Source: an optimization exercise on an open RTL-to-GDS flow (aim: a short achievable clock period and few clock cycles). Production flows keep margins and buffers that such runs may drop. Function was checked by simulation only, so behaviour that the tests miss may differ from the original. The series may have gaps, and a smaller design here may also do less where the tests do not look. Power is estimated from default activity; no workload was simulated.

==> flow/design.v <==
module alu(
  input      [31:0]src_a,
  input      [31:0]src_b,
  input       [2:0]op,
  input            alt,
  output reg [31:0]res
);
wire signed [31:0]a_sign;
wire signed [31:0]b_sign;
assign a_sign = src_a;
assign b_sign = src_b;
wire [4:0]shamt = src_b[4:0];
always @(*) begin
  case (op)
    3'b000: res = src_a + (alt ? (~src_b + 1) : src_b);
    3'b001: res = src_a << shamt;
    3'b010: res = a_sign < b_sign;
    3'b011: res = src_a < src_b;
    3'b100: res = src_a ^ src_b;
    3'b101: if (alt) res = a_sign >>> shamt;
            else res = src_a >> shamt;
    3'b110: res = src_a | src_b;
    3'b111: res = src_a & src_b;
    default: res = 0;
  endcase
end
endmodule
module control(
  input      [31:0]instr,
  output reg       has_imm,
  output reg [11:0]imm12,
  output reg [19:0]imm20,
  output reg  [2:0]alu_op,
  output reg       alt,
  output reg       rf_we,
  output reg       mem_we,
  output reg       mem_re,
  output reg       is_branch,
  output reg       is_check_eq,
  output reg       is_jump
);
wire [6:0]opcode = instr[6:0];
wire [2:0]funct3 = instr[14:12];
wire [6:0]funct7 = instr[31:25];
always @(*) begin
  has_imm     = 1'b0;
  imm12       = 12'b0;
  imm20       = 20'b0;
  alu_op      = 3'b000;
  alt         = 1'b0;
  rf_we       = 1'b0;
  mem_we      = 1'b0;
  mem_re      = 1'b0;
  is_branch   = 1'b0;
  is_check_eq = 1'b0;
  is_jump     = 1'b0;
  casez (opcode)
    7'b0010011: begin  
      rf_we       = 1'b1;
      alu_op      = funct3;
      imm12       = instr[31:20];
      has_imm     = 1'b1;
      alt         = (funct3 == 3'b101) && funct7[5];
    end
    7'b0110011: begin  
      rf_we       = 1'b1;
      alu_op      = funct3;
      alt         = funct7[5];
    end
    7'b0100011: begin  
      imm12       = {instr[31:25], instr[11:7]};
      has_imm     = 1'b1;
      mem_we      = (funct3 == 3'b010);
    end
    7'b0000011: begin  
      imm12       = instr[31:20];
      has_imm     = 1'b1;
      mem_re      = 1'b1;
      rf_we       = 1'b1;
    end
    7'b1100011: begin  
      alt         = ~funct3[2];
      alu_op      = {1'b0, funct3[2:1]};
      imm12       = {instr[31], instr[31], instr[7],
                    instr[30:25], instr[11:9]};
      is_branch   = 1'b1;
      is_check_eq = funct3[0] ^ ~funct3[2]; 
    end
    7'b1101111: begin  
      imm20       = {instr[31], instr[31], instr[19:12],
                    instr[20], instr[30:22]};
      is_jump     = 1'b1;
      rf_we       = 1'b1;
    end
    7'b1100111: begin  
      imm12       = instr[31:20];
      has_imm     = 1'b1;
      is_jump     = 1'b1;
      rf_we       = 1'b1;
    end
    default: ;
  endcase
end
endmodule
module reg_file(
    input        clk,
    input   [4:0]raddr0,
    input   [4:0]raddr1,
    input   [4:0]waddr,
    input  [31:0]wdata,
    input        we,
    output [31:0]rdata0,
    output [31:0]rdata1
);
reg [31:0]x[31:0];
assign rdata0 = (raddr0 == 0) ? 0 : x[raddr0];
assign rdata1 = (raddr1 == 0) ? 0 : x[raddr1];
always @(posedge clk) begin
  if (we) begin
    x[waddr] <= wdata;
  end
end
endmodule
module core(
  input        clk,
  input        rst,
  output [31:0]instr_addr,
  input  [31:0]instr_data,
  output [31:0]ram_raddr,
  input  [31:0]ram_rdata,
  output [31:0]ram_waddr,
  output [31:0]ram_wdata,
  output       ram_we
);
wire [31:0]instr = instr_data;
wire  [4:0] rd   = instr[11:7];
wire  [4:0]rs1   = instr[19:15];
wire  [4:0]rs2   = instr[24:20];
wire       ram_re;
wire [31:0]alu_result;
wire       is_jump;
reg  [31:0]pc;
wire  [4:0]rf_raddr0 = rs1;
wire [31:0]rf_rdata0;
wire  [4:0]rf_raddr1 = rs2;
wire [31:0]rf_rdata1;
wire  [4:0]rf_waddr  = rd;
wire [31:0]rf_wdata  = is_jump
                        ? pc + 1
                        : ram_re
                          ? ram_rdata
                          : alu_result;
wire rf_we;
reg_file rf(
  .clk(clk),
  .raddr0(rf_raddr0), .rdata0(rf_rdata0),
  .raddr1(rf_raddr1), .rdata1(rf_rdata1),
  .waddr (rf_waddr ), .wdata (rf_wdata ), .we(rf_we)
);
assign ram_wdata = rf_rdata1;
assign ram_waddr = alu_result;
assign ram_raddr = alu_result;
wire has_imm;
wire [11:0]imm12;
wire [19:0]imm20;
wire [31:0]imm32 = (is_jump && !has_imm)
                    ? {{12{imm20[19]}}, imm20}
                    : {{20{imm12[11]}}, imm12};
wire [31:0]alu_a_src = rf_rdata0;
wire [31:0]alu_b_src = has_imm ? imm32 : rf_rdata1;
wire  [2:0]alu_op;
wire       alu_alt;
alu alu(
  .src_a (rf_rdata0 ),
  .src_b (alu_b_src ),
  .op    (alu_op    ),
  .alt   (alu_alt   ),
  .res   (alu_result)
);
wire is_branch;
wire is_check_eq;
control control(
  .instr       (instr      ),
  .has_imm     (has_imm    ),
  .imm12       (imm12      ),
  .imm20       (imm20      ),
  .alu_op      (alu_op     ),
  .alt         (alu_alt    ),
  .rf_we       (rf_we      ),
  .mem_we      (ram_we     ),
  .mem_re      (ram_re     ),
  .is_branch   (is_branch  ),
  .is_check_eq (is_check_eq),
  .is_jump     (is_jump     )
);
reg  [31:0]pc_next;
wire       is_taken      = is_branch
                            ? (is_check_eq ^ |alu_result)
                            : 1'b0;
wire [31:0]branch_target = pc + imm32;
wire [31:0]jump_target   = has_imm
                            ? alu_result
                            : branch_target;
always @(*) begin
  if (is_jump)
    pc_next = jump_target;
  else if (is_taken)
    pc_next = branch_target;
  else
    pc_next = pc + 1;
end
always @(posedge clk) begin
  if (rst)
    pc <= 32'b0;
  else
    pc <= pc_next;
end
assign instr_addr = pc;
endmodule
==> flow/run.sh <==
#!/bin/bash
# synth_recipe.tcl (not shown) runs the flow's synth.tcl, then flattens the netlist and writes it again
# the make line also repeats each setting of config.mk as NAME=value (left out here)
make -C /OpenROAD-flow-scripts/flow DESIGN_CONFIG=/design/flow/config.mk WORK_HOME=/design/flow/orfs CLKGATE_MAP_FILE= SYNTH_SCRIPT=/design/flow/synth_recipe.tcl finish
==> flow/config.mk <==
export PLATFORM = sky130hd
export DESIGN_NAME = core
export DESIGN_NICKNAME = core
export VERILOG_FILES = /design/flow/design.v
export SDC_FILE = /design/flow/constraint.sdc
export NUM_CORES = 4
export LEC_CHECK = 0
export CAP_MARGIN = 20
export CORE_MARGIN = 2
export CORE_UTILIZATION = 40
export SETUP_SLACK_MARGIN = 0.3
export SLEW_MARGIN = 20
==> flow/constraint.sdc <==
create_clock -name core_clock -period 12.0 [get_ports {clk}]
set_input_delay 2.4000 -clock core_clock [delete_from_list [all_inputs] [get_ports {clk}]]
set_output_delay 2.4000 -clock core_clock [all_outputs]
set_load 0.01 [all_outputs]
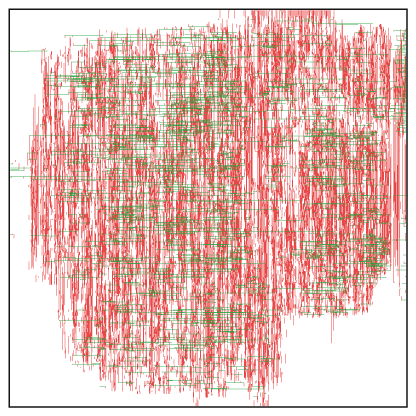
(run_1/wires.png)
Drawn at 1 px/um. Two of the layers only.
[metal 3] green | wire length: 25.0 mm
[metal 2] red | wire length: 116 mm

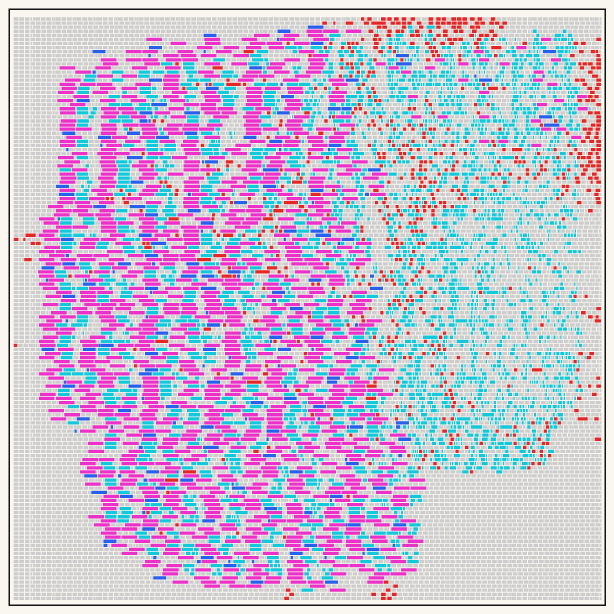
(run_1/placement_by_type.png)
Drawn at 1.5 px/um. Fill, decap, tap and diode cells in grey.
[remaining buffers and delay cells] red | cells: 738
[combinational and other logic] cyan | cells: 3043
[sequential cells] magenta | cells: 1056
[clock drivers and dummy loads] blue | cells: 205

==> results.cfg, run 1 <==
[synthesis]
synth_seq_cells = 1056
synth_area_um2 = 61600
synth_nets = 4676
synthArstFlopShare = 0
postSynthCellCount = 4448
synth.avg_cell_area_um2 = 13.8
ys_seq_area_frac = 0.510
yosys_most_used_dff = edfxtp_1
synth.distinct_cells = 93
synth_edf_count = 1024
yosysWarnings = 4

[grt]
grt_pass1_wl_um = 347000
grt_pass1_vias = 45400
antenna_found_initial = 6
grt_usage = 0.313
grt_overflow = 0
grt_max_degree = 68

[timing]
fin_crit_sh = 0.969
slew_headroom = 0.242
slew_viol_final = 0
rsz0062_at_grt = true
worst_pin_slew_ns = 1.13
finalSetupViolCount = 0
clock_skew_ns = 0.0434
max_freq_ghz = 0.0860
fin_crit_ns = 11.62
hold_violations = 0
fin_tns_setup_ns = 0

[detailed_routing]
met3_wirelength_um = 25000
wl_per_cell_um = 35.4
drc = 0
routed_wl_um = 251000
via_count = 46800
met1_length_um = 93200
vias_per_cell = 6.62
ant_nets = 0
wl_met2_um = 116000
dr.pass1.iters = 6
drtIter0Drc = 6350
top_layer_used = met5

[critical_path]
crit_path_max_fanout = 13
crit_arrival_ns = 9.22
reg2regPathDepth = 40
r2r-start = rf.x[15][9]$_DFFE_PP_
start_kind = primary input
cp-end-kind = primary output
crit_required_ns = 9.60
slowest_delay_ns = 0.49
criticalPathCategory = primary input to primary output
worstSetupStartpoint = instr_data[20]
crit_path_top_delay_cell = mux4_2

[power_and_ir_drop]
peakVddDrop_mv = 0.113
power_leakage_nw = 25.7
powerDensity_nw_per_um2 = 159

[clock_tree]
cts_root_buffer = clkbuf_16
postCtsHoldBufs = 0
clk_pin_slew_worst_paths_ns = 0.06
htree_num_levels = 3
cts_tree = yes
cts_made_buffers = 111
clk_latency_ns = 0.75
cts_max_path_buffers = 3
cts.sinks = 1056

[worst_hold_path]
hold_start = pc[0]$_SDFF_PP0_
hold_path.class = register to register
whs_path_depth = 2

[floorplan]
num_rows = 143
die_h_um = 396
dieArea_um2 = 157000
dieWidth_um = 396
ios = 195
core-area_um2 = 152000
start_util = 0.404

[finish]
regArea_um2 = 31400
nFillCells = 13200
utilization = 0.481
mostFrequentLayoutCell = edfxtp_1
drive_above_1_share = 0.283
area_growth_pct = 19.0
final_nets = 5178
final_cell_mix = edfxtp_1 (1024), buf_4 (507), mux4_2 (496)
multiInputGateArea_um2 = 28700

[placement]
port_buffers = 194
hpwlAfterDp_um = 167000
place_congestion = 1.03

[status]
status = finished clean

[flow_run]
max-cap-violations = 0
Testbench counts for the RTL of run 1, summed over its fixed seeds: cycles 287,939.
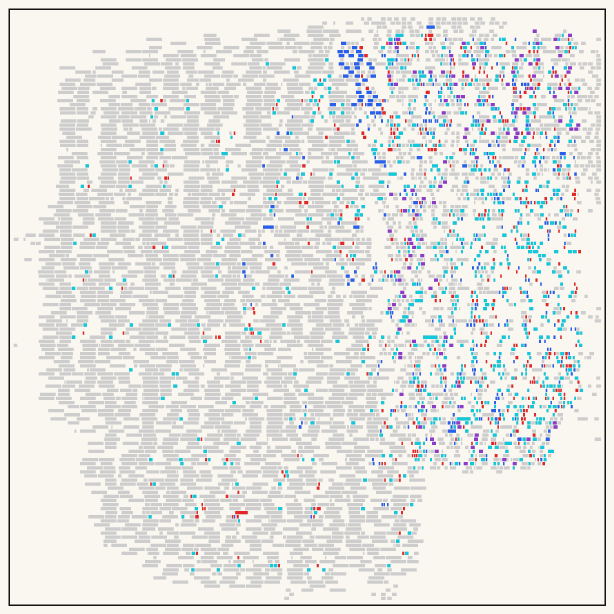
(run_1/logic_types.png)
Drawn at 1.5 px/um.
[nand cells] red | cells: 422 | most used: nand2_1
[xor and xnor cells] purple | cells: 117 | most used: xnor2_1
[nor cells] blue | cells: 368 | most used: nor2_1
[aoi and oai cells] cyan | cells: 798 | most used: a21oi_1

-- run 1: sequential cells by signal (all words and copies together), names as in the netlist --
name,flops
rf.x,1024
pc,32
-- run 1: worst max-delay path, delay by kind of cell --
kind	cells	cell delay, ns
mux	3	1.16
xor+xnor	2	0.31
simple gates	6	1.11
buf+inv	6	1.16
fa+ha+maj	1	0.29
compound gates	11	2.75
-- run 1: per-stage QoR --
stage | instance area [um2] | setup slack (ns) | hold slack (ns) | instances | total power [mW]
after CTS | 73000 | 0.301 | 0.703 | 7061 | 11.6
final | 73300 | 0.378 | 0.711 | 7074 | 11.6
after global routing | 73300 | 0.143 | 0.752 | 7073 | 11.9
after floorplan | 61600 | 0.303 | 0.630 | 4448 | 6.33
after global placement | 69000 | -0.407 | 0.678 | 6844 | 8.01
after detailed placement | 69000 | -0.419 | 0.688 | 6845 | 8.03
-- run 1: synth_stat cells (all sizes together), types with 21 or more instances --
cell type | count | area [um2]
mux2i | 248 | 2480
nor3 | 75 | 380
a21oi | 203 | 1020
and3 | 32 | 200
o21ai | 161 | 806
a31oi | 32 | 200
inv | 107 | 402
o21a | 21 | 158
clkbuf | 155 | 582
a221oi | 28 | 245
mux4 | 496 | 11200
dfxtp | 32 | 641
nand3 | 117 | 591
a22oi | 122 | 916
a211oi | 60 | 455
ha | 160 | 2000
o211ai | 35 | 263
buf | 194 | 1140
or3 | 23 | 144
a21o | 50 | 375
nand4 | 26 | 163
xor2 | 33 | 289
edfxtp | 1024 | 30700
or2 | 22 | 138
nor2 | 248 | 936
nand2 | 239 | 897
mux2 | 34 | 383
nor2b | 22 | 138
nand2b | 23 | 144
o22ai | 39 | 244
xnor2 | 84 | 736
a22o | 27 | 236
-- run 1: cell families after synthesis --
group                    share of synthesized area
XOR/XNOR                                    0.0166
flip-flops                                   0.510
multiplexers                                 0.228
AND/OR/NAND/NOR                             0.0717
buffers and inverters                       0.0346
adder cells (fa/ha/maj)                     0.0332
AO/OA/AOI/OAI                                0.106
-- run 1: final cells by class --
type | count | share of cell area
sequential | 1056 | 0.428
clock buffer | 127 | 0.0390
timing repair buffer | 738 | 0.0885
antenna | 2 | 0.0000683
clock inverter | 78 | 0.0119
inverter | 109 | 0.00558
tap | 2030 | 0.0347
multi-input combinational | 2934 | 0.392
-- run 1: routing by layer --
layer  vias to the layer above  GRT usage
met3                       655     0.0571
met5                         -          0
li1                      19000          -
met4                         4      0.175
met2                      3112      0.498
met1                     24000      0.404
-- run 1: report_power, final --
group | internal [mW] | total, mW | switching (mW)
sequential | 4.59 | 4.60 | 0.00696
clock | 2.02 | 3.54 | 1.52
combinational | 1.20 | 3.49 | 2.29
total | 7.82 | 11.6 | 3.81
-- run 1: path summary, 6_finish.rpt --
check	endpoint	slack (ns)
worst max-delay path	ram_waddr[28]	0.38
worst max register to register	pc[14]$_SDFF_PP0_	2.95
worst min register to register	pc[0]$_SDFF_PP0_	0.71
worst min-delay path	pc[0]$_SDFF_PP0_	0.71
-- run 1: what timing repair did --
| item | in CTS | in global routing |
|---|---|---|
| gates cloned | 1 | 4 |
| resized for setup | 36 | 41 |
| pin swaps | 10 | 15 |
| setup endpoints to repair | 14 | 14 |
| buffers inserted | 10 | 7 |
==> run_1/routing.png <==
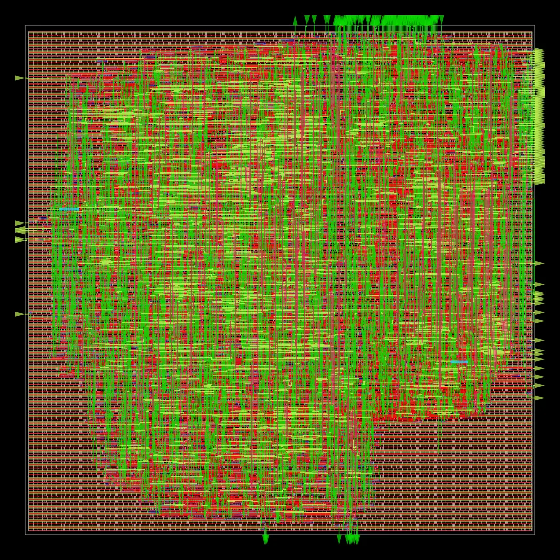

--- run 2 (changed files replaced; the others as in run 1) ---
==> flow/design.v <==
module core(
  input        clk,
  input        rst,
  output [31:0]instr_addr,
  input  [31:0]instr_data,
  output [31:0]ram_raddr,
  input  [31:0]ram_rdata,
  output [31:0]ram_waddr,
  output [31:0]ram_wdata,
  output       ram_we
);
localparam [6:0] OPC_IMM  = 7'b0010011;
localparam [6:0] OPC_REG  = 7'b0110011;
localparam [6:0] OPC_LD   = 7'b0000011;
localparam [6:0] OPC_ST   = 7'b0100011;
localparam [6:0] OPC_BR   = 7'b1100011;
localparam [6:0] OPC_JAL  = 7'b1101111;
localparam [6:0] OPC_JALR = 7'b1100111;
reg  [31:0]pc;
reg        d_v;
reg  [31:0]d_ir;
reg  [31:0]d_pc;
reg  [31:0]d_pred;
reg        d_hit;
reg   [1:0]d_ctr;
reg        e_v;
reg  [31:0]e_a, e_b, e_s;
reg        e_fw1, e_fw2, e_fws;
reg   [2:0]e_op;
reg        e_alt;
reg   [2:0]e_f3;
reg        e_br, e_jal, e_jalr, e_ld, e_st, e_wen, e_link;
reg   [4:0]e_rd;
reg  [11:0]e_pcl;      
reg  [31:0]e_pc1;      
reg  [31:0]e_tgt;      
reg  [31:0]e_pred;     
reg        e_mseq, e_mtgt;
reg        e_hit;
reg   [1:0]e_ctr;
reg        e_call, e_ret;
reg        m_wen, m_ld;
reg   [4:0]m_rd;
reg  [31:0]m_res;
reg  [31:0]m_raddr, m_waddr, m_wdata;
reg        m_we;
reg  [31:0]rf[1:31];
reg  [63:0]bt_v;
reg   [5:0]bt_tag[0:63];
reg  [11:0]bt_tgt[0:63];
reg   [1:0]bt_ctr[0:63];
reg        bt_ret[0:63];
reg  [31:0]ras;
assign instr_addr = pc;
wire  [5:0]f_idx  = pc[5:0];
wire       f_hit  = bt_v[f_idx] && (bt_tag[f_idx] == pc[11:6]);
wire  [1:0]f_ctr  = bt_ctr[f_idx];
wire       f_take = f_hit && f_ctr[1];
wire [31:0]f_inc  = pc + 32'd1;
wire [31:0]f_pred = !f_take        ? f_inc :
                    bt_ret[f_idx]  ? ras   : {pc[31:12], bt_tgt[f_idx]};
wire  [6:0]d_opc = d_ir[6:0];
wire  [2:0]d_f3  = d_ir[14:12];
wire  [4:0]d_rd  = d_ir[11:7];
wire  [4:0]d_rs1 = d_ir[19:15];
wire  [4:0]d_rs2 = d_ir[24:20];
wire d_imm  = (d_opc == OPC_IMM);
wire d_reg  = (d_opc == OPC_REG);
wire d_ld   = (d_opc == OPC_LD);
wire d_st   = (d_opc == OPC_ST);
wire d_br   = (d_opc == OPC_BR);
wire d_jal  = (d_opc == OPC_JAL);
wire d_jalr = (d_opc == OPC_JALR);
wire d_use1 = d_imm | d_reg | d_ld | d_st | d_br | d_jalr;
wire d_use2 = d_reg | d_st | d_br;
wire d_wen  = (d_imm | d_reg | d_ld | d_jal | d_jalr) && (d_rd != 5'd0);
wire [31:0]immI = {{20{d_ir[31]}}, d_ir[31:20]};
wire [31:0]immS = {{20{d_ir[31]}}, d_ir[31:25], d_ir[11:7]};
wire [31:0]immB = {{20{d_ir[31]}}, d_ir[31], d_ir[31], d_ir[7], d_ir[30:25], d_ir[11:9]};
wire [31:0]immJ = {{12{d_ir[31]}}, d_ir[31], d_ir[31], d_ir[19:12], d_ir[20], d_ir[30:22]};
wire [31:0]m_wdat = m_ld ? ram_rdata : m_res;
wire       byp1 = m_wen && (m_rd == d_rs1);
wire       byp2 = m_wen && (m_rd == d_rs2);
wire [31:0]rv1  = byp1 ? m_wdat : (d_rs1 == 5'd0) ? 32'd0 : rf[d_rs1];
wire [31:0]rv2  = byp2 ? m_wdat : (d_rs2 == 5'd0) ? 32'd0 : rf[d_rs2];
wire       d_bimm = d_imm | d_ld | d_st | d_jalr;
wire [31:0]d_b    = !d_bimm ? rv2 : d_st ? immS : immI;
wire [31:0]d_pc1  = d_pc + 32'd1;
wire [31:0]d_tgt  = d_pc + (d_jal ? immJ : immB);
wire e_fwd_ok = e_v && e_wen && !e_ld;
wire fw1      = e_fwd_ok && (e_rd == d_rs1);
wire fw2      = e_fwd_ok && (e_rd == d_rs2);
wire ld_haz = e_v && e_ld && e_wen &&
              ((d_use1 && (e_rd == d_rs1)) || (d_use2 && (e_rd == d_rs2)));
wire stall  = d_v && ld_haz;
wire [31:0]A = e_fw1 ? m_res : e_a;
wire [31:0]B = e_fw2 ? m_res : e_b;
wire [31:0]S = e_fws ? m_res : e_s;
wire [31:0]sum  = A + B;
wire [32:0]dif  = {1'b0, A} - {1'b0, B};
wire       ltu  = dif[32];
wire       lts  = (A[31] ^ B[31]) ? A[31] : ltu;
wire [31:0]shl  = A << B[4:0];
wire [31:0]shr  = A >> B[4:0];
wire signed [31:0]A_s = A;
wire [31:0]sra  = A_s >>> B[4:0];
reg  [31:0]alu;
always @(*) begin
  case (e_op)
    3'b000: alu = e_alt ? dif[31:0] : sum;
    3'b001: alu = shl;
    3'b010: alu = {31'b0, lts};
    3'b011: alu = {31'b0, ltu};
    3'b100: alu = A ^ B;
    3'b101: alu = e_alt ? sra : shr;
    3'b110: alu = A | B;
    default: alu = A & B;
  endcase
end
wire [31:0]e_res = e_link ? e_pc1 : alu;
reg        bx;
always @(*) begin
  case (e_f3[2:1])
    2'b00: bx = (A != B);
    2'b01: bx = |shl;
    2'b10: bx = lts;
    default: bx = ltu;
  endcase
end
wire       taken  = (e_f3[0] ^ ~e_f3[2]) ^ bx;
wire       e_take = e_jal | (e_br & taken);
wire       mis    = e_v && (e_jalr ? (sum != e_pred) :
                            e_take ? !e_mtgt : !e_mseq);
wire [31:0]redir  = e_jalr ? sum : e_take ? e_tgt : e_pc1;
wire       bt_taken = e_take | e_jalr;
wire       bt_upd   = e_v && (e_br | e_jal | e_jalr) && (e_hit | bt_taken);
wire  [5:0]bt_widx  = e_pcl[5:0];
wire  [5:0]bt_wtag  = e_pcl[11:6];
wire  [1:0]bt_nctr  = !e_hit ? 2'b11 :
                      bt_taken ? ((e_ctr == 2'b11) ? 2'b11 : e_ctr + 2'd1)
                               : ((e_ctr == 2'b00) ? 2'b00 : e_ctr - 2'd1);
assign ram_raddr = m_raddr;
assign ram_waddr = m_waddr;
assign ram_wdata = m_wdata;
assign ram_we    = m_we;
always @(posedge clk) begin
  if (rst) begin
    pc   <= 32'd0;
    d_v  <= 1'b0;
    e_v  <= 1'b0;
    m_wen <= 1'b0;
    m_we <= 1'b0;
    bt_v <= 64'd0;
  end else begin
    if (mis) begin
      pc  <= redir;
      d_v <= 1'b0;
    end else if (!stall) begin
      pc  <= f_pred;
      d_v <= 1'b1;
    end
    e_v <= d_v && !stall && !mis;
    m_wen <= e_v && e_wen;
    m_we  <= e_v && e_st;
    if (bt_upd) bt_v[bt_widx] <= 1'b1;
  end
  if (!stall && !mis) begin
    d_ir   <= instr_data;
    d_pc   <= pc;
    d_pred <= f_pred;
    d_hit  <= f_hit;
    d_ctr  <= f_ctr;
  end
  e_a    <= rv1;
  e_b    <= d_b;
  e_s    <= rv2;
  e_fw1  <= fw1;
  e_fw2  <= fw2 && !d_bimm;
  e_fws  <= fw2;
  e_op   <= (d_imm | d_reg) ? d_f3 : 3'b000;
  e_alt  <= (d_reg && d_ir[30]) || (d_imm && (d_f3 == 3'b101) && d_ir[30]);
  e_f3   <= d_f3;
  e_br   <= d_br;
  e_jal  <= d_jal;
  e_jalr <= d_jalr;
  e_ld   <= d_ld;
  e_st   <= d_st && (d_f3 == 3'b010);
  e_wen  <= d_wen;
  e_link <= d_jal | d_jalr;
  e_rd   <= d_rd;
  e_pcl  <= d_pc[11:0];
  e_pc1  <= d_pc1;
  e_tgt  <= d_tgt;
  e_pred <= d_pred;
  e_mseq <= (d_pred == d_pc1);
  e_mtgt <= (d_pred == d_tgt);
  e_hit  <= d_hit;
  e_ctr  <= d_ctr;
  e_call <= (d_jal | d_jalr) && (d_rd == 5'd1);
  e_ret  <= d_jalr && (d_rd == 5'd0) && (d_rs1 == 5'd1);
  m_ld  <= e_ld;
  m_rd  <= e_rd;
  m_res <= e_res;
  if (e_ld) m_raddr <= sum;
  if (e_st) begin
    m_waddr <= sum;
    m_wdata <= S;
  end
  if (m_wen) rf[m_rd] <= m_wdat;
  if (bt_upd) begin
    bt_tag[bt_widx] <= bt_wtag;
    bt_ctr[bt_widx] <= bt_nctr;
    bt_ret[bt_widx] <= e_ret;
  end
  if (bt_upd && bt_taken) bt_tgt[bt_widx] <= redir[11:0];
  if (e_v && e_call) ras <= e_pc1;
end
endmodule
==> flow/config.mk <==
export PLATFORM = sky130hd
export DESIGN_NAME = core
export DESIGN_NICKNAME = core
export VERILOG_FILES = /design/flow/design.v
export SDC_FILE = /design/flow/constraint.sdc
export NUM_CORES = 4
export LEC_CHECK = 0
export ABC_CLOCK_PERIOD_IN_PS = 3000
export CAP_MARGIN = 20
export CORE_MARGIN = 2
export CORE_UTILIZATION = 40
export SETUP_SLACK_MARGIN = 5
export SLEW_MARGIN = 20
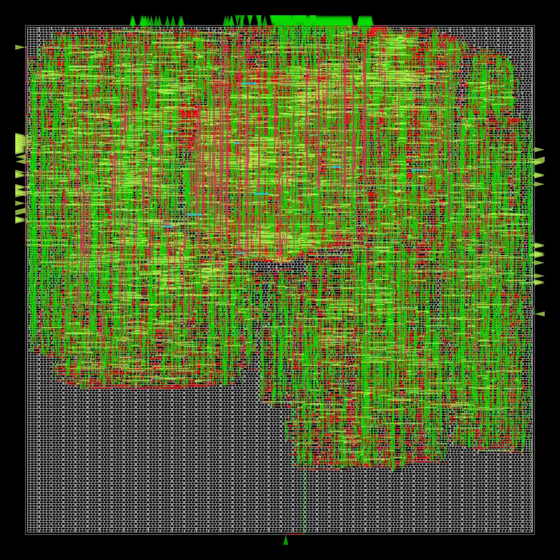
(run_2/routing.png)
total routed wirelength: 441000 um
GRT Overall Usage: 0.255
metal3 WL: 34800 um
vias: 81.0k

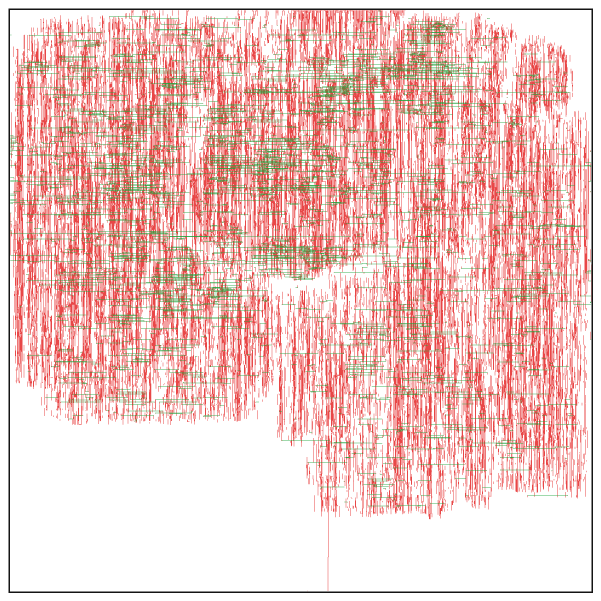
(run_2/wires.png)
Drawn at 1 px/um. Two of the layers only.
[metal 2] red | wire length: 207 mm
[metal 3] green | wire length: 34.8 mm

==> results.cfg, run 2 <==
[status]
status = finished clean

[power_and_ir_drop]
power_leakage_nw = 49.3
peakVddDrop_mv = 0.118
powerDensity_nw_per_um2 = 187
power_switching_mw = 8.69
power.internal_mw = 19.6
switching_share = 0.307
sequentialPowerShare = 0.446
clkPwrFrac = 0.336

[critical_path]
criticalPathCategory = register to register
crit_arrival_ns = 7.40
crit_path_max_fanout = 37
crit_required_ns = 12.51
crit_path_top_delay_cell = nor2_1
start_kind = register
cp-end-kind = register
path_depth = 19
slowest_delay_ns = 0.85
cp_top_family = simple AND/OR/NAND/NOR gates
reg2regPathDepth = 19

[finish]
drive_above_1_share = 0.234
utilization = 0.456
mostFrequentLayoutCell = edfxtp_1
nFillCells = 28500
area_growth_pct = 13.7
largest_reg_flops = 992
largest-register = rf
final_nets = 8539
top_regs = rf: 992 flops, bt_tgt: 768 flops, bt_tag: 384 flops

[synthesis]
yosysMostFrequentCell = edfxtp_1
yosys_most_used_dff = edfxtp_1
synth_nets = 8354
yosysWarnings = 1
yosys.area.top_type = edfxtp_1
synthTopCellsByCount = edfxtp_1 (2563), mux4_2 (1018), nor2_1 (562)
synth_top_area_share = 0.577
postSynthCellCount = 8151
synth_area_um2 = 133000
synth_edf_count = 2563
netlist_top_cells_area = edfxtp_1 (58%), mux4_2 (17%), dfxtp_1 (5.8%)
synth.distinct_cells = 93
synth_seq_cells = 2950

[detailed_routing]
vias_per_cell = 6.24
drtIter0Drc = 10600
ant_nets = 0
wl_per_cell_um = 34.0
dr.pass1.iters = 6
drc = 0

[clock_tree]
postCtsHoldBufs = 0
cts_max_path_buffers = 4
cts_root_buffer = clkbuf_16
cts.sinks = 2950
cts_made_buffers = 311
htree_num_levels = 5
clk_pin_slew_worst_paths_ns = 0.06

[timing]
fin_crit_sh = 0.574
max_freq_ghz = 0.145
finalSetupViolCount = 0
rsz0062_at_grt = true
clock_skew_ns = 0.0896
fin_tns_setup_ns = 0
slew_viol_final = 0
hold_violations = 0
worst_pin_slew_ns = 1.22
hold_slack_ns = 0.344
slew_headroom = 0.180

[flow_run]
max-cap-violations = 0

[grt]
antenna_found_initial = 30
grt_pass1_vias = 80000
grt_pass1_wl_um = 617000
grt_max_degree = 124

[placement]
place_congestion = 1.04
port_buffers = 194
hpwlAfterDp_um = 285000

[floorplan]
core-area_um2 = 333000
start_util = 0.401
num_rows = 212
dieArea_um2 = 338000

[worst_hold_path]
whs_path_depth = 0
hold_path.class = register to register
Testbench counts for the RTL of run 2, summed over its fixed seeds: cycles 313,131.
## run 2: kinds of logic (layout without fill, tap and decap cells)
logic type,Yosys count,in the layout,share of synthesized area
xor+xnor,251,251,0.0172
other cells,0,9,0
compound gates,1252,1252,0.0612
simple gates,1386,1386,0.0466
flops,2950,2950,0.635
mux,1453,1453,0.206
fa+ha+maj,138,138,0.0131
buf+inv,721,1152,0.0212
## run 2: worst paths after layout
kind / slack, ns / startpoint / to
max: 5.11 / e_fw2$_DFF_P_ / bt_tag[53][0]$_DFFE_PP_
min: 0.34 / d_hit$_DFFE_PP_ / e_hit$_DFF_P_
max reg2reg: 5.11 / e_fw2$_DFF_P_ / bt_tag[53][0]$_DFFE_PP_
min reg2reg: 0.34 / d_hit$_DFFE_PP_ / e_hit$_DFF_P_
## run 2: area by class of cell
cell class,count,area [um2],share of cell area
antenna,9,22.5,0.000148
sequential,2950,84800,0.559
clock inverter,154,1490,0.00984
timing repair buffer,406,3770,0.0248
inverter,187,707,0.00466
multi-input combinational,4480,47000,0.310
clock buffer,405,8430,0.0556
tap,4387,5490,0.0362
## run 2: power groups by stage
stage | combinational (mW) | sequential, mW | clock (mW)
2_1_floorplan | 3.68 | 12.5 | 0
3_3_place_gp | 5.91 | 12.8 | 0
3_5_place_dp | 5.94 | 12.8 | 0
4_1_cts | 5.99 | 12.6 | 9.65
5_1_grt | 6.43 | 12.6 | 10.0
6_report | 6.15 | 12.6 | 9.52
## run 2: per-stage QoR
step	std cells	setup WS, ns	cell area (um2)	power (mW)
after floorplan	8151	5.06	133000	16.1
after global placement	12400	3.64	141000	18.7
after detailed placement	12400	3.69	141000	18.7
after CTS	13000	4.89	151000	28.2
after global routing	13000	4.98	152000	29.1
final	13000	5.11	152000	28.3
## run 2: timing repair
item                       4_1_cts  5_1_grt
buffers inserted                 3        1
pin swaps                        0        1
setup endpoints to repair     2371     1525
resized for setup              172       36
cloned                           1        2
## run 2: worst register-to-register path, delay by kind of cell (launching register included)
kind,cells,cell delay [ns]
simple gates,8,3.31
buf+inv,6,1.76
compound gates,3,0.56
flops,1,0.51
mux,1,0.26
xor+xnor,1,0.18
## run 2: routing by layer
layer / up-vias / global-route usage / wire, um
met2: 4138 / 0.406 / 207000
met4: 18 / 0.109 / 21400
met5: - / 0 / 91
li1: 33200 / - / -
met3: 874 / 0.0404 / 34800
met1: 42800 / 0.348 / 178000
--- run 3 (changed files replaced; the others as in run 2) ---
removed: flow/run.sh
==> flow/design.v <==
module core(
  input        clk,
  input        rst,
  output [31:0]instr_addr,
  input  [31:0]instr_data,
  output [31:0]ram_raddr,
  input  [31:0]ram_rdata,
  output [31:0]ram_waddr,
  output [31:0]ram_wdata,
  output       ram_we
);
localparam [6:0] OPC_IMM  = 7'b0010011;
localparam [6:0] OPC_REG  = 7'b0110011;
localparam [6:0] OPC_LD   = 7'b0000011;
localparam [6:0] OPC_ST   = 7'b0100011;
localparam [6:0] OPC_BR   = 7'b1100011;
localparam [6:0] OPC_JAL  = 7'b1101111;
localparam [6:0] OPC_JALR = 7'b1100111;
reg  [31:0]pc;
reg        d_v;
reg  [31:0]d_ir;
reg  [31:0]d_pc;
reg  [31:0]d_pred;
reg        d_hit;
reg   [1:0]d_ctr;
reg        e_v;
reg  [31:0]e_a, e_b, e_s;
reg        e_fw1, e_fw2, e_fws;
reg   [7:0]e_op;       
reg        e_alt;
reg   [2:0]e_f3;
reg        e_br, e_jal, e_jalr, e_ld, e_st, e_wen, e_link;
reg   [4:0]e_rd;
reg  [11:0]e_pcl;      
reg  [31:0]e_pc1;      
reg  [31:0]e_tgt;      
reg  [31:0]e_pred;     
reg  [31:0]e_pmi;      
reg        e_hit;
reg   [1:0]e_ctr;
reg        e_call, e_ret;
reg        m_wen, m_ld;
reg   [4:0]m_rd;
reg  [31:0]m_res;
reg  [31:0]m_raddr, m_waddr, m_wdata;
reg        m_we;
reg  [31:0]rf[1:31];
reg  [63:0]bt_v;
reg   [5:0]bt_tag[0:63];
reg  [11:0]bt_tgt[0:63];
reg   [1:0]bt_ctr[0:63];
reg        bt_ret[0:63];
reg  [31:0]ras;
reg        u_upd, u_taken, u_hit, u_ret, u_mis;
reg   [5:0]u_idx, u_tag;
reg   [1:0]u_ctr;
reg  [11:0]u_pred;
assign instr_addr = pc;
wire  [5:0]f_idx  = pc[5:0];
wire       f_hit  = bt_v[f_idx] && (bt_tag[f_idx] == pc[11:6]);
wire  [1:0]f_ctr  = bt_ctr[f_idx];
wire       f_take = f_hit && f_ctr[1];
wire [31:0]f_inc  = pc + 32'd1;
wire [31:0]f_pred = !f_take        ? f_inc :
                    bt_ret[f_idx]  ? ras   : {pc[31:12], bt_tgt[f_idx]};
wire  [6:0]d_opc = d_ir[6:0];
wire  [2:0]d_f3  = d_ir[14:12];
wire  [4:0]d_rd  = d_ir[11:7];
wire  [4:0]d_rs1 = d_ir[19:15];
wire  [4:0]d_rs2 = d_ir[24:20];
wire d_imm  = (d_opc == OPC_IMM);
wire d_reg  = (d_opc == OPC_REG);
wire d_ld   = (d_opc == OPC_LD);
wire d_st   = (d_opc == OPC_ST);
wire d_br   = (d_opc == OPC_BR);
wire d_jal  = (d_opc == OPC_JAL);
wire d_jalr = (d_opc == OPC_JALR);
wire d_use1 = d_imm | d_reg | d_ld | d_st | d_br | d_jalr;
wire d_use2 = d_reg | d_st | d_br;
wire d_wen  = (d_imm | d_reg | d_ld | d_jal | d_jalr) && (d_rd != 5'd0);
wire d_brsh = d_br && (d_f3[2:1] == 2'b01);
wire [31:0]immI = {{20{d_ir[31]}}, d_ir[31:20]};
wire [31:0]immS = {{20{d_ir[31]}}, d_ir[31:25], d_ir[11:7]};
wire [31:0]immB = {{20{d_ir[31]}}, d_ir[31], d_ir[31], d_ir[7], d_ir[30:25], d_ir[11:9]};
wire [31:0]immJ = {{12{d_ir[31]}}, d_ir[31], d_ir[31], d_ir[19:12], d_ir[20], d_ir[30:22]};
wire [31:0]m_wdat = m_ld ? ram_rdata : m_res;
wire       byp1 = m_wen && (m_rd == d_rs1);
wire       byp2 = m_wen && (m_rd == d_rs2);
wire [31:0]rv1  = byp1 ? m_wdat : (d_rs1 == 5'd0) ? 32'd0 : rf[d_rs1];
wire [31:0]rv2  = byp2 ? m_wdat : (d_rs2 == 5'd0) ? 32'd0 : rf[d_rs2];
wire       d_bimm = d_imm | d_ld | d_st | d_jalr;
wire [31:0]d_b    = !d_bimm ? rv2 : d_st ? immS : immI;
wire [31:0]d_pc1  = d_pc + 32'd1;
wire [31:0]d_tgt  = d_pc + (d_jal ? immJ : immB);
wire e_fwd_ok = e_v && e_wen && !e_ld;
wire fw1      = e_fwd_ok && (e_rd == d_rs1);
wire fw2      = e_fwd_ok && (e_rd == d_rs2);
wire ld_haz = e_v && e_ld && e_wen &&
              ((d_use1 && (e_rd == d_rs1)) || (d_use2 && (e_rd == d_rs2)));
wire sh_haz = d_brsh && e_v && e_wen && ((e_rd == d_rs1) || (e_rd == d_rs2));
wire stall  = d_v && (ld_haz || sh_haz);
wire [31:0]A = e_fw1 ? m_res : e_a;
wire [31:0]B = e_fw2 ? m_res : e_b;
wire [31:0]S = e_fws ? m_res : e_s;
wire [31:0]sum  = A + B;
wire [32:0]dif  = {1'b0, A} - {1'b0, B};
wire       ltu  = dif[32];
wire       lts  = (A[31] ^ B[31]) ? A[31] : ltu;
wire [31:0]shl  = A << B[4:0];
wire [31:0]shr  = A >> B[4:0];
wire signed [31:0]A_s = A;
wire [31:0]sra  = A_s >>> B[4:0];
wire [31:0]alu = ({32{e_op[0]}} & (e_alt ? dif[31:0] : sum)) |
                 ({32{e_op[1]}} & shl) |
                 ({32{e_op[2]}} & {31'b0, lts}) |
                 ({32{e_op[3]}} & {31'b0, ltu}) |
                 ({32{e_op[4]}} & (A ^ B)) |
                 ({32{e_op[5]}} & (e_alt ? sra : shr)) |
                 ({32{e_op[6]}} & (A | B)) |
                 ({32{e_op[7]}} & (A & B));
wire [31:0]e_res = e_link ? e_pc1 : alu;
wire [32:0]d00 = {1'b0, e_a}   - {1'b0, e_b};
wire [32:0]d10 = {1'b0, m_res} - {1'b0, e_b};
wire [32:0]d01 = {1'b0, e_a}   - {1'b0, m_res};
wire ne00 = (e_a != e_b),   ltu00 = d00[32], lts00 = (e_a[31] ^ e_b[31])   ? e_a[31]   : ltu00;
wire ne10 = (m_res != e_b), ltu10 = d10[32], lts10 = (m_res[31] ^ e_b[31]) ? m_res[31] : ltu10;
wire ne01 = (e_a != m_res), ltu01 = d01[32], lts01 = (e_a[31] ^ m_res[31]) ? e_a[31]   : ltu01;
wire bne  = e_fw1 ? (e_fw2 ? 1'b0 : ne10)  : (e_fw2 ? ne01  : ne00);
wire bltu = e_fw1 ? (e_fw2 ? 1'b0 : ltu10) : (e_fw2 ? ltu01 : ltu00);
wire blts = e_fw1 ? (e_fw2 ? 1'b0 : lts10) : (e_fw2 ? lts01 : lts00);
wire [31:0]shmask = 32'hffffffff >> e_b[4:0];
wire bsh  = |(e_a & shmask);
reg        bx;
always @(*) begin
  case (e_f3[2:1])
    2'b00: bx = bne;
    2'b01: bx = bsh;
    2'b10: bx = blts;
    default: bx = bltu;
  endcase
end
wire       taken  = (e_f3[0] ^ ~e_f3[2]) ^ bx;
wire       e_take = e_jal | (e_br & taken);
wire       ne_seq  = (e_pred != e_pc1);
wire       ne_tgt  = (e_pred != e_tgt);
wire       ne_jalr = e_fw1 ? (m_res != e_pmi) : (e_a != e_pmi);
wire       mis_j   = e_v && e_jalr && ne_jalr;
wire       mis_t   = e_v && !e_jalr && e_take && ne_tgt;
wire       mis_n   = e_v && !e_jalr && !e_take && ne_seq;
wire       mis     = mis_j | mis_t | mis_n;
assign ram_raddr = m_raddr;
assign ram_waddr = m_waddr;
assign ram_wdata = m_wdata;
assign ram_we    = m_we;
wire [11:0]u_tgt   = u_mis ? pc[11:0] : u_pred;
wire  [1:0]u_nctr  = !u_hit ? 2'b11 :
                     u_taken ? ((u_ctr == 2'b11) ? 2'b11 : u_ctr + 2'd1)
                             : ((u_ctr == 2'b00) ? 2'b00 : u_ctr - 2'd1);
wire       u_write = u_upd && (u_hit || u_taken);
always @(posedge clk) begin
  if (rst) begin
    pc    <= 32'd0;
    d_v   <= 1'b0;
    e_v   <= 1'b0;
    m_wen <= 1'b0;
    m_we  <= 1'b0;
    u_upd <= 1'b0;
    bt_v  <= 64'd0;
  end else begin
    if (mis_j)
      pc <= sum;
    else if (mis_t)
      pc <= e_tgt;
    else if (mis_n)
      pc <= e_pc1;
    else if (!stall)
      pc <= f_pred;
    if (mis)
      d_v <= 1'b0;
    else if (!stall)
      d_v <= 1'b1;
    e_v   <= d_v && !stall && !mis;
    m_wen <= e_v && e_wen;
    m_we  <= e_v && e_st;
    u_upd <= e_v && (e_br | e_jal | e_jalr);
    if (u_write) bt_v[u_idx] <= 1'b1;
  end
  if (!stall) begin
    d_ir   <= instr_data;
    d_pc   <= pc;
    d_pred <= f_pred;
    d_hit  <= f_hit;
    d_ctr  <= f_ctr;
  end
  e_a    <= rv1;
  e_b    <= d_b;
  e_s    <= rv2;
  e_fw1  <= fw1;
  e_fw2  <= fw2 && !d_bimm;
  e_fws  <= fw2;
  e_op   <= (d_imm | d_reg) ? (8'd1 << d_f3) : 8'd1;
  e_alt  <= (d_reg && d_ir[30]) || (d_imm && (d_f3 == 3'b101) && d_ir[30]);
  e_f3   <= d_f3;
  e_br   <= d_br;
  e_jal  <= d_jal;
  e_jalr <= d_jalr;
  e_ld   <= d_ld;
  e_st   <= d_st && (d_f3 == 3'b010);
  e_wen  <= d_wen;
  e_link <= d_jal | d_jalr;
  e_rd   <= d_rd;
  e_pcl  <= d_pc[11:0];
  e_pc1  <= d_pc1;
  e_tgt  <= d_tgt;
  e_pred <= d_pred;
  e_pmi  <= d_pred - immI;
  e_hit  <= d_hit;
  e_ctr  <= d_ctr;
  e_call <= (d_jal | d_jalr) && (d_rd == 5'd1);
  e_ret  <= d_jalr && (d_rd == 5'd0) && (d_rs1 == 5'd1);
  m_ld  <= e_ld;
  m_rd  <= e_rd;
  m_res <= e_res;
  if (e_ld) m_raddr <= sum;
  if (e_st) begin
    m_waddr <= sum;
    m_wdata <= S;
  end
  if (m_wen) rf[m_rd] <= m_wdat;
  u_taken <= e_take | e_jalr;
  u_hit   <= e_hit;
  u_ctr   <= e_ctr;
  u_ret   <= e_ret;
  u_mis   <= mis;
  u_pred  <= e_pred[11:0];
  u_idx   <= e_pcl[5:0];
  u_tag   <= e_pcl[11:6];
  if (u_write) begin
    bt_tag[u_idx] <= u_tag;
    bt_ctr[u_idx] <= u_nctr;
    bt_ret[u_idx] <= u_ret;
  end
  if (u_write && u_taken) bt_tgt[u_idx] <= u_tgt;
  if (e_v && e_call) ras <= e_pc1;
end
endmodule
==> flow/flow/run.sh <==
#!/bin/bash
set -euo pipefail
bash standard.sh SETUP_SLACK_MARGIN=8 finish > flow_make.log 2>&1
==> flow/standard.sh <==
#!/bin/bash
# synth_recipe.tcl (not shown) runs the flow's synth.tcl, then flattens the netlist and writes it again
# the make line also repeats each setting of config.mk as NAME=value (left out here)
make -C /OpenROAD-flow-scripts/flow DESIGN_CONFIG=/design/flow/config.mk WORK_HOME=/design/flow/orfs CLKGATE_MAP_FILE= SYNTH_SCRIPT=/design/flow/synth_recipe.tcl "${@:-finish}"
==> flow/config.mk <==
export PLATFORM = sky130hd
export DESIGN_NAME = core
export DESIGN_NICKNAME = core
export VERILOG_FILES = /design/flow/design.v
export SDC_FILE = /design/flow/constraint.sdc
export NUM_CORES = 4
export LEC_CHECK = 0
export ABC_CLOCK_PERIOD_IN_PS = 1500
export CAP_MARGIN = 20
export CORE_MARGIN = 2
export CORE_UTILIZATION = 30
export SLEW_MARGIN = 20
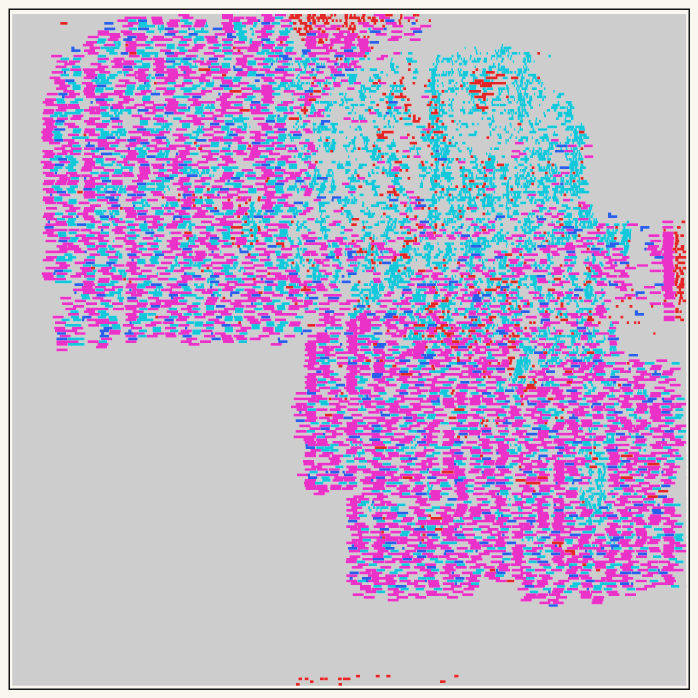
(run_3/placement_by_type.png)
Drawn at 1 px/um. Fill, decap, tap and diode cells in grey.
[combinational and other logic] cyan | cells: 5000
[clock drivers and dummy loads] blue | cells: 583
[sequential cells] magenta | cells: 3016
[remaining buffers and delay cells] red | cells: 697

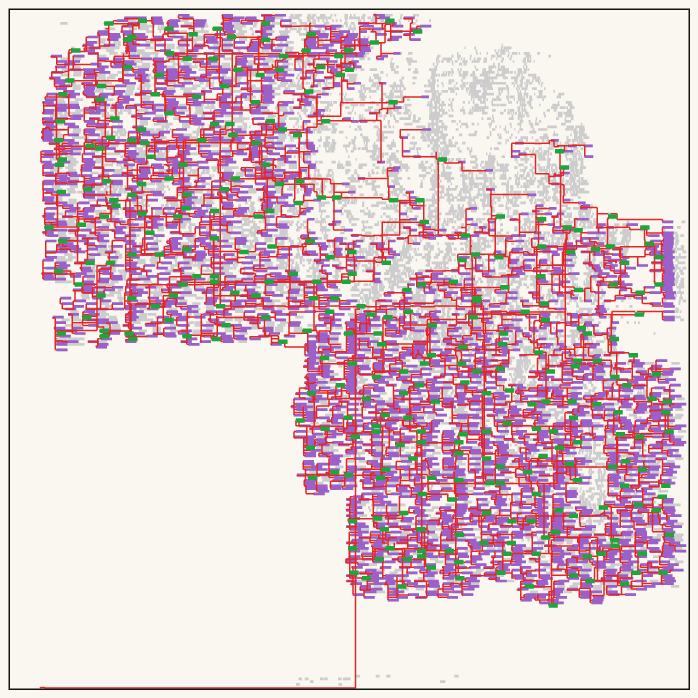
(run_3/clk_routes.png)
Drawn at 1 px/um.
[flip-flops] purple | count: 3016
[clock drivers] green | count: 322
[clock wires] red | length: 37.3 mm
routed clock nets: 323
flops lie: all over the die

==> results.cfg, run 3 <==
[clock_tree]
cts_max_path_buffers = 4
postCtsHoldBufs = 0
htree_num_levels = 5
cts_tree = yes
clk_pin_slew_worst_paths_ns = 0.07
cts_made_buffers = 322
cts.sinks = 3016
cts_root_buffer = clkbuf_16
clk_latency_ns = 0.94

[worst_hold_path]
hold_start = e_ctr[0]$_DFF_P_
hold_path.class = register to register

[power_and_ir_drop]
peakVddDrop_mv = 0.125
power_leakage_nw = 53.4
switching_share = 0.293
total_power_mw = 28.4
power_switching_mw = 8.33
sequentialPowerShare = 0.442
power.internal_mw = 20.1
p_comb_frac = 0.203
clkPwrFrac = 0.355
powerDensity_nw_per_um2 = 175

[critical_path]
criticalPathCategory = register to register
slowest_delay_ns = 0.66
cp_cell_sequence = buf_16 > mux4_2 > mux4_2 > nor2b_4 > or4_4 > a2bb2oi_4 > a211oi_4 > or4_4 > buf_12 > buf_12 > mux2i_2 > o211a_1 > o31ai_1 > a311oi_1
crit_path_top_delay_cell = or4_4
cp-end-kind = register
crit_path_max_fanout = 7
cp.buffers_inverters = 3
cp_top_family = simple AND/OR/NAND/NOR gates
crit_required_ns = 12.80
start_kind = register
crit_arrival_ns = 5.38

[grt]
grt_usage = 0.200
antenna_found_initial = 40
grt_max_degree = 85
grt_pass1_vias = 84900
grt_overflow = 0
grt_pass1_wl_um = 663000

[synthesis]
synth_top_area_share = 0.564
synth.distinct_cells = 91
yosys.area.top_type = edfxtp_1
yosysWarnings = 1
postSynthCellCount = 8528
synth_edf_count = 2563
synth_seq_cells = 3016
synth_area_um2 = 136000
synthArstFlopShare = 0
yosysMostFrequentCell = edfxtp_1
ys_seq_area_frac = 0.630
synth_nets = 8859
synth.avg_cell_area_um2 = 16.0
yosys_most_used_dff = edfxtp_1
synthTopCellsByCount = edfxtp_1 (2563), mux4_2 (959), nor2_1 (612)
netlist_top_cells_area = edfxtp_1 (56%), mux4_2 (16%), dfxtp_1 (6.6%)

[placement]
post-place-cells = 14400
placed_cell_area_um2 = 146000
hpwlAfterDp_um = 301000
port_buffers = 194
place_congestion = 0.950

[detailed_routing]
ant_nets = 0
wl_per_cell_um = 31.3
dr.pass1.iters = 9
vias_per_cell = 5.62
routed_wl_um = 478000
drc = 0
drtIter0Drc = 11200
via_count = 85900

[timing]
finalSetupViolCount = 0
fin_tns_setup_ns = 0
hold_violations = 0
max_freq_ghz = 0.218
clock_skew_ns = 0.0889
slew_headroom = 0.195
rsz0062_at_grt = true
worst_pin_slew_ns = 1.21
fin_crit_ns = 4.58
slew_viol_final = 0
fin_crit_sh = 0.382

[finish]
fin_cells = 15300
nFillCells = 42000
final_cell_mix = edfxtp_1 (2563), mux4_2 (959), nor2_1 (512)
largest_reg_flops = 992
area_growth_pct = 19.3
mostFrequentLayoutCell = edfxtp_1
fin_area_um2 = 163000
final_nets = 9368
largest-register = rf
top_regs = rf: 992 flops, bt_tgt: 768 flops, bt_tag: 384 flops
drive_above_1_share = 0.286

[floorplan]
start_util = 0.301
dieArea_um2 = 460000
core-area_um2 = 453000
dieWidth_um = 678
num_rows = 247
ios = 195
die_h_um = 678

[status]
status = finished clean

[flow_run]
max-cap-violations = 0
Testbench counts for the RTL of run 3, summed over its fixed seeds: cycles 313,003.
==> run 3: cell count changes in the layout (fill, tap and decap cells not counted), moves of 59 or more <==
cell / delta
nor2_1: +94
nand2_1: -88
o21ai_0: -85
inv_1: +100
mux2i_1: -63
xnor2_1: +67
ha_1: +98
clkdlybuf4s50_1: -130
buf_4: +183
mux4_2: -59
==> run 3: cells by family (layout without fill, tap and decap cells) <==
logic type / Yosys count / count (layout) / synth area share
AOI/OAI and AO/OA: 1357 / 1357 / 0.0661
xor gates and xnor gates: 265 / 265 / 0.0170
adders and majority gates: 265 / 265 / 0.0245
buffers and inverters: 812 / 1577 / 0.0234
DFF: 3016 / 3016 / 0.630
muxes: 1385 / 1386 / 0.191
other: 0 / 13 / 0
and+or+nand+nor: 1428 / 1430 / 0.0479
==> run 3: power groups by stage <==
stage          Sequential [mW]  Combinational, mW  Clock [mW]
4_1_cts                   12.5               5.54        10.2
2_1_floorplan             12.4               3.15           0
3_3_place_gp              12.8               4.79           0
5_1_grt                   12.6               6.08        10.6
3_5_place_dp              12.8               4.87           0
6_report                  12.6               5.78        10.1
==> run 3: layout make-up <==
type	instances	area (um2)	share of cell area
well taps	5976	7480	0.0459
clock buffers	411	8820	0.0542
inverters	295	1190	0.00731
flip-flops and latches	3016	86300	0.530
repair buffers	697	7280	0.0447
clock inverters	172	1790	0.0110
multi-input cells	4703	50000	0.307
diodes	13	32.5	0.000200
repair inverters	2	10.0	0.0000615
==> run 3: worst paths after layout <==
path,endpoint,slack (ns),cells after the start
setup / recovery,pc[9]$_SDFFE_PP0N_,7.42,14
setup reg to reg,pc[9]$_SDFFE_PP0N_,7.42,14
hold reg to reg,u_ctr[0]$_DFF_P_,0.33,0
hold / removal,u_ctr[0]$_DFF_P_,0.33,0
==> run 3: timing repair <==
| item | in CTS | in global routing |
|---|---|---|
| pin swaps | 98 | 74 |
| resized for setup | 951 | 203 |
| gates cloned | 33 | 3 |
| setup buffers | 187 | 77 |
| endpoints found under the setup margin | 424 | 326 |
==> run 3: stage by stage <==
step | utilization | setup WS (ns) | hold WS [ns]
after floorplan | - | 7.97 | 0.310
after global routing | 0.360 | 7.39 | 0.332
after detailed placement | 0.323 | 5.31 | 0.318
final | 0.360 | 7.42 | 0.331
after CTS | 0.356 | 7.51 | 0.330
after global placement | 0.323 | 5.40 | 0.317
==> run 3: per-layer routing <==
metal	track usage	up-vias	wire length, um
met1	0.264	44900	187000
li1	-	35200	-
met5	0	-	138
met3	0.0408	1002	43600
met4	0.0940	18	26100
met2	0.317	4850	221000
==> run 3 -> run 4 <==
--- a/flow/config.mk
+++ b/flow/config.mk
@@ -8,5 +8,5 @@
 export ABC_CLOCK_PERIOD_IN_PS = 1500
 export CAP_MARGIN = 20
 export CORE_MARGIN = 2
-export CORE_UTILIZATION = 30
+export CORE_UTILIZATION = 40
 export SLEW_MARGIN = 20
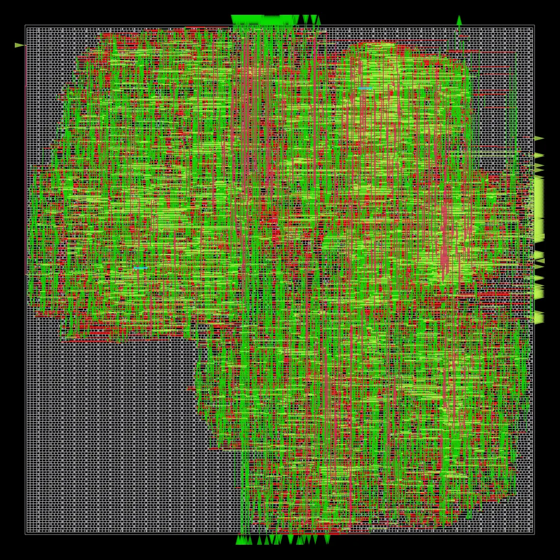
(run_4/routing.png)
Max Used Layer: met5
GRT Overall Usage: 0.261
vias: 85.9k

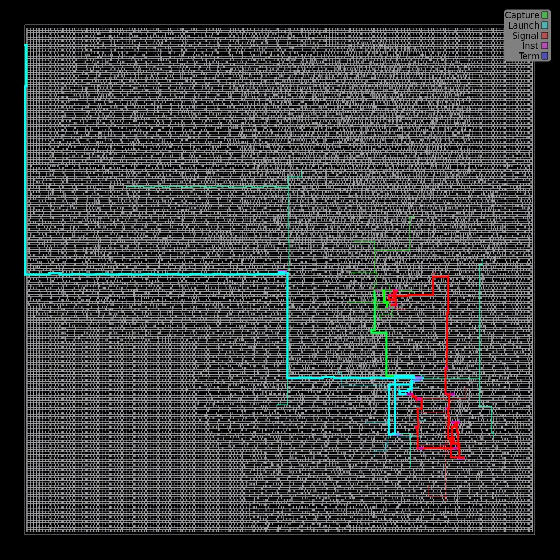
(run_4/worst_path.png)
setup_tns: 0 ns
final core utilization: 0.476
Min Clock Period, post-route: 4.47 ns
final cell count without fillers: 13.9k

==> results.cfg, run 4 <==
[timing]
worst_pin_slew_ns = 1.18
max_freq_ghz = 0.224
hold_violations = 0
slew_headroom = 0.209
fin_crit_sh = 0.372
rsz0062_at_grt = true
slew_viol_final = 0
finalSetupViolCount = 0

[synthesis]
yosys_most_used_dff = edfxtp_1
synth_seq_cells = 3016
yosysWarnings = 1
synth_top_area_share = 0.564
synthTopCellsByCount = edfxtp_1 (2563), mux4_2 (959), nor2_1 (612)
postSynthCellCount = 8528
synthArstFlopShare = 0
synth.distinct_cells = 91
yosys.area.top_type = edfxtp_1
netlist_top_cells_area = edfxtp_1 (56%), mux4_2 (16%), dfxtp_1 (6.6%)
synth.avg_cell_area_um2 = 16.0
ys_seq_area_frac = 0.630
yosysMostFrequentCell = edfxtp_1
synth_edf_count = 2563

[grt]
grt_max_degree = 132
grt_overflow = 0
grt_pass1_vias = 84000

[finish]
drive_above_1_share = 0.288
area_growth_pct = 18.6
final_nets = 9382
largest-register = rf
top_regs = rf: 992 flops, bt_tgt: 768 flops, bt_tag: 384 flops
multiInputGateArea_um2 = 50300
nFillCells = 28500
final_cell_mix = edfxtp_1 (2563), mux4_2 (959), nor2_1 (520)
mostFrequentLayoutCell = edfxtp_1
largest_reg_flops = 992

[detailed_routing]
wl_per_cell_um = 33.5
ant_nets = 0
vias_per_cell = 6.19
drc = 0
drtIter0Drc = 11400

[clock_tree]
cts_made_buffers = 326
postCtsHoldBufs = 0
clk_pin_slew_worst_paths_ns = 0.06
cts_max_path_buffers = 4
cts_tree = yes
htree_num_levels = 5
clk_latency_ns = 0.95
cts.sinks = 3016
cts_root_buffer = clkbuf_16

[power_and_ir_drop]
peakVddDrop_mv = 0.130
powerDensity_nw_per_um2 = 177
power_leakage_nw = 53.6

[placement]
place_congestion = 0.991
port_buffers = 194
post-place-cells = 12900
hpwlAfterDp_um = 286000

[critical_path]
crit_path_max_fanout = 7
slowest_delay_ns = 0.66
cp_top_family = multiplexers
cp.buffers_inverters = 2
start_kind = register
cp-end-kind = register
crit_arrival_ns = 5.29
criticalPathCategory = register to register
reg2regPathDepth = 13
crit_path_top_delay_cell = or4_4
crit_required_ns = 12.82

[worst_hold_path]
hold_start = e_pcl[5]$_DFF_P_
hold_path.class = register to register
whs_endpoint = u_idx[5]$_DFF_P_
whs_path_depth = 0

[floorplan]
num_rows = 214
ios = 195
start_util = 0.402
dieArea_um2 = 346000
core-area_um2 = 340000

[status]
status = finished clean

[flow_run]
max-cap-violations = 0
[run 4: cell types whose count changed in the layout (fill, tap and decap cells not counted), moves of 12 or more]
| cell | delta |
|---|---|
| diode_2 | +12 |
| buf_4 | -14 |
| dlygate4sd2_1 | +16 |
| buf_2 | -33 |
| dfxtp_2 | +14 |
| clkdlybuf4s15_1 | +24 |
| mux2i_1 | +18 |
| dfxtp_1 | -13 |
[run 4: final cells by class]
| cell class | instances | share of cell area |
|---|---|---|
| timing repair inverter | 3 | 0.000131 |
| clock inverter | 182 | 0.0115 |
| tap | 4536 | 0.0351 |
| timing repair buffer | 702 | 0.0465 |
| sequential | 3016 | 0.533 |
| multi-input combinational | 4707 | 0.311 |
| clock buffer | 412 | 0.0551 |
| inverter | 295 | 0.00731 |
| antenna | 25 | 0.000387 |
[run 4: what timing repair did]
action	in CTS	in global routing
pin swaps	86	144
gates cloned	32	12
setup endpoints to repair	487	259
buffers inserted	158	105
gates resized for setup	824	301
[run 4: logic make-up (layout without fill, tap and decap cells)]
kind of cell,count (synthesis),count (layout),share of synthesized area
xor+xnor,265,265,0.0170
flops,3016,3016,0.630
compound gates,1357,1357,0.0661
buf+inv,812,1594,0.0234
mux,1385,1385,0.191
simple gates,1428,1435,0.0479
fa+ha+maj,265,265,0.0245
other cells,0,25,0
[run 4: metrics by stage]
| step | instance area (um2) | total power [mW] | worst slack, ns | utilization | hold slack, ns |
|---|---|---|---|---|---|
| after detailed placement | 144000 | 17.7 | 5.44 | 0.425 | 0.313 |
| after CTS | 159000 | 28.4 | 7.59 | 0.469 | 0.267 |
| after global routing | 162000 | 29.5 | 7.51 | 0.476 | 0.279 |
| after global placement | 144000 | 17.6 | 5.37 | 0.425 | 0.311 |
| after floorplan | 137000 | 15.6 | 7.97 | - | 0.310 |
| final | 162000 | 28.7 | 7.53 | 0.476 | 0.275 |
[run 4: worst max path at each step]
stage | from | to | cells past startpoint
6_report | register | pc[1]$_SDFFE_PP0N_ | 13
5_1_grt | register | pc[1]$_SDFFE_PP0N_ | 13
4_1_cts | register | pc[0]$_SDFFE_PP0N_ | 13
3_5_place_dp | register | register | 13
3_3_place_gp | register | pc[25]$_SDFFE_PP0N_ | 13
2_1_floorplan | d_ir[4]$_DFFE_PN_ | e_tgt[29]$_DFF_P_ | 17
[run 4: where the power goes]
part	total (mW)	internal, mW	switching, mW
Sequential	12.5	12.1	0.382
Combinational	5.90	2.20	3.70
Clock	10.3	5.98	4.28
Total	28.7	20.3	8.36
[run 4: metal layers]
| metal | vias up | share of wire | global-route usage |
|---|---|---|---|
| met3 | 1031 | 0.086 | 0.0442 |
| li1 | 35200 | - | - |
| met5 | - | 0.000058 | 0 |
| met4 | 4 | 0.053 | 0.121 |
| met1 | 45000 | 0.39 | 0.352 |
| met2 | 4662 | 0.47 | 0.412 |
==> run 4 -> run 5 <==
--- a/flow/design.v
+++ b/flow/design.v
@@ -57,12 +57,19 @@
 reg  [11:0]u_pred;
 assign instr_addr = pc;
 wire  [5:0]f_idx  = pc[5:0];
-wire       f_hit  = bt_v[f_idx] && (bt_tag[f_idx] == pc[11:6]);
+wire [63:0]f_match;
+genvar gi;
+generate
+  for (gi = 0; gi < 64; gi = gi + 1) begin : g_bt
+    assign f_match[gi] = bt_v[gi] && (bt_tag[gi] == pc[11:6]);
+  end
+endgenerate
+wire       f_hit  = f_match[f_idx];
 wire  [1:0]f_ctr  = bt_ctr[f_idx];
 wire       f_take = f_hit && f_ctr[1];
 wire [31:0]f_inc  = pc + 32'd1;
-wire [31:0]f_pred = !f_take        ? f_inc :
-                    bt_ret[f_idx]  ? ras   : {pc[31:12], bt_tgt[f_idx]};
+wire [31:0]f_tgt  = bt_ret[f_idx] ? ras : {pc[31:12], bt_tgt[f_idx]};
+wire [31:0]f_pred = f_take ? f_tgt : f_inc;
 wire  [6:0]d_opc = d_ir[6:0];
 wire  [2:0]d_f3  = d_ir[14:12];
 wire  [4:0]d_rd  = d_ir[11:7];
@@ -91,7 +98,9 @@
 wire       d_bimm = d_imm | d_ld | d_st | d_jalr;
 wire [31:0]d_b    = !d_bimm ? rv2 : d_st ? immS : immI;
 wire [31:0]d_pc1  = d_pc + 32'd1;
-wire [31:0]d_tgt  = d_pc + (d_jal ? immJ : immB);
+wire [31:0]d_tgtJ = d_pc + immJ;
+wire [31:0]d_tgtB = d_pc + immB;
+wire [31:0]d_tgt  = d_jal ? d_tgtJ : d_tgtB;
 wire e_fwd_ok = e_v && e_wen && !e_ld;
 wire fw1      = e_fwd_ok && (e_rd == d_rs1);
 wire fw2      = e_fwd_ok && (e_rd == d_rs2);
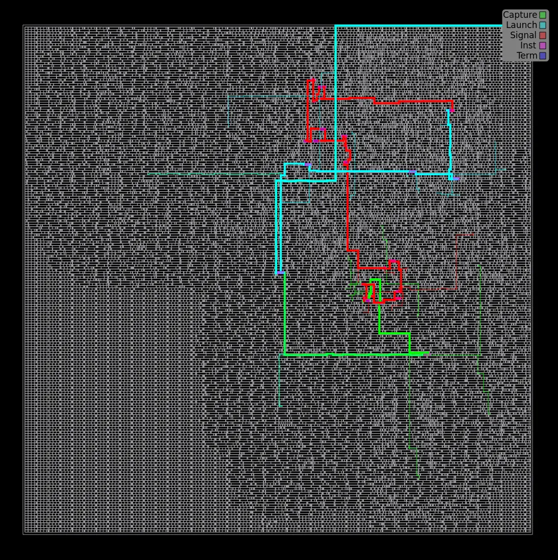
(run_5/worst_path.png)
final core utilization: 0.475
final worst-path setup slack: 7.66 ns
final cell count without fillers: 14.3k

==> results.cfg, run 5 <==
[synthesis]
synthTopCellsByCount = edfxtp_1 (2563), mux4_2 (860), nor2_1 (591)
synth.distinct_cells = 93
synth_top_area_share = 0.560
synth_area_um2 = 137000
synth_nets = 9252
yosys.area.top_type = edfxtp_1
ys_seq_area_frac = 0.627
synth_seq_cells = 3016
yosysWarnings = 1
netlist_top_cells_area = edfxtp_1 (56%), mux4_2 (14%), dfxtp_1 (6.6%)
yosysMostFrequentCell = edfxtp_1
postSynthCellCount = 8921
yosys_most_used_dff = edfxtp_1
synth_edf_count = 2563
synthArstFlopShare = 0
synth.avg_cell_area_um2 = 15.4

[critical_path]
worstSetupStartpoint = m_res[31]$_DFF_P_
reg2regPathDepth = 17
r2r-start = m_res[31]$_DFF_P_
slowest_delay_ns = 0.60
cp-end-kind = register
crit_required_ns = 12.78
crit_path_max_fanout = 6
cp_top_family = simple AND/OR/NAND/NOR gates
path_depth = 17
cp.buffers_inverters = 4
r2r_slack_ns = 7.66
start_kind = register
r2r-end = pc[5]$_SDFFE_PP0N_
endpoint = pc[5]$_SDFFE_PP0N_
cp_cell_sequence = inv_4 > ha_4 > nand4_1 > or4_4 > or4b_4 > a31oi_4 > a31oi_4 > xor2_2 > o21ai_2 > o31a_4 > or2_4 > buf_12 > a21oi_4 > buf_12 > buf_4 > o2bb2ai_2 > nor3_2
crit_path_top_delay_cell = or4_4
crit_arrival_ns = 5.12
criticalPathCategory = register to register

[detailed_routing]
vias_per_cell = 6.13
wl_per_cell_um = 33.2
drtIter0Drc = 11200
via_count = 87700
routed_wl_um = 475000
drc = 0
ant_nets = 0
dr.pass1.iters = 6

[floorplan]
start_util = 0.401
dieWidth_um = 590
dieArea_um2 = 348000
num_rows = 215
ios = 195
die_h_um = 590
core-area_um2 = 342000

[timing]
worst_pin_slew_ns = 1.20
finalSetupViolCount = 0
clock_skew_ns = 0.108
fin_crit_ns = 4.34
hold_violations = 0
slew_viol_final = 0
max_freq_ghz = 0.231
rsz0062_at_grt = true
slew_headroom = 0.203
hold_slack_ns = 0.317
fin_crit_sh = 0.362
fin_tns_setup_ns = 0

[grt]
grt_pass1_vias = 85400
antenna_found_initial = 29
grt_pass1_wl_um = 659000
grt_usage = 0.266
grt_overflow = 0
grt_max_degree = 154

[finish]
final_cell_mix = edfxtp_1 (2563), mux4_2 (860), nor2_1 (514)
top_regs = rf: 992 flops, bt_tgt: 768 flops, bt_tag: 384 flops
largest-register = rf
area_growth_pct = 18.5
final_nets = 9793
largest_reg_flops = 992
drive_above_1_share = 0.264
mostFrequentLayoutCell = edfxtp_1

[worst_hold_path]
hold_path.class = register to register
hold_start = e_pcl[5]$_DFF_P_

[power_and_ir_drop]
power_leakage_nw = 55.2
peakVddDrop_mv = 0.197
powerDensity_nw_per_um2 = 203

[clock_tree]
cts_tree = yes
clk_pin_slew_worst_paths_ns = 0.07
cts_made_buffers = 328
htree_num_levels = 5
cts.sinks = 3016
cts_max_path_buffers = 4
clk_latency_ns = 0.96
cts_root_buffer = clkbuf_16

[status]
status = finished clean

[placement]
port_buffers = 194
hpwlAfterDp_um = 293000
place_congestion = 0.955

[flow_run]
max-cap-violations = 0
Testbench counts for the RTL of run 5, summed over its fixed seeds: cycles 313,003.
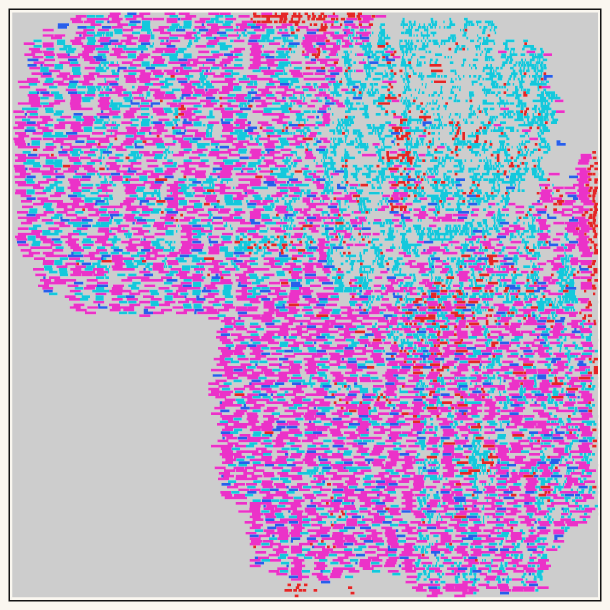
(run_5/placement_by_type.png)
Drawn at 1 px/um. Fill, decap, tap and diode cells in grey.
[sequential cells] magenta | cells: 3016
[remaining buffers and delay cells] red | cells: 734
[combinational and other logic] cyan | cells: 5382
[clock drivers and dummy loads] blue | cells: 598

==> run 5: cell count changes in the layout (fill, tap and decap cells not counted), sizes merged, moves of 35 or more <==
cell / delta
nand4: +35
xor2: +266
a21oi: +70
o21ai: +57
nand2: +82
nor4: +39
mux4: -101
xnor2: +127
mux2i: -122
==> run 5: report_power, final <==
group | switching, mW | internal, mW | total [mW]
Sequential | 0.962 | 12.8 | 13.7
Clock | 4.31 | 5.98 | 10.3
Combinational | 5.53 | 3.46 | 8.99
==> run 5: layout make-up <==
| class | instances | area (um2) |
|---|---|---|
| well taps | 4557 | 5700 |
| fillers | 29000 | 180000 |
| clock buffers | 412 | 8860 |
| inverters | 285 | 1120 |
| clock inverters | 186 | 2020 |
| repair buffers | 734 | 7880 |
| flip-flops and latches | 3016 | 86300 |
| diodes | 19 | 47.5 |
| multi-input cells | 5097 | 50700 |
==> run 5: worst min-delay path by stage <==
stage                     slack, ns                to  cells after the start
after floorplan                0.31  u_ctr[0]$_DFF_P_                      0
after CTS                      0.32  u_tag[2]$_DFF_P_                      0
final                          0.32  u_idx[5]$_DFF_P_                      0
after detailed placement       0.31  u_tag[1]$_DFF_P_                      0
after global placement         0.31  u_tag[4]$_DFF_P_                      0
after global routing           0.32  u_idx[5]$_DFF_P_                      0
==> run 5: kinds of logic (layout without fill, tap and decap cells) <==
group	Yosys count	in the layout	share of synthesized area
multiplexers	1165	1166	0.164
adder cells (fa/ha/maj)	266	266	0.0244
buffers and inverters	810	1617	0.0236
AO/OA/AOI/OAI	1374	1374	0.0638
other	0	19	0
XOR/XNOR	658	658	0.0420
flip-flops	3016	3016	0.627
AND/OR/NAND/NOR	1632	1633	0.0556
==> run 5: what timing repair did <==
item,in CTS,in global routing
hold buffers,0,0
setup endpoints to repair,430,264
resized for setup,929,191
cloned,35,6
buffers inserted,204,77
pin swaps,101,124
==> run 5: per-layer routing <==
layer  GRT usage  routed length (um)  up-vias
met5           0                  24        -
met4       0.124               25900        4
met3      0.0482               43600      982
met2       0.407              215000     4843
met1       0.368              191000    45800
li1            -                   -    36100
==> run 5: per-stage QoR <==
| stage | std cells | worst slack, ns | power [mW] | utilization | cell area (um2) |
|---|---|---|---|---|---|
| 2_1_floorplan | 8921 | 8.00 | 18.1 | - | 137000 |
| 3_3_place_gp | 13400 | 6.03 | 21.4 | 0.424 | 145000 |
| 3_5_place_dp | 13400 | 6.02 | 21.5 | 0.424 | 145000 |
| 4_1_cts | 14200 | 7.81 | 32.7 | 0.470 | 161000 |
| 5_1_grt | 14300 | 7.61 | 33.9 | 0.475 | 163000 |
| 6_report | 14300 | 7.66 | 33.0 | 0.475 | 163000 |
==> run_5/wires.png <==
Drawn at 1 px/um. Two of the layers only.
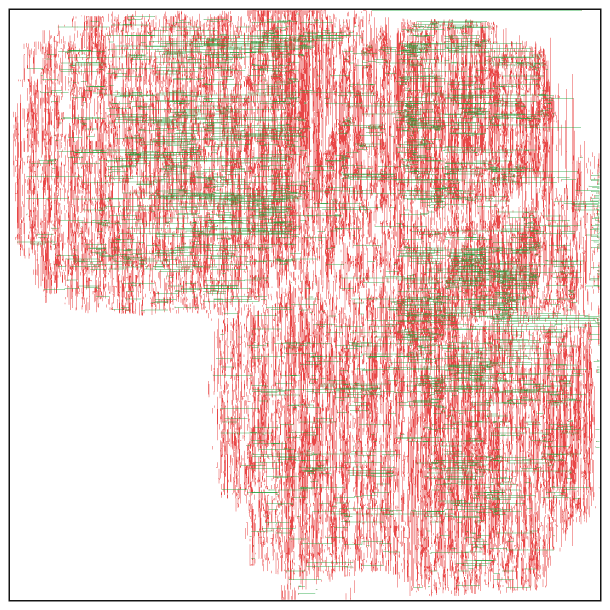

==> run 5 -> run 6 <==
--- a/flow/design.v
+++ b/flow/design.v
@@ -44,6 +44,8 @@
 reg  [31:0]m_res;
 reg  [31:0]m_raddr, m_waddr, m_wdata;
 reg        m_we;
+reg        j_mis;      
+reg  [31:0]j_tgt;      
 reg  [31:0]rf[1:31];
 reg  [63:0]bt_v;
 reg   [5:0]bt_tag[0:63];
@@ -51,7 +53,7 @@
 reg   [1:0]bt_ctr[0:63];
 reg        bt_ret[0:63];
 reg  [31:0]ras;
-reg        u_upd, u_taken, u_hit, u_ret, u_mis;
+reg        u_upd, u_taken, u_hit, u_ret, u_mis, u_jalr;
 reg   [5:0]u_idx, u_tag;
 reg   [1:0]u_ctr;
 reg  [11:0]u_pred;
@@ -153,15 +155,15 @@
 wire       ne_seq  = (e_pred != e_pc1);
 wire       ne_tgt  = (e_pred != e_tgt);
 wire       ne_jalr = e_fw1 ? (m_res != e_pmi) : (e_a != e_pmi);
-wire       mis_j   = e_v && e_jalr && ne_jalr;
-wire       mis_t   = e_v && !e_jalr && e_take && ne_tgt;
-wire       mis_n   = e_v && !e_jalr && !e_take && ne_seq;
-wire       mis     = mis_j | mis_t | mis_n;
+wire       e_ok    = e_v && !j_mis;
+wire       mis_t   = e_ok && !e_jalr && e_take && ne_tgt;
+wire       mis_n   = e_ok && !e_jalr && !e_take && ne_seq;
+wire       mis     = mis_t | mis_n;
 assign ram_raddr = m_raddr;
 assign ram_waddr = m_waddr;
 assign ram_wdata = m_wdata;
 assign ram_we    = m_we;
-wire [11:0]u_tgt   = u_mis ? pc[11:0] : u_pred;
+wire [11:0]u_tgt   = u_jalr ? j_tgt[11:0] : u_mis ? pc[11:0] : u_pred;
 wire  [1:0]u_nctr  = !u_hit ? 2'b11 :
                      u_taken ? ((u_ctr == 2'b11) ? 2'b11 : u_ctr + 2'd1)
                              : ((u_ctr == 2'b00) ? 2'b00 : u_ctr - 2'd1);
@@ -174,24 +176,26 @@
     m_wen <= 1'b0;
     m_we  <= 1'b0;
     u_upd <= 1'b0;
+    j_mis <= 1'b0;
     bt_v  <= 64'd0;
   end else begin
-    if (mis_j)
-      pc <= sum;
+    if (j_mis)
+      pc <= j_tgt;
     else if (mis_t)
       pc <= e_tgt;
     else if (mis_n)
       pc <= e_pc1;
     else if (!stall)
       pc <= f_pred;
-    if (mis)
+    if (mis || j_mis)
       d_v <= 1'b0;
     else if (!stall)
       d_v <= 1'b1;
-    e_v   <= d_v && !stall && !mis;
-    m_wen <= e_v && e_wen;
-    m_we  <= e_v && e_st;
-    u_upd <= e_v && (e_br | e_jal | e_jalr);
+    e_v   <= d_v && !stall && !mis && !j_mis;
+    m_wen <= e_ok && e_wen;
+    m_we  <= e_ok && e_st;
+    u_upd <= e_ok && (e_br | e_jal | e_jalr);
+    j_mis <= e_ok && e_jalr && ne_jalr;
     if (u_write) bt_v[u_idx] <= 1'b1;
   end
   if (!stall) begin
@@ -241,6 +245,8 @@
   u_ctr   <= e_ctr;
   u_ret   <= e_ret;
   u_mis   <= mis;
+  u_jalr  <= e_jalr;
+  j_tgt   <= sum;
   u_pred  <= e_pred[11:0];
   u_idx   <= e_pcl[5:0];
   u_tag   <= e_pcl[11:6];
@@ -250,6 +256,6 @@
     bt_ret[u_idx] <= u_ret;
   end
   if (u_write && u_taken) bt_tgt[u_idx] <= u_tgt;
-  if (e_v && e_call) ras <= e_pc1;
+  if (e_ok && e_call) ras <= e_pc1;
 end
 endmodule
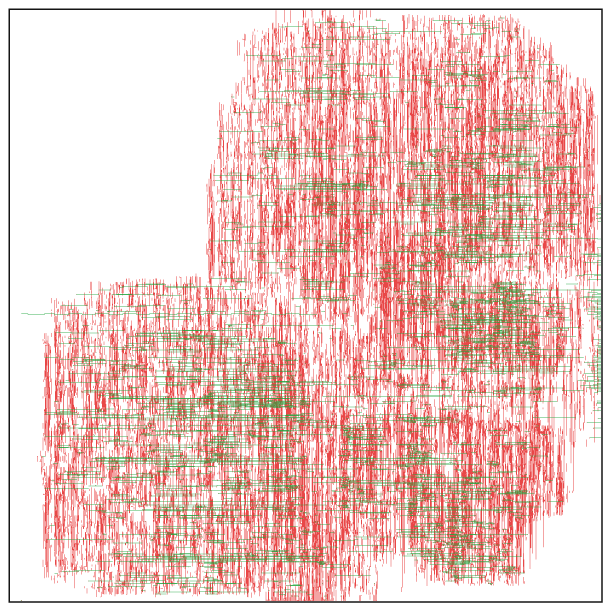
(run_6/wires.png)
Drawn at 1 px/um. Two of the layers only.
[metal 3] green | wire length: 45.0 mm
[metal 2] red | wire length: 214 mm

==> results.cfg, run 6 <==
[timing]
clock_skew_ns = 0.0713
fin_tns_setup_ns = 0
slew_headroom = 0.115
slew_viol_final = 0
worst_pin_slew_ns = 1.32
max_freq_ghz = 0.222
rsz0062_at_grt = true
hold_slack_ns = 0.270

[synthesis]
synthTopCellsByCount = edfxtp_1 (2563), mux4_2 (870), nor2_1 (617)
synth.distinct_cells = 94
synth_area_um2 = 138000
netlist_top_cells_area = edfxtp_1 (56%), mux4_2 (14%), dfxtp_1 (7.1%)
synth_nets = 9246
synth_seq_cells = 3050
synthArstFlopShare = 0
yosys.area.top_type = edfxtp_1
yosysWarnings = 1
yosysMostFrequentCell = edfxtp_1
synth.avg_cell_area_um2 = 15.5
yosys_most_used_dff = edfxtp_1

[placement]
placed_cell_area_um2 = 146000
place_congestion = 0.968
hpwlAfterDp_um = 285000

[critical_path]
crit_arrival_ns = 5.32
crit_required_ns = 12.81
cp-end-kind = register
start_kind = register
criticalPathCategory = register to register

[floorplan]
dieArea_um2 = 349000
dieWidth_um = 591
die_h_um = 591

[detailed_routing]
routed_wl_um = 470000
vias_per_cell = 6.14
top_layer_used = met5
drc = 0
drtIter0Drc = 11300
met1_length_um = 184000
wl_per_cell_um = 32.9
ant_nets = 0
dr.pass1.iters = 6

[finish]
largest-register = rf
largest_reg_flops = 992
final_cell_mix = edfxtp_1 (2563), mux4_2 (870), nor2_1 (524)
mostFrequentLayoutCell = edfxtp_1
final_nets = 9773
top_regs = rf: 992 flops, bt_tgt: 768 flops, bt_tag: 384 flops

[clock_tree]
clk_pin_slew_worst_paths_ns = 0.06
clk_latency_ns = 0.94
cts_made_buffers = 320
cts.sinks = 3050

[grt]
grt_pass1_wl_um = 656000
antenna_found_initial = 45
grt_pass1_vias = 85500

[power_and_ir_drop]
powerDensity_nw_per_um2 = 180

[worst_hold_path]
hold_path.class = register to register

[status]
status = finished clean
Testbench counts for the RTL of run 6, summed over its fixed seeds: cycles 314,772.
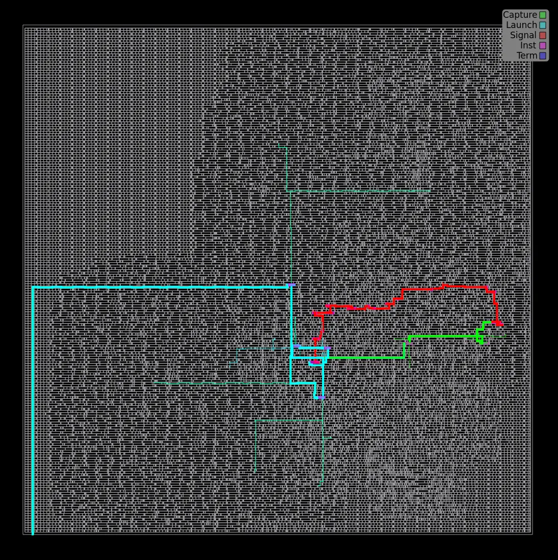
(run_6/worst_path.png)
final cell count without fillers: 14.3k
final worst-path setup slack: 7.49 ns
Min Clock Period, post-route: 4.51 ns
final core utilization: 0.475

[run 6: cell families (layout without fill, tap and decap cells)]
kind of cell             count (synthesis)  count (layout)  synth area share
other                                    0              31                 0
buffers and inverters                  798            1585            0.0237
AND/OR/NAND/NOR                       1638            1639            0.0544
multiplexers                          1170            1170             0.164
flip-flops                            3050            3050             0.629
AO/OA/AOI/OAI                         1340            1340            0.0631
XOR/XNOR                               653             653            0.0415
adder cells (fa/ha/maj)                266             266            0.0243
[run 6: timing repair]
action                                  4_1_cts  5_1_grt
pin swaps                                    73      124
gates resized for setup                     819      265
cloned                                       38        8
hold buffers                                  0        0
endpoints found under the setup margin      445      208
setup buffers                               165      107
[run 6: layout make-up]
class | count | area share
timing repair buffer | 724 | 0.0482
tap | 4557 | 0.0350
timing repair inverter | 1 | 0.0000307
antenna | 31 | 0.000476
clock inverter | 176 | 0.0105
inverter | 277 | 0.00667
multi-input combinational | 5068 | 0.312
clock buffer | 407 | 0.0537
sequential | 3050 | 0.534
[run 6: routing by layer]
metal	global-route usage	up-vias
met3	0.0516	982
met4	0.131	12
met5	0	-
li1	-	36100
met1	0.358	45800
met2	0.402	4864
[run 6: metrics by stage]
stage          setup slack, ns  instances
2_1_floorplan             7.64       8915
3_3_place_gp              5.99      13400
3_5_place_dp              6.21      13400
4_1_cts                   7.53      14100
5_1_grt                   7.30      14300
6_report                  7.49      14300
[run 6: worst paths after layout]
kind / depth (start not counted) / slack [ns] / endpoint / start
hold reg to reg: 0 / 0.27 / u_idx[4]$_DFF_P_ / e_pcl[4]$_DFF_P_
setup reg to reg: 18 / 7.49 / e_tgt[29]$_DFF_P_ / d_ir[4]$_DFFE_PN_
hold / removal: 0 / 0.27 / u_idx[4]$_DFF_P_ / e_pcl[4]$_DFF_P_
setup / recovery: 18 / 7.49 / e_tgt[29]$_DFF_P_ / d_ir[4]$_DFFE_PN_
[run 6: critical path, stage by stage, from the launching register on]
cell and delay, ns:
edfxtp_1 0.42, nor3b_2 0.22, nand3_2 0.10, inv_2 0.08, and2_4 0.17, mux2_4 0.33
ha_4 0.21, a21o_1 0.16, a21o_1 0.21, a2111oi_4 0.36, or4_1 0.18, nand3_2 0.08
o211a_1 0.24, o21a_1 0.25, a221o_1 0.39, a41o_1 0.23, o41a_1 0.40, a211oi_2 0.26
xnor2_1 0.14
[run 6: where the power goes]
group | leakage [nW] | internal [mW] | switching, mW
clock network | 5.08 | 5.77 | 4.24
registers | 27.5 | 12.6 | 0.563
logic | 22.1 | 2.21 | 3.95
total | 54.7 | 20.5 | 8.75
==> run 6 -> run 7 <==
==> flow/flow/run.sh (replaced) <==
#!/bin/bash
set -euo pipefail
bash standard.sh SETUP_SLACK_MARGIN=9.5 finish > flow_make.log 2>&1
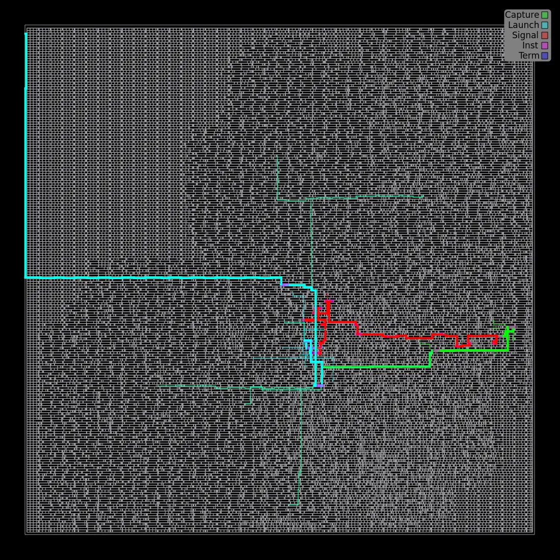
(run_7/worst_path.png)
Min Clock Period, post-route: 4.60 ns
final core utilization: 0.525

==> results.cfg, run 7 <==
[status]
status = finished clean

[detailed_routing]
drtIter0Drc = 12800
routed_wl_um = 511000
via_count = 93200
ant_nets = 0
drc = 0
vias_per_cell = 6.16
dr.pass1.iters = 6

[floorplan]
num_rows = 215
start_util = 0.402
dieArea_um2 = 349000
ios = 195
dieWidth_um = 591
die_h_um = 591
core-area_um2 = 343000

[timing]
hold_slack_ns = 0.321
clock_skew_ns = 0.0943
slew_viol_final = 0
rsz0062_at_grt = true
slew_headroom = 0.237
hold_violations = 0
fin_crit_sh = 0.383
worst_pin_slew_ns = 1.14
finalSetupViolCount = 0
fin_tns_setup_ns = 0
max_freq_ghz = 0.218

[finish]
mostFrequentLayoutCell = edfxtp_1
top_regs = rf: 992 flops, bt_tgt: 768 flops, bt_tag: 384 flops
fin_cells = 15100
final_cell_mix = edfxtp_1 (2563), mux4_2 (870), buf_4 (660)
drive_above_1_share = 0.395
area_growth_pct = 30.5
largest_reg_flops = 992
final_nets = 10600
largest-register = rf

[critical_path]
crit_arrival_ns = 5.40
criticalPathCategory = register to register
crit_required_ns = 12.80
start_kind = register
crit_path_max_fanout = 4
reg2regPathDepth = 18
cp-end-kind = register

[grt]
grt_overflow = 0
grt_pass1_vias = 89300
grt_max_degree = 73
grt_pass1_wl_um = 696000
grt_usage = 0.281
antenna_found_initial = 40

[synthesis]
yosysMostFrequentCell = edfxtp_1
yosysWarnings = 1
synth_top_area_share = 0.558
synthTopCellsByCount = edfxtp_1 (2563), mux4_2 (870), nor2_1 (617)
synth_nets = 9246
synth.avg_cell_area_um2 = 15.5
netlist_top_cells_area = edfxtp_1 (56%), mux4_2 (14%), dfxtp_1 (7.1%)
ys_seq_area_frac = 0.629
synthArstFlopShare = 0
synth_area_um2 = 138000
synth_seq_cells = 3050
postSynthCellCount = 8915
synth_edf_count = 2563
synth.distinct_cells = 94
yosys_most_used_dff = edfxtp_1
yosys.area.top_type = edfxtp_1

[placement]
hpwlAfterDp_um = 287000
post-place-cells = 13300
port_buffers = 194
place_congestion = 0.986

[power_and_ir_drop]
p_comb_frac = 0.257
switching_share = 0.305
powerDensity_nw_per_um2 = 175
peakVddDrop_mv = 0.131
sequentialPowerShare = 0.414
power_leakage_nw = 61.4
clkPwrFrac = 0.329
power_switching_mw = 9.63
power.internal_mw = 21.9

[clock_tree]
cts_made_buffers = 330
htree_num_levels = 5
cts.sinks = 3050
postCtsHoldBufs = 0
cts_root_buffer = clkbuf_16
clk_pin_slew_worst_paths_ns = 0.07
cts_max_path_buffers = 4
clk_latency_ns = 0.97
cts_tree = yes

[flow_run]
max-cap-violations = 0

[worst_hold_path]
whs_path_depth = 0
hold_path.class = register to register
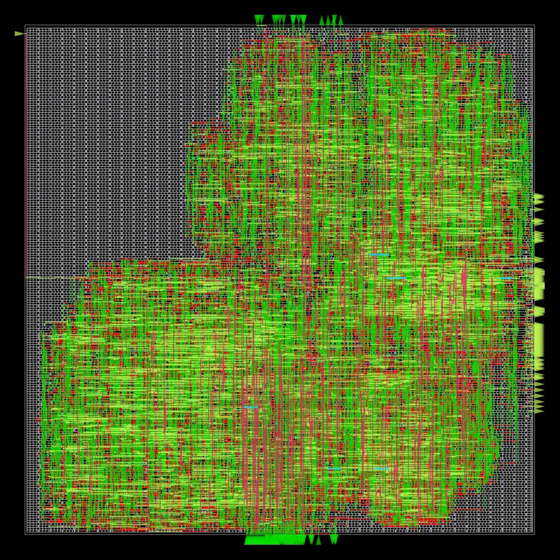
(run_7/routing.png)
wl on met1: 197000 um
routed len/inst: 33.8 um

## run 7: cell counts after synthesis
No cell type changed its count.
## run 7: timing repair
item	4_1_cts	5_1_grt
setup endpoints to repair	3799	1978
buffers inserted	625	374
resized for setup	2038	724
endpoints found under the hold margin	0	0
pin swaps	312	293
cloned	106	41
## run 7: final cells by class
cell class | instances | area (um2)
Tap cell | 4557 | 5700
Timing Repair Buffer | 1494 | 18400
Timing Repair inverter | 17 | 211
Clock buffer | 432 | 9040
Inverter | 277 | 1340
Fill cell | 27200 | 163000
Antenna cell | 47 | 118
Clock inverter | 173 | 1890
Multi-Input combinational cell | 5076 | 56300
Sequential cell | 3050 | 87100
## run 7: layer usage
layer,vias to the layer above,wire (um),GRT usage,part of all wire
li1,37800,-,-,-
met1,48300,197000,0.383,0.38
met2,5842,232000,0.433,0.45
met3,1205,53400,0.0543,0.10
met4,12,29600,0.136,0.058
met5,-,95,0,0.00019
## run 7: critical path, cell delays in order (launching register included)
cell	delay, ns
edfxtp_1	0.41
nor3b_2	0.22
nand3_1	0.13
inv_2	0.09
and2_4	0.17
mux2_4	0.33
ha_4	0.21
a21o_1	0.15
a21o_1	0.23
a2111oi_4	0.42
or4_4	0.23
nand3_4	0.07
o211a_1	0.25
o21a_1	0.23
a221o_1	0.35
a41o_1	0.22
o41a_1	0.42
a211oi_2	0.23
xnor2_1	0.14
## run 7: power groups by stage
stage                     clock [mW]  combinational [mW]  sequential (mW)
final                           10.4                8.12             13.1
after detailed placement           0                5.47             13.3
after global placement             0                5.43             13.3
after floorplan                    0                3.56             13.0
after global routing            10.9                8.42             13.1
after CTS                       10.5                7.18             13.1
## run 7: through the flow
step / cell area (um2) / worst slack, ns / power [mW]
floorplan: 141000 / 7.67 / 16.5
global placement: 147000 / 6.14 / 18.8
detailed placement: 147000 / 6.27 / 18.8
CTS: 173000 / 7.44 / 30.7
global route: 180000 / 7.30 / 32.4
finish: 180000 / 7.40 / 31.6
## run 7: logic make-up (layout without fill, tap and decap cells)
group                    after synthesis  in the layout  share of synthesized area
adder cells (fa/ha/maj)              266            266                     0.0243
AND/OR/NAND/NOR                     1638           1643                     0.0544
other                                  0             47                          0
XOR/XNOR                             653            653                     0.0415
buffers and inverters                798           2393                     0.0237
multiplexers                        1170           1170                      0.164
flip-flops                          3050           3050                      0.629
AO/OA/AOI/OAI                       1340           1344                     0.0631
## run 7: path summary, 6_finish.rpt
| kind | from | slack, ns | end |
|---|---|---|---|
| setup / recovery | d_ir[4]$_DFFE_PN_ | 7.40 | e_tgt[29]$_DFF_P_ |
| hold / removal | e_pcl[10]$_DFF_P_ | 0.32 | u_tag[4]$_DFF_P_ |
| setup reg to reg | d_ir[4]$_DFFE_PN_ | 7.40 | e_tgt[29]$_DFF_P_ |
| hold reg to reg | e_pcl[10]$_DFF_P_ | 0.32 | u_tag[4]$_DFF_P_ |
==> run 7 -> run 8 <==
--- a/flow/design.v
+++ b/flow/design.v
@@ -25,7 +25,7 @@
 reg   [1:0]d_ctr;
 reg        e_v;
 reg  [31:0]e_a, e_b, e_s;
-reg        e_fw1, e_fw2, e_fws;
+reg        e_fw1, e_fw2, e_fws, e_fwsl;
 reg   [7:0]e_op;       
 reg        e_alt;
 reg   [2:0]e_f3;
@@ -102,12 +102,13 @@
 wire [31:0]d_pc1  = d_pc + 32'd1;
 wire [31:0]d_tgtJ = d_pc + immJ;
 wire [31:0]d_tgtB = d_pc + immB;
-wire [31:0]d_tgt  = d_jal ? d_tgtJ : d_tgtB;
+wire [31:0]d_tgt  = d_ir[2] ? d_tgtJ : d_tgtB;
 wire e_fwd_ok = e_v && e_wen && !e_ld;
 wire fw1      = e_fwd_ok && (e_rd == d_rs1);
 wire fw2      = e_fwd_ok && (e_rd == d_rs2);
 wire ld_haz = e_v && e_ld && e_wen &&
-              ((d_use1 && (e_rd == d_rs1)) || (d_use2 && (e_rd == d_rs2)));
+              ((d_use1 && (e_rd == d_rs1)) || (d_use2 && !d_st && (e_rd == d_rs2)));
+wire fwsl   = e_v && e_ld && e_wen && (e_rd == d_rs2);
 wire sh_haz = d_brsh && e_v && e_wen && ((e_rd == d_rs1) || (e_rd == d_rs2));
 wire stall  = d_v && (ld_haz || sh_haz);
 wire [31:0]A = e_fw1 ? m_res : e_a;
@@ -211,6 +212,7 @@
   e_fw1  <= fw1;
   e_fw2  <= fw2 && !d_bimm;
   e_fws  <= fw2;
+  e_fwsl <= fwsl;
   e_op   <= (d_imm | d_reg) ? (8'd1 << d_f3) : 8'd1;
   e_alt  <= (d_reg && d_ir[30]) || (d_imm && (d_f3 == 3'b101) && d_ir[30]);
   e_f3   <= d_f3;
@@ -237,7 +239,7 @@
   if (e_ld) m_raddr <= sum;
   if (e_st) begin
     m_waddr <= sum;
-    m_wdata <= S;
+    m_wdata <= e_fwsl ? ram_rdata : S;
   end
   if (m_wen) rf[m_rd] <= m_wdat;
   u_taken <= e_take | e_jalr;
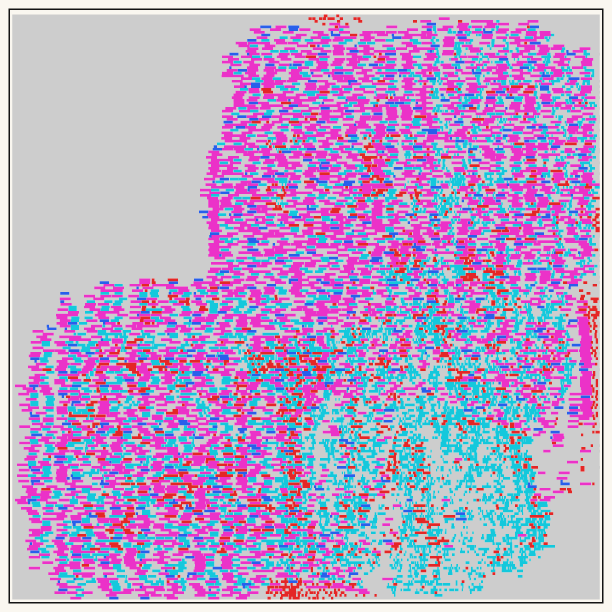
(run_8/placement_by_type.png)
Drawn at 1 px/um. Fill, decap, tap and diode cells in grey.
[remaining buffers and delay cells] red | cells: 1367
[combinational and other logic] cyan | cells: 5525
[sequential cells] magenta | cells: 3051
[clock drivers and dummy loads] blue | cells: 591

==> results.cfg, run 8 <==
[synthesis]
synth.avg_cell_area_um2 = 15.3
postSynthCellCount = 9069
yosysWarnings = 1
synthTopCellsByCount = edfxtp_1 (2563), mux4_2 (863), nor2_1 (629)
ys_seq_area_frac = 0.627
synth_nets = 9400
yosys.area.top_type = edfxtp_1
netlist_top_cells_area = edfxtp_1 (56%), mux4_2 (14%), dfxtp_1 (7.1%)
synth_seq_cells = 3051
synth.distinct_cells = 89
synth_top_area_share = 0.556
synth_area_um2 = 138000
synthArstFlopShare = 0
synth_edf_count = 2563
yosysMostFrequentCell = edfxtp_1
yosys_most_used_dff = edfxtp_1

[floorplan]
dieWidth_um = 592
core-area_um2 = 344000
ios = 195
dieArea_um2 = 351000
num_rows = 215
die_h_um = 592
start_util = 0.403

[clock_tree]
clk_pin_slew_worst_paths_ns = 0.06
cts_tree = yes
cts_made_buffers = 329
cts.sinks = 3051
clk_latency_ns = 0.95
htree_num_levels = 5
cts_max_path_buffers = 4
cts_root_buffer = clkbuf_16

[timing]
finalSetupViolCount = 0
max_freq_ghz = 0.239
fin_tns_setup_ns = 0
slew_headroom = 0.239
clock_skew_ns = 0.0849
hold_violations = 0
fin_crit_sh = 0.348
slew_viol_final = 0
rsz0062_at_grt = true
worst_pin_slew_ns = 1.14

[placement]
post-place-cells = 13500
port_buffers = 194
hpwlAfterDp_um = 290000
place_congestion = 0.959

[finish]
final_cell_mix = edfxtp_1 (2563), mux4_2 (863), buf_4 (582)
largest_reg_flops = 992
drive_above_1_share = 0.370
top_regs = rf: 992 flops, bt_tgt: 768 flops, bt_tag: 384 flops
final_nets = 10600
area_growth_pct = 28.9
largest-register = rf
mostFrequentLayoutCell = edfxtp_1

[power_and_ir_drop]
powerDensity_nw_per_um2 = 167
power.internal_mw = 21.1
sequentialPowerShare = 0.428
p_comb_frac = 0.229
power_leakage_nw = 61.4
power_switching_mw = 8.69
switching_share = 0.292
total_power_mw = 29.8
clkPwrFrac = 0.343
peakVddDrop_mv = 0.127

[detailed_routing]
drtIter0Drc = 12600
ant_nets = 0
drc = 0
via_count = 93500
vias_per_cell = 6.18
routed_wl_um = 516000
wl_per_cell_um = 34.1
dr.pass1.iters = 8

[flow_run]
max-cap-violations = 0

[grt]
grt_max_degree = 69
grt_pass1_vias = 90400
antenna_found_initial = 30
grt_pass1_wl_um = 703000
grt_overflow = 0
grt_usage = 0.284

[worst_hold_path]
hold_path.class = register to register

[critical_path]
criticalPathCategory = register to register
cp-end-kind = register
crit_path_max_fanout = 5
crit_arrival_ns = 4.94
crit_required_ns = 12.76
start_kind = register

[status]
status = finished clean
Testbench counts for the RTL of run 8, summed over its fixed seeds: cycles 313,943.
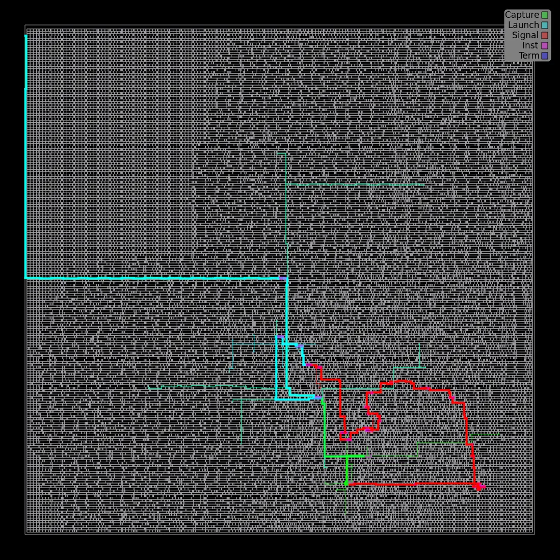
(run_8/worst_path.png)
final cell count without fillers: 15.1k
Min Clock Period, post-route: 4.18 ns
final worst-path setup slack: 7.82 ns
final core utilization: 0.519

==> run 8: timing repair <==
item                       4_1_cts  5_1_grt
pin swaps                      269      226
setup endpoints to repair     3886     1446
gates resized for setup       2149      467
hold endpoints to repair         0        0
cloned                         132       47
setup buffers                  599      219
hold buffers                     0        0
==> run 8: final timing paths <==
kind / from / end / slack (ns) / depth (start not counted)
worst max register to register: e_fw2$_DFF_P_ / m_res[25]$_DFF_P_ / 7.82 / 20
worst min register to register: e_ret$_DFF_P_ / u_ret$_DFF_P_ / 0.28 / 0
worst max-delay path: e_fw2$_DFF_P_ / m_res[25]$_DFF_P_ / 7.82 / 20
worst min-delay path: e_ret$_DFF_P_ / u_ret$_DFF_P_ / 0.28 / 0
==> run 8: layout make-up <==
cell class / instances / area (um2)
antenna: 34 / 85.1
clock buffer: 434 / 9080
clock inverter: 157 / 1590
fill: 27500 / 165000
inverter: 280 / 1280
multi-input combinational: 5207 / 56000
sequential: 3051 / 87100
tap: 4557 / 5700
timing repair buffer: 1367 / 17300
timing repair inverter: 38 / 275
==> run 8: worst max-delay path, stage by stage, from the launching register on <==
cell and delay (ns):
dfxtp_4 0.37, buf_12 0.13, mux2i_4 0.26, buf_12 0.15, inv_12 0.04, ha_4 0.16
buf_6 0.11, buf_6 0.10, a21o_1 0.20, a21oi_4 0.19, o21ai_4 0.08, a41o_1 0.32
o2111ai_4 0.24, a31o_4 0.23, o211ai_1 0.10, a31o_2 0.33, buf_6 0.14, a31oi_4 0.20
o21ai_2 0.08, mux2i_2 0.23, o32a_1 0.38
==> run 8: cells by family after synthesis <==
| family | synth area share |
|---|---|
| DFF | 0.627 |
| and+or+nand+nor | 0.0581 |
| AOI/OAI and AO/OA | 0.0632 |
| muxes | 0.162 |
| buffers and inverters | 0.0235 |
| xor gates and xnor gates | 0.0418 |
| adders and majority gates | 0.0243 |
==> run 8: power groups by stage <==
stage	clock network, mW	logic [mW]	registers, mW
2_1_floorplan	0	2.77	12.7
3_3_place_gp	0	4.26	13.0
3_5_place_dp	0	4.32	13.0
4_1_cts	10.3	6.15	12.7
5_1_grt	10.7	7.08	12.8
6_report	10.2	6.82	12.7
==> run 8: per-stage QoR <==
step | cell area, um2 | utilization | worst slack (ns) | hold slack, ns
2_1_floorplan | 141000 | - | 7.99 | 0.310
3_3_place_gp | 148000 | 0.430 | 5.87 | 0.310
3_5_place_dp | 148000 | 0.431 | 5.81 | 0.312
4_1_cts | 173000 | 0.505 | 7.88 | 0.278
5_1_grt | 178000 | 0.519 | 7.75 | 0.298
6_report | 178000 | 0.519 | 7.82 | 0.282
==> run 8: layer usage <==
metal | GRT usage | part of all wire | up-vias
li1 | - | - | 38000
met1 | 0.374 | 0.38 | 48500
met2 | 0.443 | 0.45 | 5831
met3 | 0.0685 | 0.11 | 1157
met4 | 0.140 | 0.060 | 12
met5 | 0 | 0.00015 | -
==> run_8/detail.png <==
Region (123, 123) to (173, 173) um. Cells in grey, sequential cells in the stronger grey; small squares are vias.
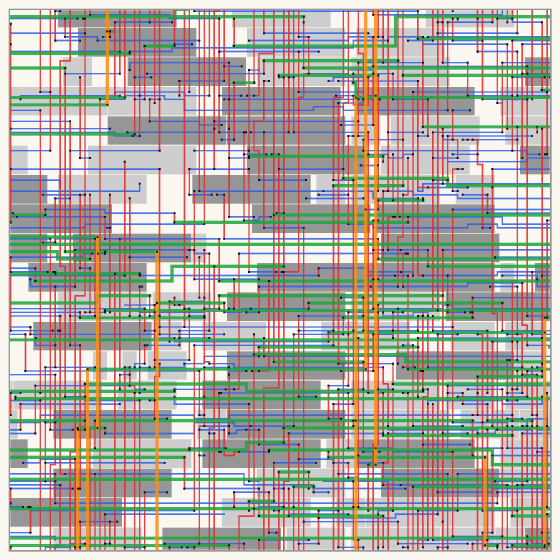

==> run 8 -> run 9 <==
--- a/flow/design.v
+++ b/flow/design.v
@@ -25,7 +25,7 @@
 reg   [1:0]d_ctr;
 reg        e_v;
 reg  [31:0]e_a, e_b, e_s;
-reg        e_fw1, e_fw2, e_fws, e_fwsl;
+reg        e_fwsl;
 reg   [7:0]e_op;       
 reg        e_alt;
 reg   [2:0]e_f3;
@@ -87,7 +87,6 @@
 wire d_use1 = d_imm | d_reg | d_ld | d_st | d_br | d_jalr;
 wire d_use2 = d_reg | d_st | d_br;
 wire d_wen  = (d_imm | d_reg | d_ld | d_jal | d_jalr) && (d_rd != 5'd0);
-wire d_brsh = d_br && (d_f3[2:1] == 2'b01);
 wire [31:0]immI = {{20{d_ir[31]}}, d_ir[31:20]};
 wire [31:0]immS = {{20{d_ir[31]}}, d_ir[31:25], d_ir[11:7]};
 wire [31:0]immB = {{20{d_ir[31]}}, d_ir[31], d_ir[31], d_ir[7], d_ir[30:25], d_ir[11:9]};
@@ -109,11 +108,10 @@
 wire ld_haz = e_v && e_ld && e_wen &&
               ((d_use1 && (e_rd == d_rs1)) || (d_use2 && !d_st && (e_rd == d_rs2)));
 wire fwsl   = e_v && e_ld && e_wen && (e_rd == d_rs2);
-wire sh_haz = d_brsh && e_v && e_wen && ((e_rd == d_rs1) || (e_rd == d_rs2));
-wire stall  = d_v && (ld_haz || sh_haz);
-wire [31:0]A = e_fw1 ? m_res : e_a;
-wire [31:0]B = e_fw2 ? m_res : e_b;
-wire [31:0]S = e_fws ? m_res : e_s;
+wire stall  = d_v && ld_haz;
+wire [31:0]A = e_a;
+wire [31:0]B = e_b;
+wire [31:0]S = e_s;
 wire [31:0]sum  = A + B;
 wire [32:0]dif  = {1'b0, A} - {1'b0, B};
 wire       ltu  = dif[32];
@@ -131,17 +129,11 @@
                  ({32{e_op[6]}} & (A | B)) |
                  ({32{e_op[7]}} & (A & B));
 wire [31:0]e_res = e_link ? e_pc1 : alu;
-wire [32:0]d00 = {1'b0, e_a}   - {1'b0, e_b};
-wire [32:0]d10 = {1'b0, m_res} - {1'b0, e_b};
-wire [32:0]d01 = {1'b0, e_a}   - {1'b0, m_res};
-wire ne00 = (e_a != e_b),   ltu00 = d00[32], lts00 = (e_a[31] ^ e_b[31])   ? e_a[31]   : ltu00;
-wire ne10 = (m_res != e_b), ltu10 = d10[32], lts10 = (m_res[31] ^ e_b[31]) ? m_res[31] : ltu10;
-wire ne01 = (e_a != m_res), ltu01 = d01[32], lts01 = (e_a[31] ^ m_res[31]) ? e_a[31]   : ltu01;
-wire bne  = e_fw1 ? (e_fw2 ? 1'b0 : ne10)  : (e_fw2 ? ne01  : ne00);
-wire bltu = e_fw1 ? (e_fw2 ? 1'b0 : ltu10) : (e_fw2 ? ltu01 : ltu00);
-wire blts = e_fw1 ? (e_fw2 ? 1'b0 : lts10) : (e_fw2 ? lts01 : lts00);
-wire [31:0]shmask = 32'hffffffff >> e_b[4:0];
-wire bsh  = |(e_a & shmask);
+wire bne  = (A != B);
+wire bltu = ltu;
+wire blts = lts;
+wire [31:0]shmask = 32'hffffffff >> B[4:0];
+wire bsh  = |(A & shmask);
 reg        bx;
 always @(*) begin
   case (e_f3[2:1])
@@ -155,7 +147,7 @@
 wire       e_take = e_jal | (e_br & taken);
 wire       ne_seq  = (e_pred != e_pc1);
 wire       ne_tgt  = (e_pred != e_tgt);
-wire       ne_jalr = e_fw1 ? (m_res != e_pmi) : (e_a != e_pmi);
+wire       ne_jalr = (A != e_pmi);
 wire       e_ok    = e_v && !j_mis;
 wire       mis_t   = e_ok && !e_jalr && e_take && ne_tgt;
 wire       mis_n   = e_ok && !e_jalr && !e_take && ne_seq;
@@ -206,12 +198,9 @@
     d_hit  <= f_hit;
     d_ctr  <= f_ctr;
   end
-  e_a    <= rv1;
-  e_b    <= d_b;
-  e_s    <= rv2;
-  e_fw1  <= fw1;
-  e_fw2  <= fw2 && !d_bimm;
-  e_fws  <= fw2;
+  e_a    <= fw1 ? e_res : rv1;
+  e_b    <= (fw2 && !d_bimm) ? e_res : d_b;
+  e_s    <= fw2 ? e_res : rv2;
   e_fwsl <= fwsl;
   e_op   <= (d_imm | d_reg) ? (8'd1 << d_f3) : 8'd1;
   e_alt  <= (d_reg && d_ir[30]) || (d_imm && (d_f3 == 3'b101) && d_ir[30]);
==> flow/flow/run.sh (replaced) <==
#!/bin/bash
set -euo pipefail
bash standard.sh SETUP_SLACK_MARGIN=8 finish > flow_make.log 2>&1
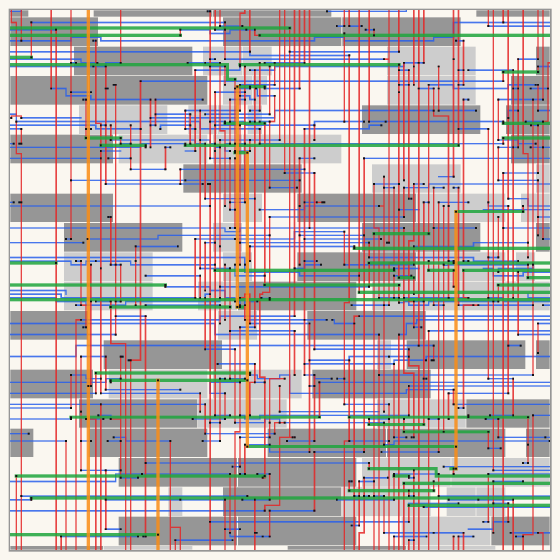
(run_9/detail.png)
Region (122, 122) to (172, 172) um. Cells in grey, sequential cells in the stronger grey; small squares are vias.
[metal 1] blue
[metal 3] green
[metal 4] orange
[metal 2] red
cells with their middle in the window: 69
most frequent: edfxtp_1 (31), mux4_2 (17), a211oi_1 (6)
netlist names of flops here include: rf (31)
sequential cells in the window: 31

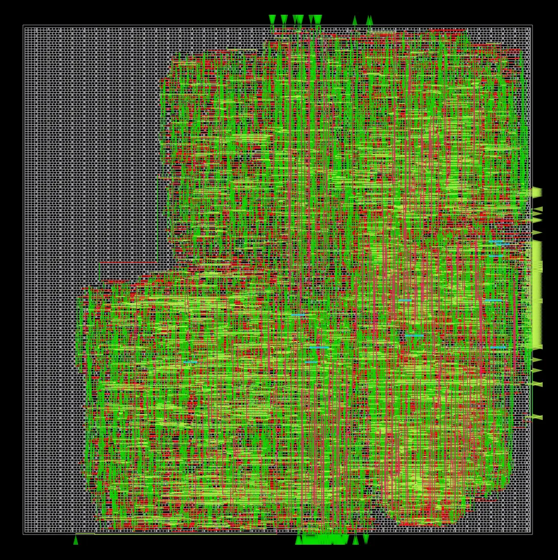
(run_9/routing.png)
routed len/inst: 33.6 um
GRT Overall Usage: 0.261

==> results.cfg, run 9 <==
[synthesis]
yosys.area.top_type = edfxtp_1
synth_top_area_share = 0.564
synth_seq_cells = 3048
netlist_top_cells_area = edfxtp_1 (56%), mux4_2 (15%), dfxtp_1 (7.1%)
yosysMostFrequentCell = edfxtp_1
synth.distinct_cells = 98
synthTopCellsByCount = edfxtp_1 (2563), mux4_2 (889), nor2_1 (598)
synth_edf_count = 2563
synth.avg_cell_area_um2 = 15.9
ys_seq_area_frac = 0.635
yosysWarnings = 1
postSynthCellCount = 8580
yosys_most_used_dff = edfxtp_1
synthArstFlopShare = 0
synth_area_um2 = 136000
synth_nets = 8815

[power_and_ir_drop]
total_power_mw = 32.3
power.internal_mw = 21.9
powerDensity_nw_per_um2 = 202
sequentialPowerShare = 0.430
power_leakage_nw = 53.4
p_comb_frac = 0.265
clkPwrFrac = 0.305
peakVddDrop_mv = 0.124
power_switching_mw = 10.4
switching_share = 0.321

[finish]
fin_cells = 13800
largest_reg_flops = 992
final_cell_mix = edfxtp_1 (2563), mux4_2 (889), nor2_1 (518)
top_regs = rf: 992 flops, bt_tgt: 768 flops, bt_tag: 384 flops
largest-register = rf
mostFrequentLayoutCell = edfxtp_1
final_nets = 9247
drive_above_1_share = 0.260
area_growth_pct = 17.0

[detailed_routing]
dr.pass1.iters = 8
routed_wl_um = 464000
ant_nets = 0
drtIter0Drc = 11100
drc = 0
vias_per_cell = 6.13
via_count = 84700

[floorplan]
num_rows = 214
core-area_um2 = 340000
start_util = 0.402
ios = 195
dieWidth_um = 588
dieArea_um2 = 346000
die_h_um = 588

[clock_tree]
clk_latency_ns = 0.93
cts_max_path_buffers = 4
postCtsHoldBufs = 0
htree_num_levels = 5
cts.sinks = 3048
cts_made_buffers = 315
cts_tree = yes
cts_root_buffer = clkbuf_16
clk_pin_slew_worst_paths_ns = 0.06

[grt]
antenna_found_initial = 39
grt_max_degree = 118
grt_overflow = 0
grt_pass1_vias = 82900
grt_pass1_wl_um = 644000

[timing]
slew_headroom = 0.129
fin_tns_setup_ns = 0
fin_crit_ns = 4.16
slew_viol_final = 0
hold_slack_ns = 0.325
fin_crit_sh = 0.346
finalSetupViolCount = 0
rsz0062_at_grt = true
max_freq_ghz = 0.241
hold_violations = 0
worst_pin_slew_ns = 1.30
clock_skew_ns = 0.0657

[critical_path]
cp_top_family = simple AND/OR/NAND/NOR gates
cp_cell_sequence = buf_4 > inv_1 > ha_1 > nor2_4 > o22ai_2 > a21oi_4 > o21a_4 > o2111a_1 > or3_4 > buf_12 > nor3_4 > buf_6 > nand2_8 > nand2_4 > a221oi_1
slowest_delay_ns = 0.86
crit_path_top_delay_cell = ha_1
crit_path_max_fanout = 13
crit_required_ns = 12.72
crit_arrival_ns = 4.88
cp-end-kind = register
criticalPathCategory = register to register
start_kind = register
cp.buffers_inverters = 4

[placement]
port_buffers = 194
post-place-cells = 13000
place_congestion = 0.969
hpwlAfterDp_um = 286000

[worst_hold_path]
hold_path.class = register to register

[status]
status = finished clean

[flow_run]
max-cap-violations = 0
Testbench counts for the RTL of run 9, summed over its fixed seeds: cycles 313,943.
-- run 9: what timing repair did --
action,in CTS,in global routing
gates cloned,23,9
gates resized for setup,692,221
setup endpoints to repair,390,255
setup buffers,183,51
pin swaps,57,80
-- run 9: cell families (layout without fill, tap and decap cells) --
kind of cell / after synthesis / count (layout) / share of synthesized area
AND/OR/NAND/NOR: 1477 / 1483 / 0.0511
buffers and inverters: 767 / 1452 / 0.0238
multiplexers: 1201 / 1201 / 0.170
XOR/XNOR: 649 / 649 / 0.0417
adder cells (fa/ha/maj): 171 / 171 / 0.0159
AO/OA/AOI/OAI: 1267 / 1267 / 0.0619
flip-flops: 3048 / 3048 / 0.635
other: 0 / 18 / 0
-- run 9: path summary, 6_finish.rpt --
path	start	to	slack, ns	depth (start not counted)
worst max-delay path	e_a[31]$_DFF_P_	pc[29]$_SDFFE_PP0N_	7.84	15
worst min-delay path	e_pcl[10]$_DFF_P_	u_tag[4]$_DFF_P_	0.32	0
worst max register to register	e_a[31]$_DFF_P_	pc[29]$_SDFFE_PP0N_	7.84	15
worst min register to register	e_pcl[10]$_DFF_P_	u_tag[4]$_DFF_P_	0.32	0
-- run 9: layer usage --
metal / vias to the layer above / wire length, um / track usage
li1: 34800 / - / -
met1: 44300 / 182000 / 0.353
met2: 4705 / 213000 / 0.402
met3: 917 / 44300 / 0.0544
met4: 22 / 24600 / 0.126
met5: - / 166 / 0
-- run 9: worst reg2reg max path: cells and delay by family, from the launching register on --
| family | cells | cell delay, ns |
|---|---|---|
| flip-flops | 1 | 0.31 |
| adder cells (fa/ha/maj) | 1 | 0.86 |
| AO/OA/AOI/OAI | 5 | 0.97 |
| AND/OR/NAND/NOR | 5 | 1.02 |
| buffers and inverters | 4 | 0.84 |
-- run 9: through the flow --
stage	setup slack [ns]	cell area [um2]	util
CTS	7.94	158000	0.465
global placement	6.09	144000	0.424
global route	7.80	160000	0.470
floorplan	8.00	136000	-
detailed placement	5.86	144000	0.424
finish	7.84	160000	0.470
-- run 9: layout make-up --
cell class                      count  area [um2]
Clock inverter                    163        1640
Clock buffer                      413        8630
Antenna cell                       18        45.0
Inverter                          215         847
Sequential cell                  3048       86900
Timing Repair Buffer              660        7070
Multi-Input combinational cell   4771       48800
Fill cell                       29000      180000
Timing Repair inverter              1        5.00
Tap cell                         4536        5680
-- run 9: power by group through the flow --
stage                     Clock [mW]  Combinational, mW  Sequential [mW]
after floorplan                    0               4.73             13.5
after global placement             0               6.84             14.2
after detailed placement           0               6.94             14.2
after CTS                       9.99               8.09             13.9
after global routing            10.4               8.93             13.9
final                           9.86               8.56             13.9
==> run 9 -> run 10 <==
--- a/flow/config.mk
+++ b/flow/config.mk
@@ -8,5 +8,5 @@
 export ABC_CLOCK_PERIOD_IN_PS = 1500
 export CAP_MARGIN = 20
 export CORE_MARGIN = 2
-export CORE_UTILIZATION = 40
+export CORE_UTILIZATION = 50
 export SLEW_MARGIN = 20
==> results.cfg, run 10 <==
[critical_path]
criticalPathCategory = register to register
crit_path_max_fanout = 16
cp-end-kind = register

[finish]
multiInputGateArea_um2 = 48700
mostFrequentLayoutCell = edfxtp_1
top_regs = rf: 992 flops, bt_tgt: 768 flops, bt_tag: 384 flops
regArea_um2 = 86900
drive_above_1_share = 0.259
fin_cells = 12900
largest-register = rf

[timing]
slew_viol_final = 0
fin_crit_sh = 0.347
clock_skew_ns = 0.0674
slew_headroom = 0.0910
fin_tns_setup_ns = 0
fin_crit_ns = 4.16

[grt]
grt_pass1_vias = 82900
grt_overflow = 0
grt_usage = 0.323
grt_max_degree = 112

[synthesis]
synth_seq_cells = 3048
synth.distinct_cells = 98
synth.avg_cell_area_um2 = 15.9
synth_edf_count = 2563
synthAdderAreaFrac = 0.0159
synth_top_area_share = 0.564
synthMuxAreaShare = 0.170
postSynthCellCount = 8580
synth_top_family_by_area = multiplexers
yosysMostFrequentCell = edfxtp_1

[placement]
port_buffers = 194
placed_cell_area_um2 = 143000
hpwlAfterDp_um = 277000
place_congestion = 0.988

[detailed_routing]
vias_per_cell = 6.64
dr.pass1.iters = 8
routed_wl_um = 458000
drc = 0
via_count = 85600
drtIter0Drc = 11600
ant_nets = 0

[clock_tree]
cts.sinks = 3048
postCtsHoldBufs = 0
cts_tree = yes
cts_root_buffer = clkbuf_16
cts_max_path_buffers = 4
cts_made_buffers = 325
htree_num_levels = 5
clk_pin_slew_worst_paths_ns = 0.06
clk_latency_ns = 0.92

[power_and_ir_drop]
power_leakage_nw = 53.6
powerDensity_nw_per_um2 = 207
peakVddDrop_mv = 0.151

[floorplan]
start_util = 0.503
core-area_um2 = 271000
dieArea_um2 = 277000

[status]
status = finished clean
-- run 10: changes by cell type in the layout (fill, tap and decap cells not counted), moves of 6 or more --
| cell | delta |
|---|---|
| clkdlybuf4s15_1 | +19 |
| clkinv_2 | +15 |
| buf_2 | -13 |
| clkbuf_16 | +9 |
| clkinvlp_4 | -7 |
| buf_4 | +6 |
| buf_6 | -6 |
| clkbuf_2 | -6 |
| clkbuf_8 | +6 |
| nor4_1 | -6 |
| o21ai_1 | +6 |
-- run 10: power by group --
group | internal (mW) | switching, mW | total [mW]
Combinational | 3.39 | 5.41 | 8.80
Clock | 5.84 | 4.28 | 10.1
Sequential | 13.0 | 0.966 | 14.0
Total | 22.2 | 10.7 | 32.9
-- run 10: stage by stage --
step | hold WS [ns] | power [mW] | utilization | setup WS [ns]
after floorplan | 0.310 | 18.2 | - | 8.00
after global placement | 0.310 | 21.4 | 0.526 | 6.26
after detailed placement | 0.312 | 21.5 | 0.527 | 6.13
after CTS | 0.318 | 32.4 | 0.579 | 7.90
after global routing | 0.329 | 33.8 | 0.586 | 7.79
final | 0.320 | 32.9 | 0.586 | 7.84
-- run 10: metal layers --
| metal | routed length (um) | track usage |
|---|---|---|
| met3 | 46900 | 0.0654 |
| met1 | 181000 | 0.458 |
| met2 | 206000 | 0.487 |
| met4 | 23700 | 0.144 |
| met5 | 100 | 0 |
-- run 10: worst max path at each step --
| stage | startpoint | endpoint | cells after the start |
|---|---|---|---|
| global route | e_a[0]$_DFF_P_ | pc[4]$_SDFFE_PP0N_ | 19 |
| floorplan | e_b[3]$_DFF_P_ | register | 18 |
| global placement | e_b[2]$_DFF_P_ | pc[24]$_SDFFE_PP0N_ | 16 |
| detailed placement | e_b[2]$_DFF_P_ | pc[24]$_SDFFE_PP0N_ | 16 |
| finish | e_b[4]$_DFF_P_ | pc[8]$_SDFFE_PP0N_ | 13 |
| CTS | pc[6]$_SDFFE_PP0N_ | pc[29]$_SDFFE_PP0N_ | 15 |
-- run 10: repair_timing --
item	CTS	global route
endpoints found under the setup margin	363	197
cloned	24	11
gates resized for setup	631	233
pin swaps	54	61
buffers inserted	151	87
-- run 10: area by class of cell --
cell class / instances / area share
antenna: 15 / 0.000236
clock buffer: 423 / 0.0557
clock inverter: 178 / 0.0111
inverter: 215 / 0.00531
multi-input combinational: 4770 / 0.307
sequential: 3048 / 0.547
tap: 3570 / 0.0281
timing repair buffer: 665 / 0.0456
-- run 10: kinds of logic (layout without fill, tap and decap cells) --
family | Yosys count | after routing
flops | 3048 | 3048
simple gates | 1477 | 1481
compound gates | 1267 | 1267
mux | 1201 | 1202
buf+inv | 767 | 1481
xor+xnor | 649 | 649
fa+ha+maj | 171 | 171
other cells | 0 | 15
-- run 10: critical path, cell delays in order, from the launching register on --
cell and delay, ns:
dfxtp_4 0.40, buf_12 0.17, clkinvlp_4 0.16, buf_12 0.19, o41ai_1 0.38, o2111ai_1 0.21
or4bb_1 0.58, o21ai_4 0.35, nor3b_4 0.10, or3_4 0.42, buf_12 0.16, buf_16 0.13
a222oi_1 0.55, a211oi_1 0.19
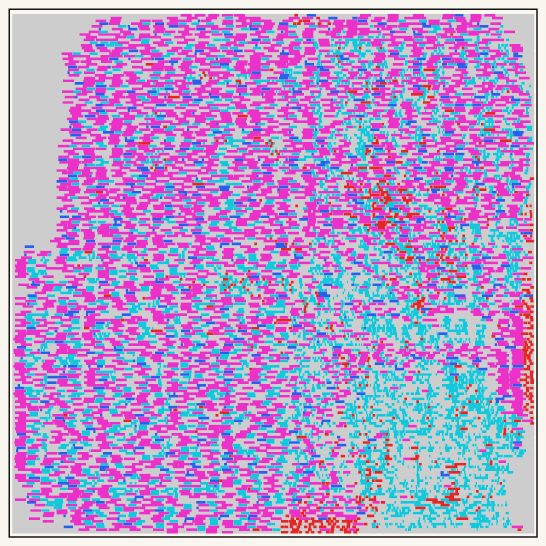
(run_10/placement_by_type.png)
Drawn at 1 px/um. Fill, decap, tap and diode cells in grey.
[clock drivers and dummy loads] blue | cells: 601
[remaining buffers and delay cells] red | cells: 665
[sequential cells] magenta | cells: 3048
[combinational and other logic] cyan | cells: 4985

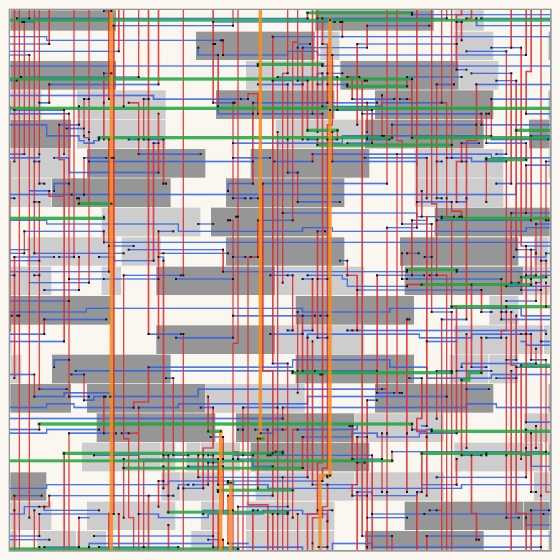
(run_10/detail.png)
Region (107, 107) to (157, 157) um. Cells in grey, sequential cells in the stronger grey; small squares are vias.
[metal 4] orange
[metal 2] red
[metal 3] green
[metal 1] blue
netlist names of flops here include: rf (32)
cells with their middle in the window: 76
most frequent: edfxtp_1 (32), mux4_2 (17), mux2i_1 (9)
sequential cells in the window: 32

==> run 10 -> run 11 <==
--- a/flow/config.mk
+++ b/flow/config.mk
@@ -8,5 +8,5 @@
 export ABC_CLOCK_PERIOD_IN_PS = 1500
 export CAP_MARGIN = 20
 export CORE_MARGIN = 2
-export CORE_UTILIZATION = 50
+export CORE_UTILIZATION = 60
 export SLEW_MARGIN = 20
==> results.cfg, run 11 <==
[critical_path]
cp_cell_sequence = inv_1 > ha_2 > inv_1 > a21oi_1 > a21oi_2 > o31ai_2 > buf_4 > a21oi_4 > buf_12 > buf_6 > o21a_4 > o211a_1 > or3_4 > buf_12 > a222oi_1 > a311oi_2
criticalPathCategory = register to register
cp_top_family = compound AO/OA/AOI/OAI gates
cp.buffers_inverters = 6
path_depth = 16
slowest_delay_ns = 0.93
reg2regPathDepth = 16
crit_arrival_ns = 5.26
crit_path_max_fanout = 10
r2r-start = e_a[11]$_DFF_P_
cp-end-kind = register
crit_path_top_delay_cell = a222oi_1
crit_required_ns = 12.76
r2r_slack_ns = 7.50
r2r-end = pc[4]$_SDFFE_PP0N_
start_kind = register

[detailed_routing]
via_count = 86600
drtIter0Drc = 13700
ant_nets = 0
met1_length_um = 174000
routed_wl_um = 452000
wl_met2_um = 197000
top_layer_used = met5
met3_wirelength_um = 57800
vias_per_cell = 7.05
wl_per_cell_um = 36.8
dr.pass1.iters = 7
drc = 0

[floorplan]
die_h_um = 481
ios = 195
core-area_um2 = 227000
dieWidth_um = 481
dieArea_um2 = 231000
start_util = 0.602
num_rows = 175

[clock_tree]
htree_num_levels = 5
cts_root_buffer = clkbuf_16
clk_latency_ns = 0.99
cts.sinks = 3048
clk_pin_slew_worst_paths_ns = 0.06
cts_max_path_buffers = 4
cts_made_buffers = 328
cts_tree = yes

[timing]
fin_crit_ns = 4.50
max_freq_ghz = 0.222
slew_viol_final = 0
fin_crit_sh = 0.375
hold_violations = 0
worst_pin_slew_ns = 1.18
fin_tns_setup_ns = 0
hold_slack_ns = 0.307
finalSetupViolCount = 0
clock_skew_ns = 0.113
slew_headroom = 0.211
rsz0062_at_grt = true

[grt]
grt_pass1_vias = 82300
antenna_found_initial = 16
grt_max_degree = 88
grt_usage = 0.387
grt_overflow = 0
grt_pass1_wl_um = 627000

[finish]
final_nets = 9247
drive_above_1_share = 0.258
top_regs = rf: 992 flops, bt_tgt: 768 flops, bt_tag: 384 flops
largest_reg_flops = 992
area_growth_pct = 15.5
final_cell_mix = edfxtp_1 (2563), mux4_2 (889), nor2_1 (522)
nFillCells = 14800
mostFrequentLayoutCell = edfxtp_1
largest-register = rf

[synthesis]
synth.distinct_cells = 98
synth_top_area_share = 0.564
synth_edf_count = 2563
synthTopCellsByCount = edfxtp_1 (2563), mux4_2 (889), nor2_1 (598)
yosys.area.top_type = edfxtp_1
yosysMostFrequentCell = edfxtp_1
postSynthCellCount = 8580
synth_nets = 8815
synth_seq_cells = 3048
synth_area_um2 = 136000
yosys_most_used_dff = edfxtp_1
ys_seq_area_frac = 0.635
netlist_top_cells_area = edfxtp_1 (56%), mux4_2 (15%), dfxtp_1 (7.1%)
yosysWarnings = 1
synth.avg_cell_area_um2 = 15.9
synthArstFlopShare = 0

[worst_hold_path]
whs_path_depth = 0
whs_endpoint = u_hit$_DFF_P_
hold_path.class = register to register
hold_start = e_hit$_DFF_P_

[flow_run]
max-cap-violations = 0

[placement]
hpwlAfterDp_um = 274000
port_buffers = 194
place_congestion = 0.992

[status]
status = finished clean

[power_and_ir_drop]
peakVddDrop_mv = 0.166
power_leakage_nw = 53.4
powerDensity_nw_per_um2 = 203
-- run 11: metrics by stage --
step / instances / worst slack (ns) / power [mW] / util / cell area [um2]
floorplan: 8580 / 8.00 / 18.2 / - / 136000
global placement: 11400 / 5.79 / 21.0 / 0.626 / 142000
detailed placement: 11400 / 5.71 / 21.0 / 0.626 / 142000
CTS: 12200 / 7.60 / 31.4 / 0.687 / 156000
global route: 12300 / 7.48 / 32.8 / 0.695 / 158000
finish: 12300 / 7.50 / 32.0 / 0.695 / 158000
-- run 11: cell families (layout without fill, tap and decap cells) --
family                   after synthesis  count (layout)  synth area share
other                                  0              11                 0
multiplexers                        1201            1201             0.170
buffers and inverters                767            1445            0.0238
AND/OR/NAND/NOR                     1477            1482            0.0511
adder cells (fa/ha/maj)              171             171            0.0159
XOR/XNOR                             649             649            0.0417
AO/OA/AOI/OAI                       1267            1267            0.0619
flip-flops                          3048            3048             0.635
-- run 11: layer usage --
layer,track usage,vias to the layer above
met1,0.566,44700
met2,0.552,6077
met5,0,-
met3,0.101,1058
li1,-,34700
met4,0.168,2
-- run 11: what timing repair did --
item,in CTS,in global routing
cloned,30,6
hold buffers,0,0
setup buffers,147,76
pin swaps,42,94
endpoints found under the setup margin,441,224
resized for setup,657,259
-- run 11: worst max-delay path by stage --
stage | end | startpoint | slack (ns)
6_report | pc[4]$_SDFFE_PP0N_ | e_a[11]$_DFF_P_ | 7.50
5_1_grt | pc[4]$_SDFFE_PP0N_ | e_b[1]$_DFF_P_ | 7.48
4_1_cts | pc[4]$_SDFFE_PP0N_ | e_a[15]$_DFF_P_ | 7.60
3_5_place_dp | pc[24]$_SDFFE_PP0N_ | e_b[1]$_DFF_P_ | 5.71
3_3_place_gp | pc[24]$_SDFFE_PP0N_ | e_b[1]$_DFF_P_ | 5.79
2_1_floorplan | register | e_b[3]$_DFF_P_ | 8.00
-- run 11: report_power, final --
part	switching (mW)	internal [mW]	leakage, nW
Sequential	1.03	12.9	27.6
Clock	4.11	5.59	5.00
Combinational	5.11	3.26	20.8
-- run 11: area by class of cell --
class                      count  area [um2]  area share
antenna                       11        27.5    0.000175
clock buffer                 436        8950      0.0568
clock inverter               145        1190     0.00755
inverter                     215         835     0.00530
multi-input combinational   4770       48600       0.309
sequential                  3048       87000       0.552
tap                         3009        3760      0.0239
timing repair buffer         649        7190      0.0456
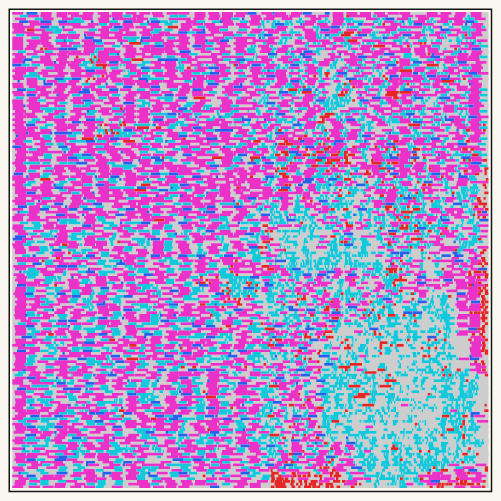
(run_11/placement_by_type.png)
Drawn at 1 px/um. Fill, decap, tap and diode cells in grey.
[remaining buffers and delay cells] red | cells: 649
[sequential cells] magenta | cells: 3048
[combinational and other logic] cyan | cells: 4985
[clock drivers and dummy loads] blue | cells: 581

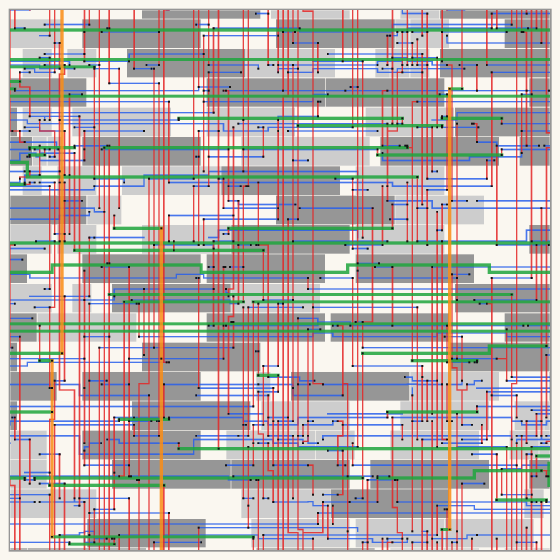
(run_11/detail.png)
Region (95, 95) to (145, 145) um. Cells in grey, sequential cells in the stronger grey; small squares are vias.
[metal 3] green
[metal 1] blue
[metal 2] red
[metal 4] orange
sequential cells in the window: 32
most frequent: edfxtp_1 (32), mux4_2 (18)
cells with their middle in the window: 76
netlist names of flops here include: rf (32)

[re-timing with driven ports]
How much do the figures lean on ideal ports? The routed layouts below were timed once more, with nothing changed but the port constraints. Step 1 assumes that a clkbuf_16 drives the clock port and a buf_2 every other input. Step 2 also shifts input and output timing later by t, the mid clock arrival at the registers, as if the neighbouring blocks saw the same clock. Three values: no drivers, after step 1, after step 2; two values: the first two.
run	shift t [ns]	setup slack, ns	slew at the worst register clock pin (ns)
run 1	0.814	0.378 / 0.290 / 0.290	0.08 / 0.08
run 2	0.958	5.113 / 5.113 / 5.113	0.08 / 0.08
run 3	1.027	7.422 / 7.422 / 7.053	0.07 / 0.07
run 4	1.005	7.531 / 7.531 / 7.186	0.07 / 0.07
run 5	1.014	7.662 / 7.662 / 7.031	0.07 / 0.07
run 6	1.010	7.488 / 7.488 / 6.955	0.08 / 0.08
run 7	1.018	7.404 / 7.404 / 7.301	0.07 / 0.07
run 8	1.008	7.820 / 7.820 / 7.820	0.07 / 0.07
run 9	1.003	7.842 / 7.800 / 6.930	0.07 / 0.07
run 10	0.991	7.836 / 7.836 / 7.043	0.08 / 0.08
run 11	1.024	7.502 / 7.502 / 7.099	0.07 / 0.07
After both steps setup and hold are still met in every run listed. For run 9, which loses most, drivers alone change the setup slack by -0.042 ns; drivers and shift together by -0.912 ns.
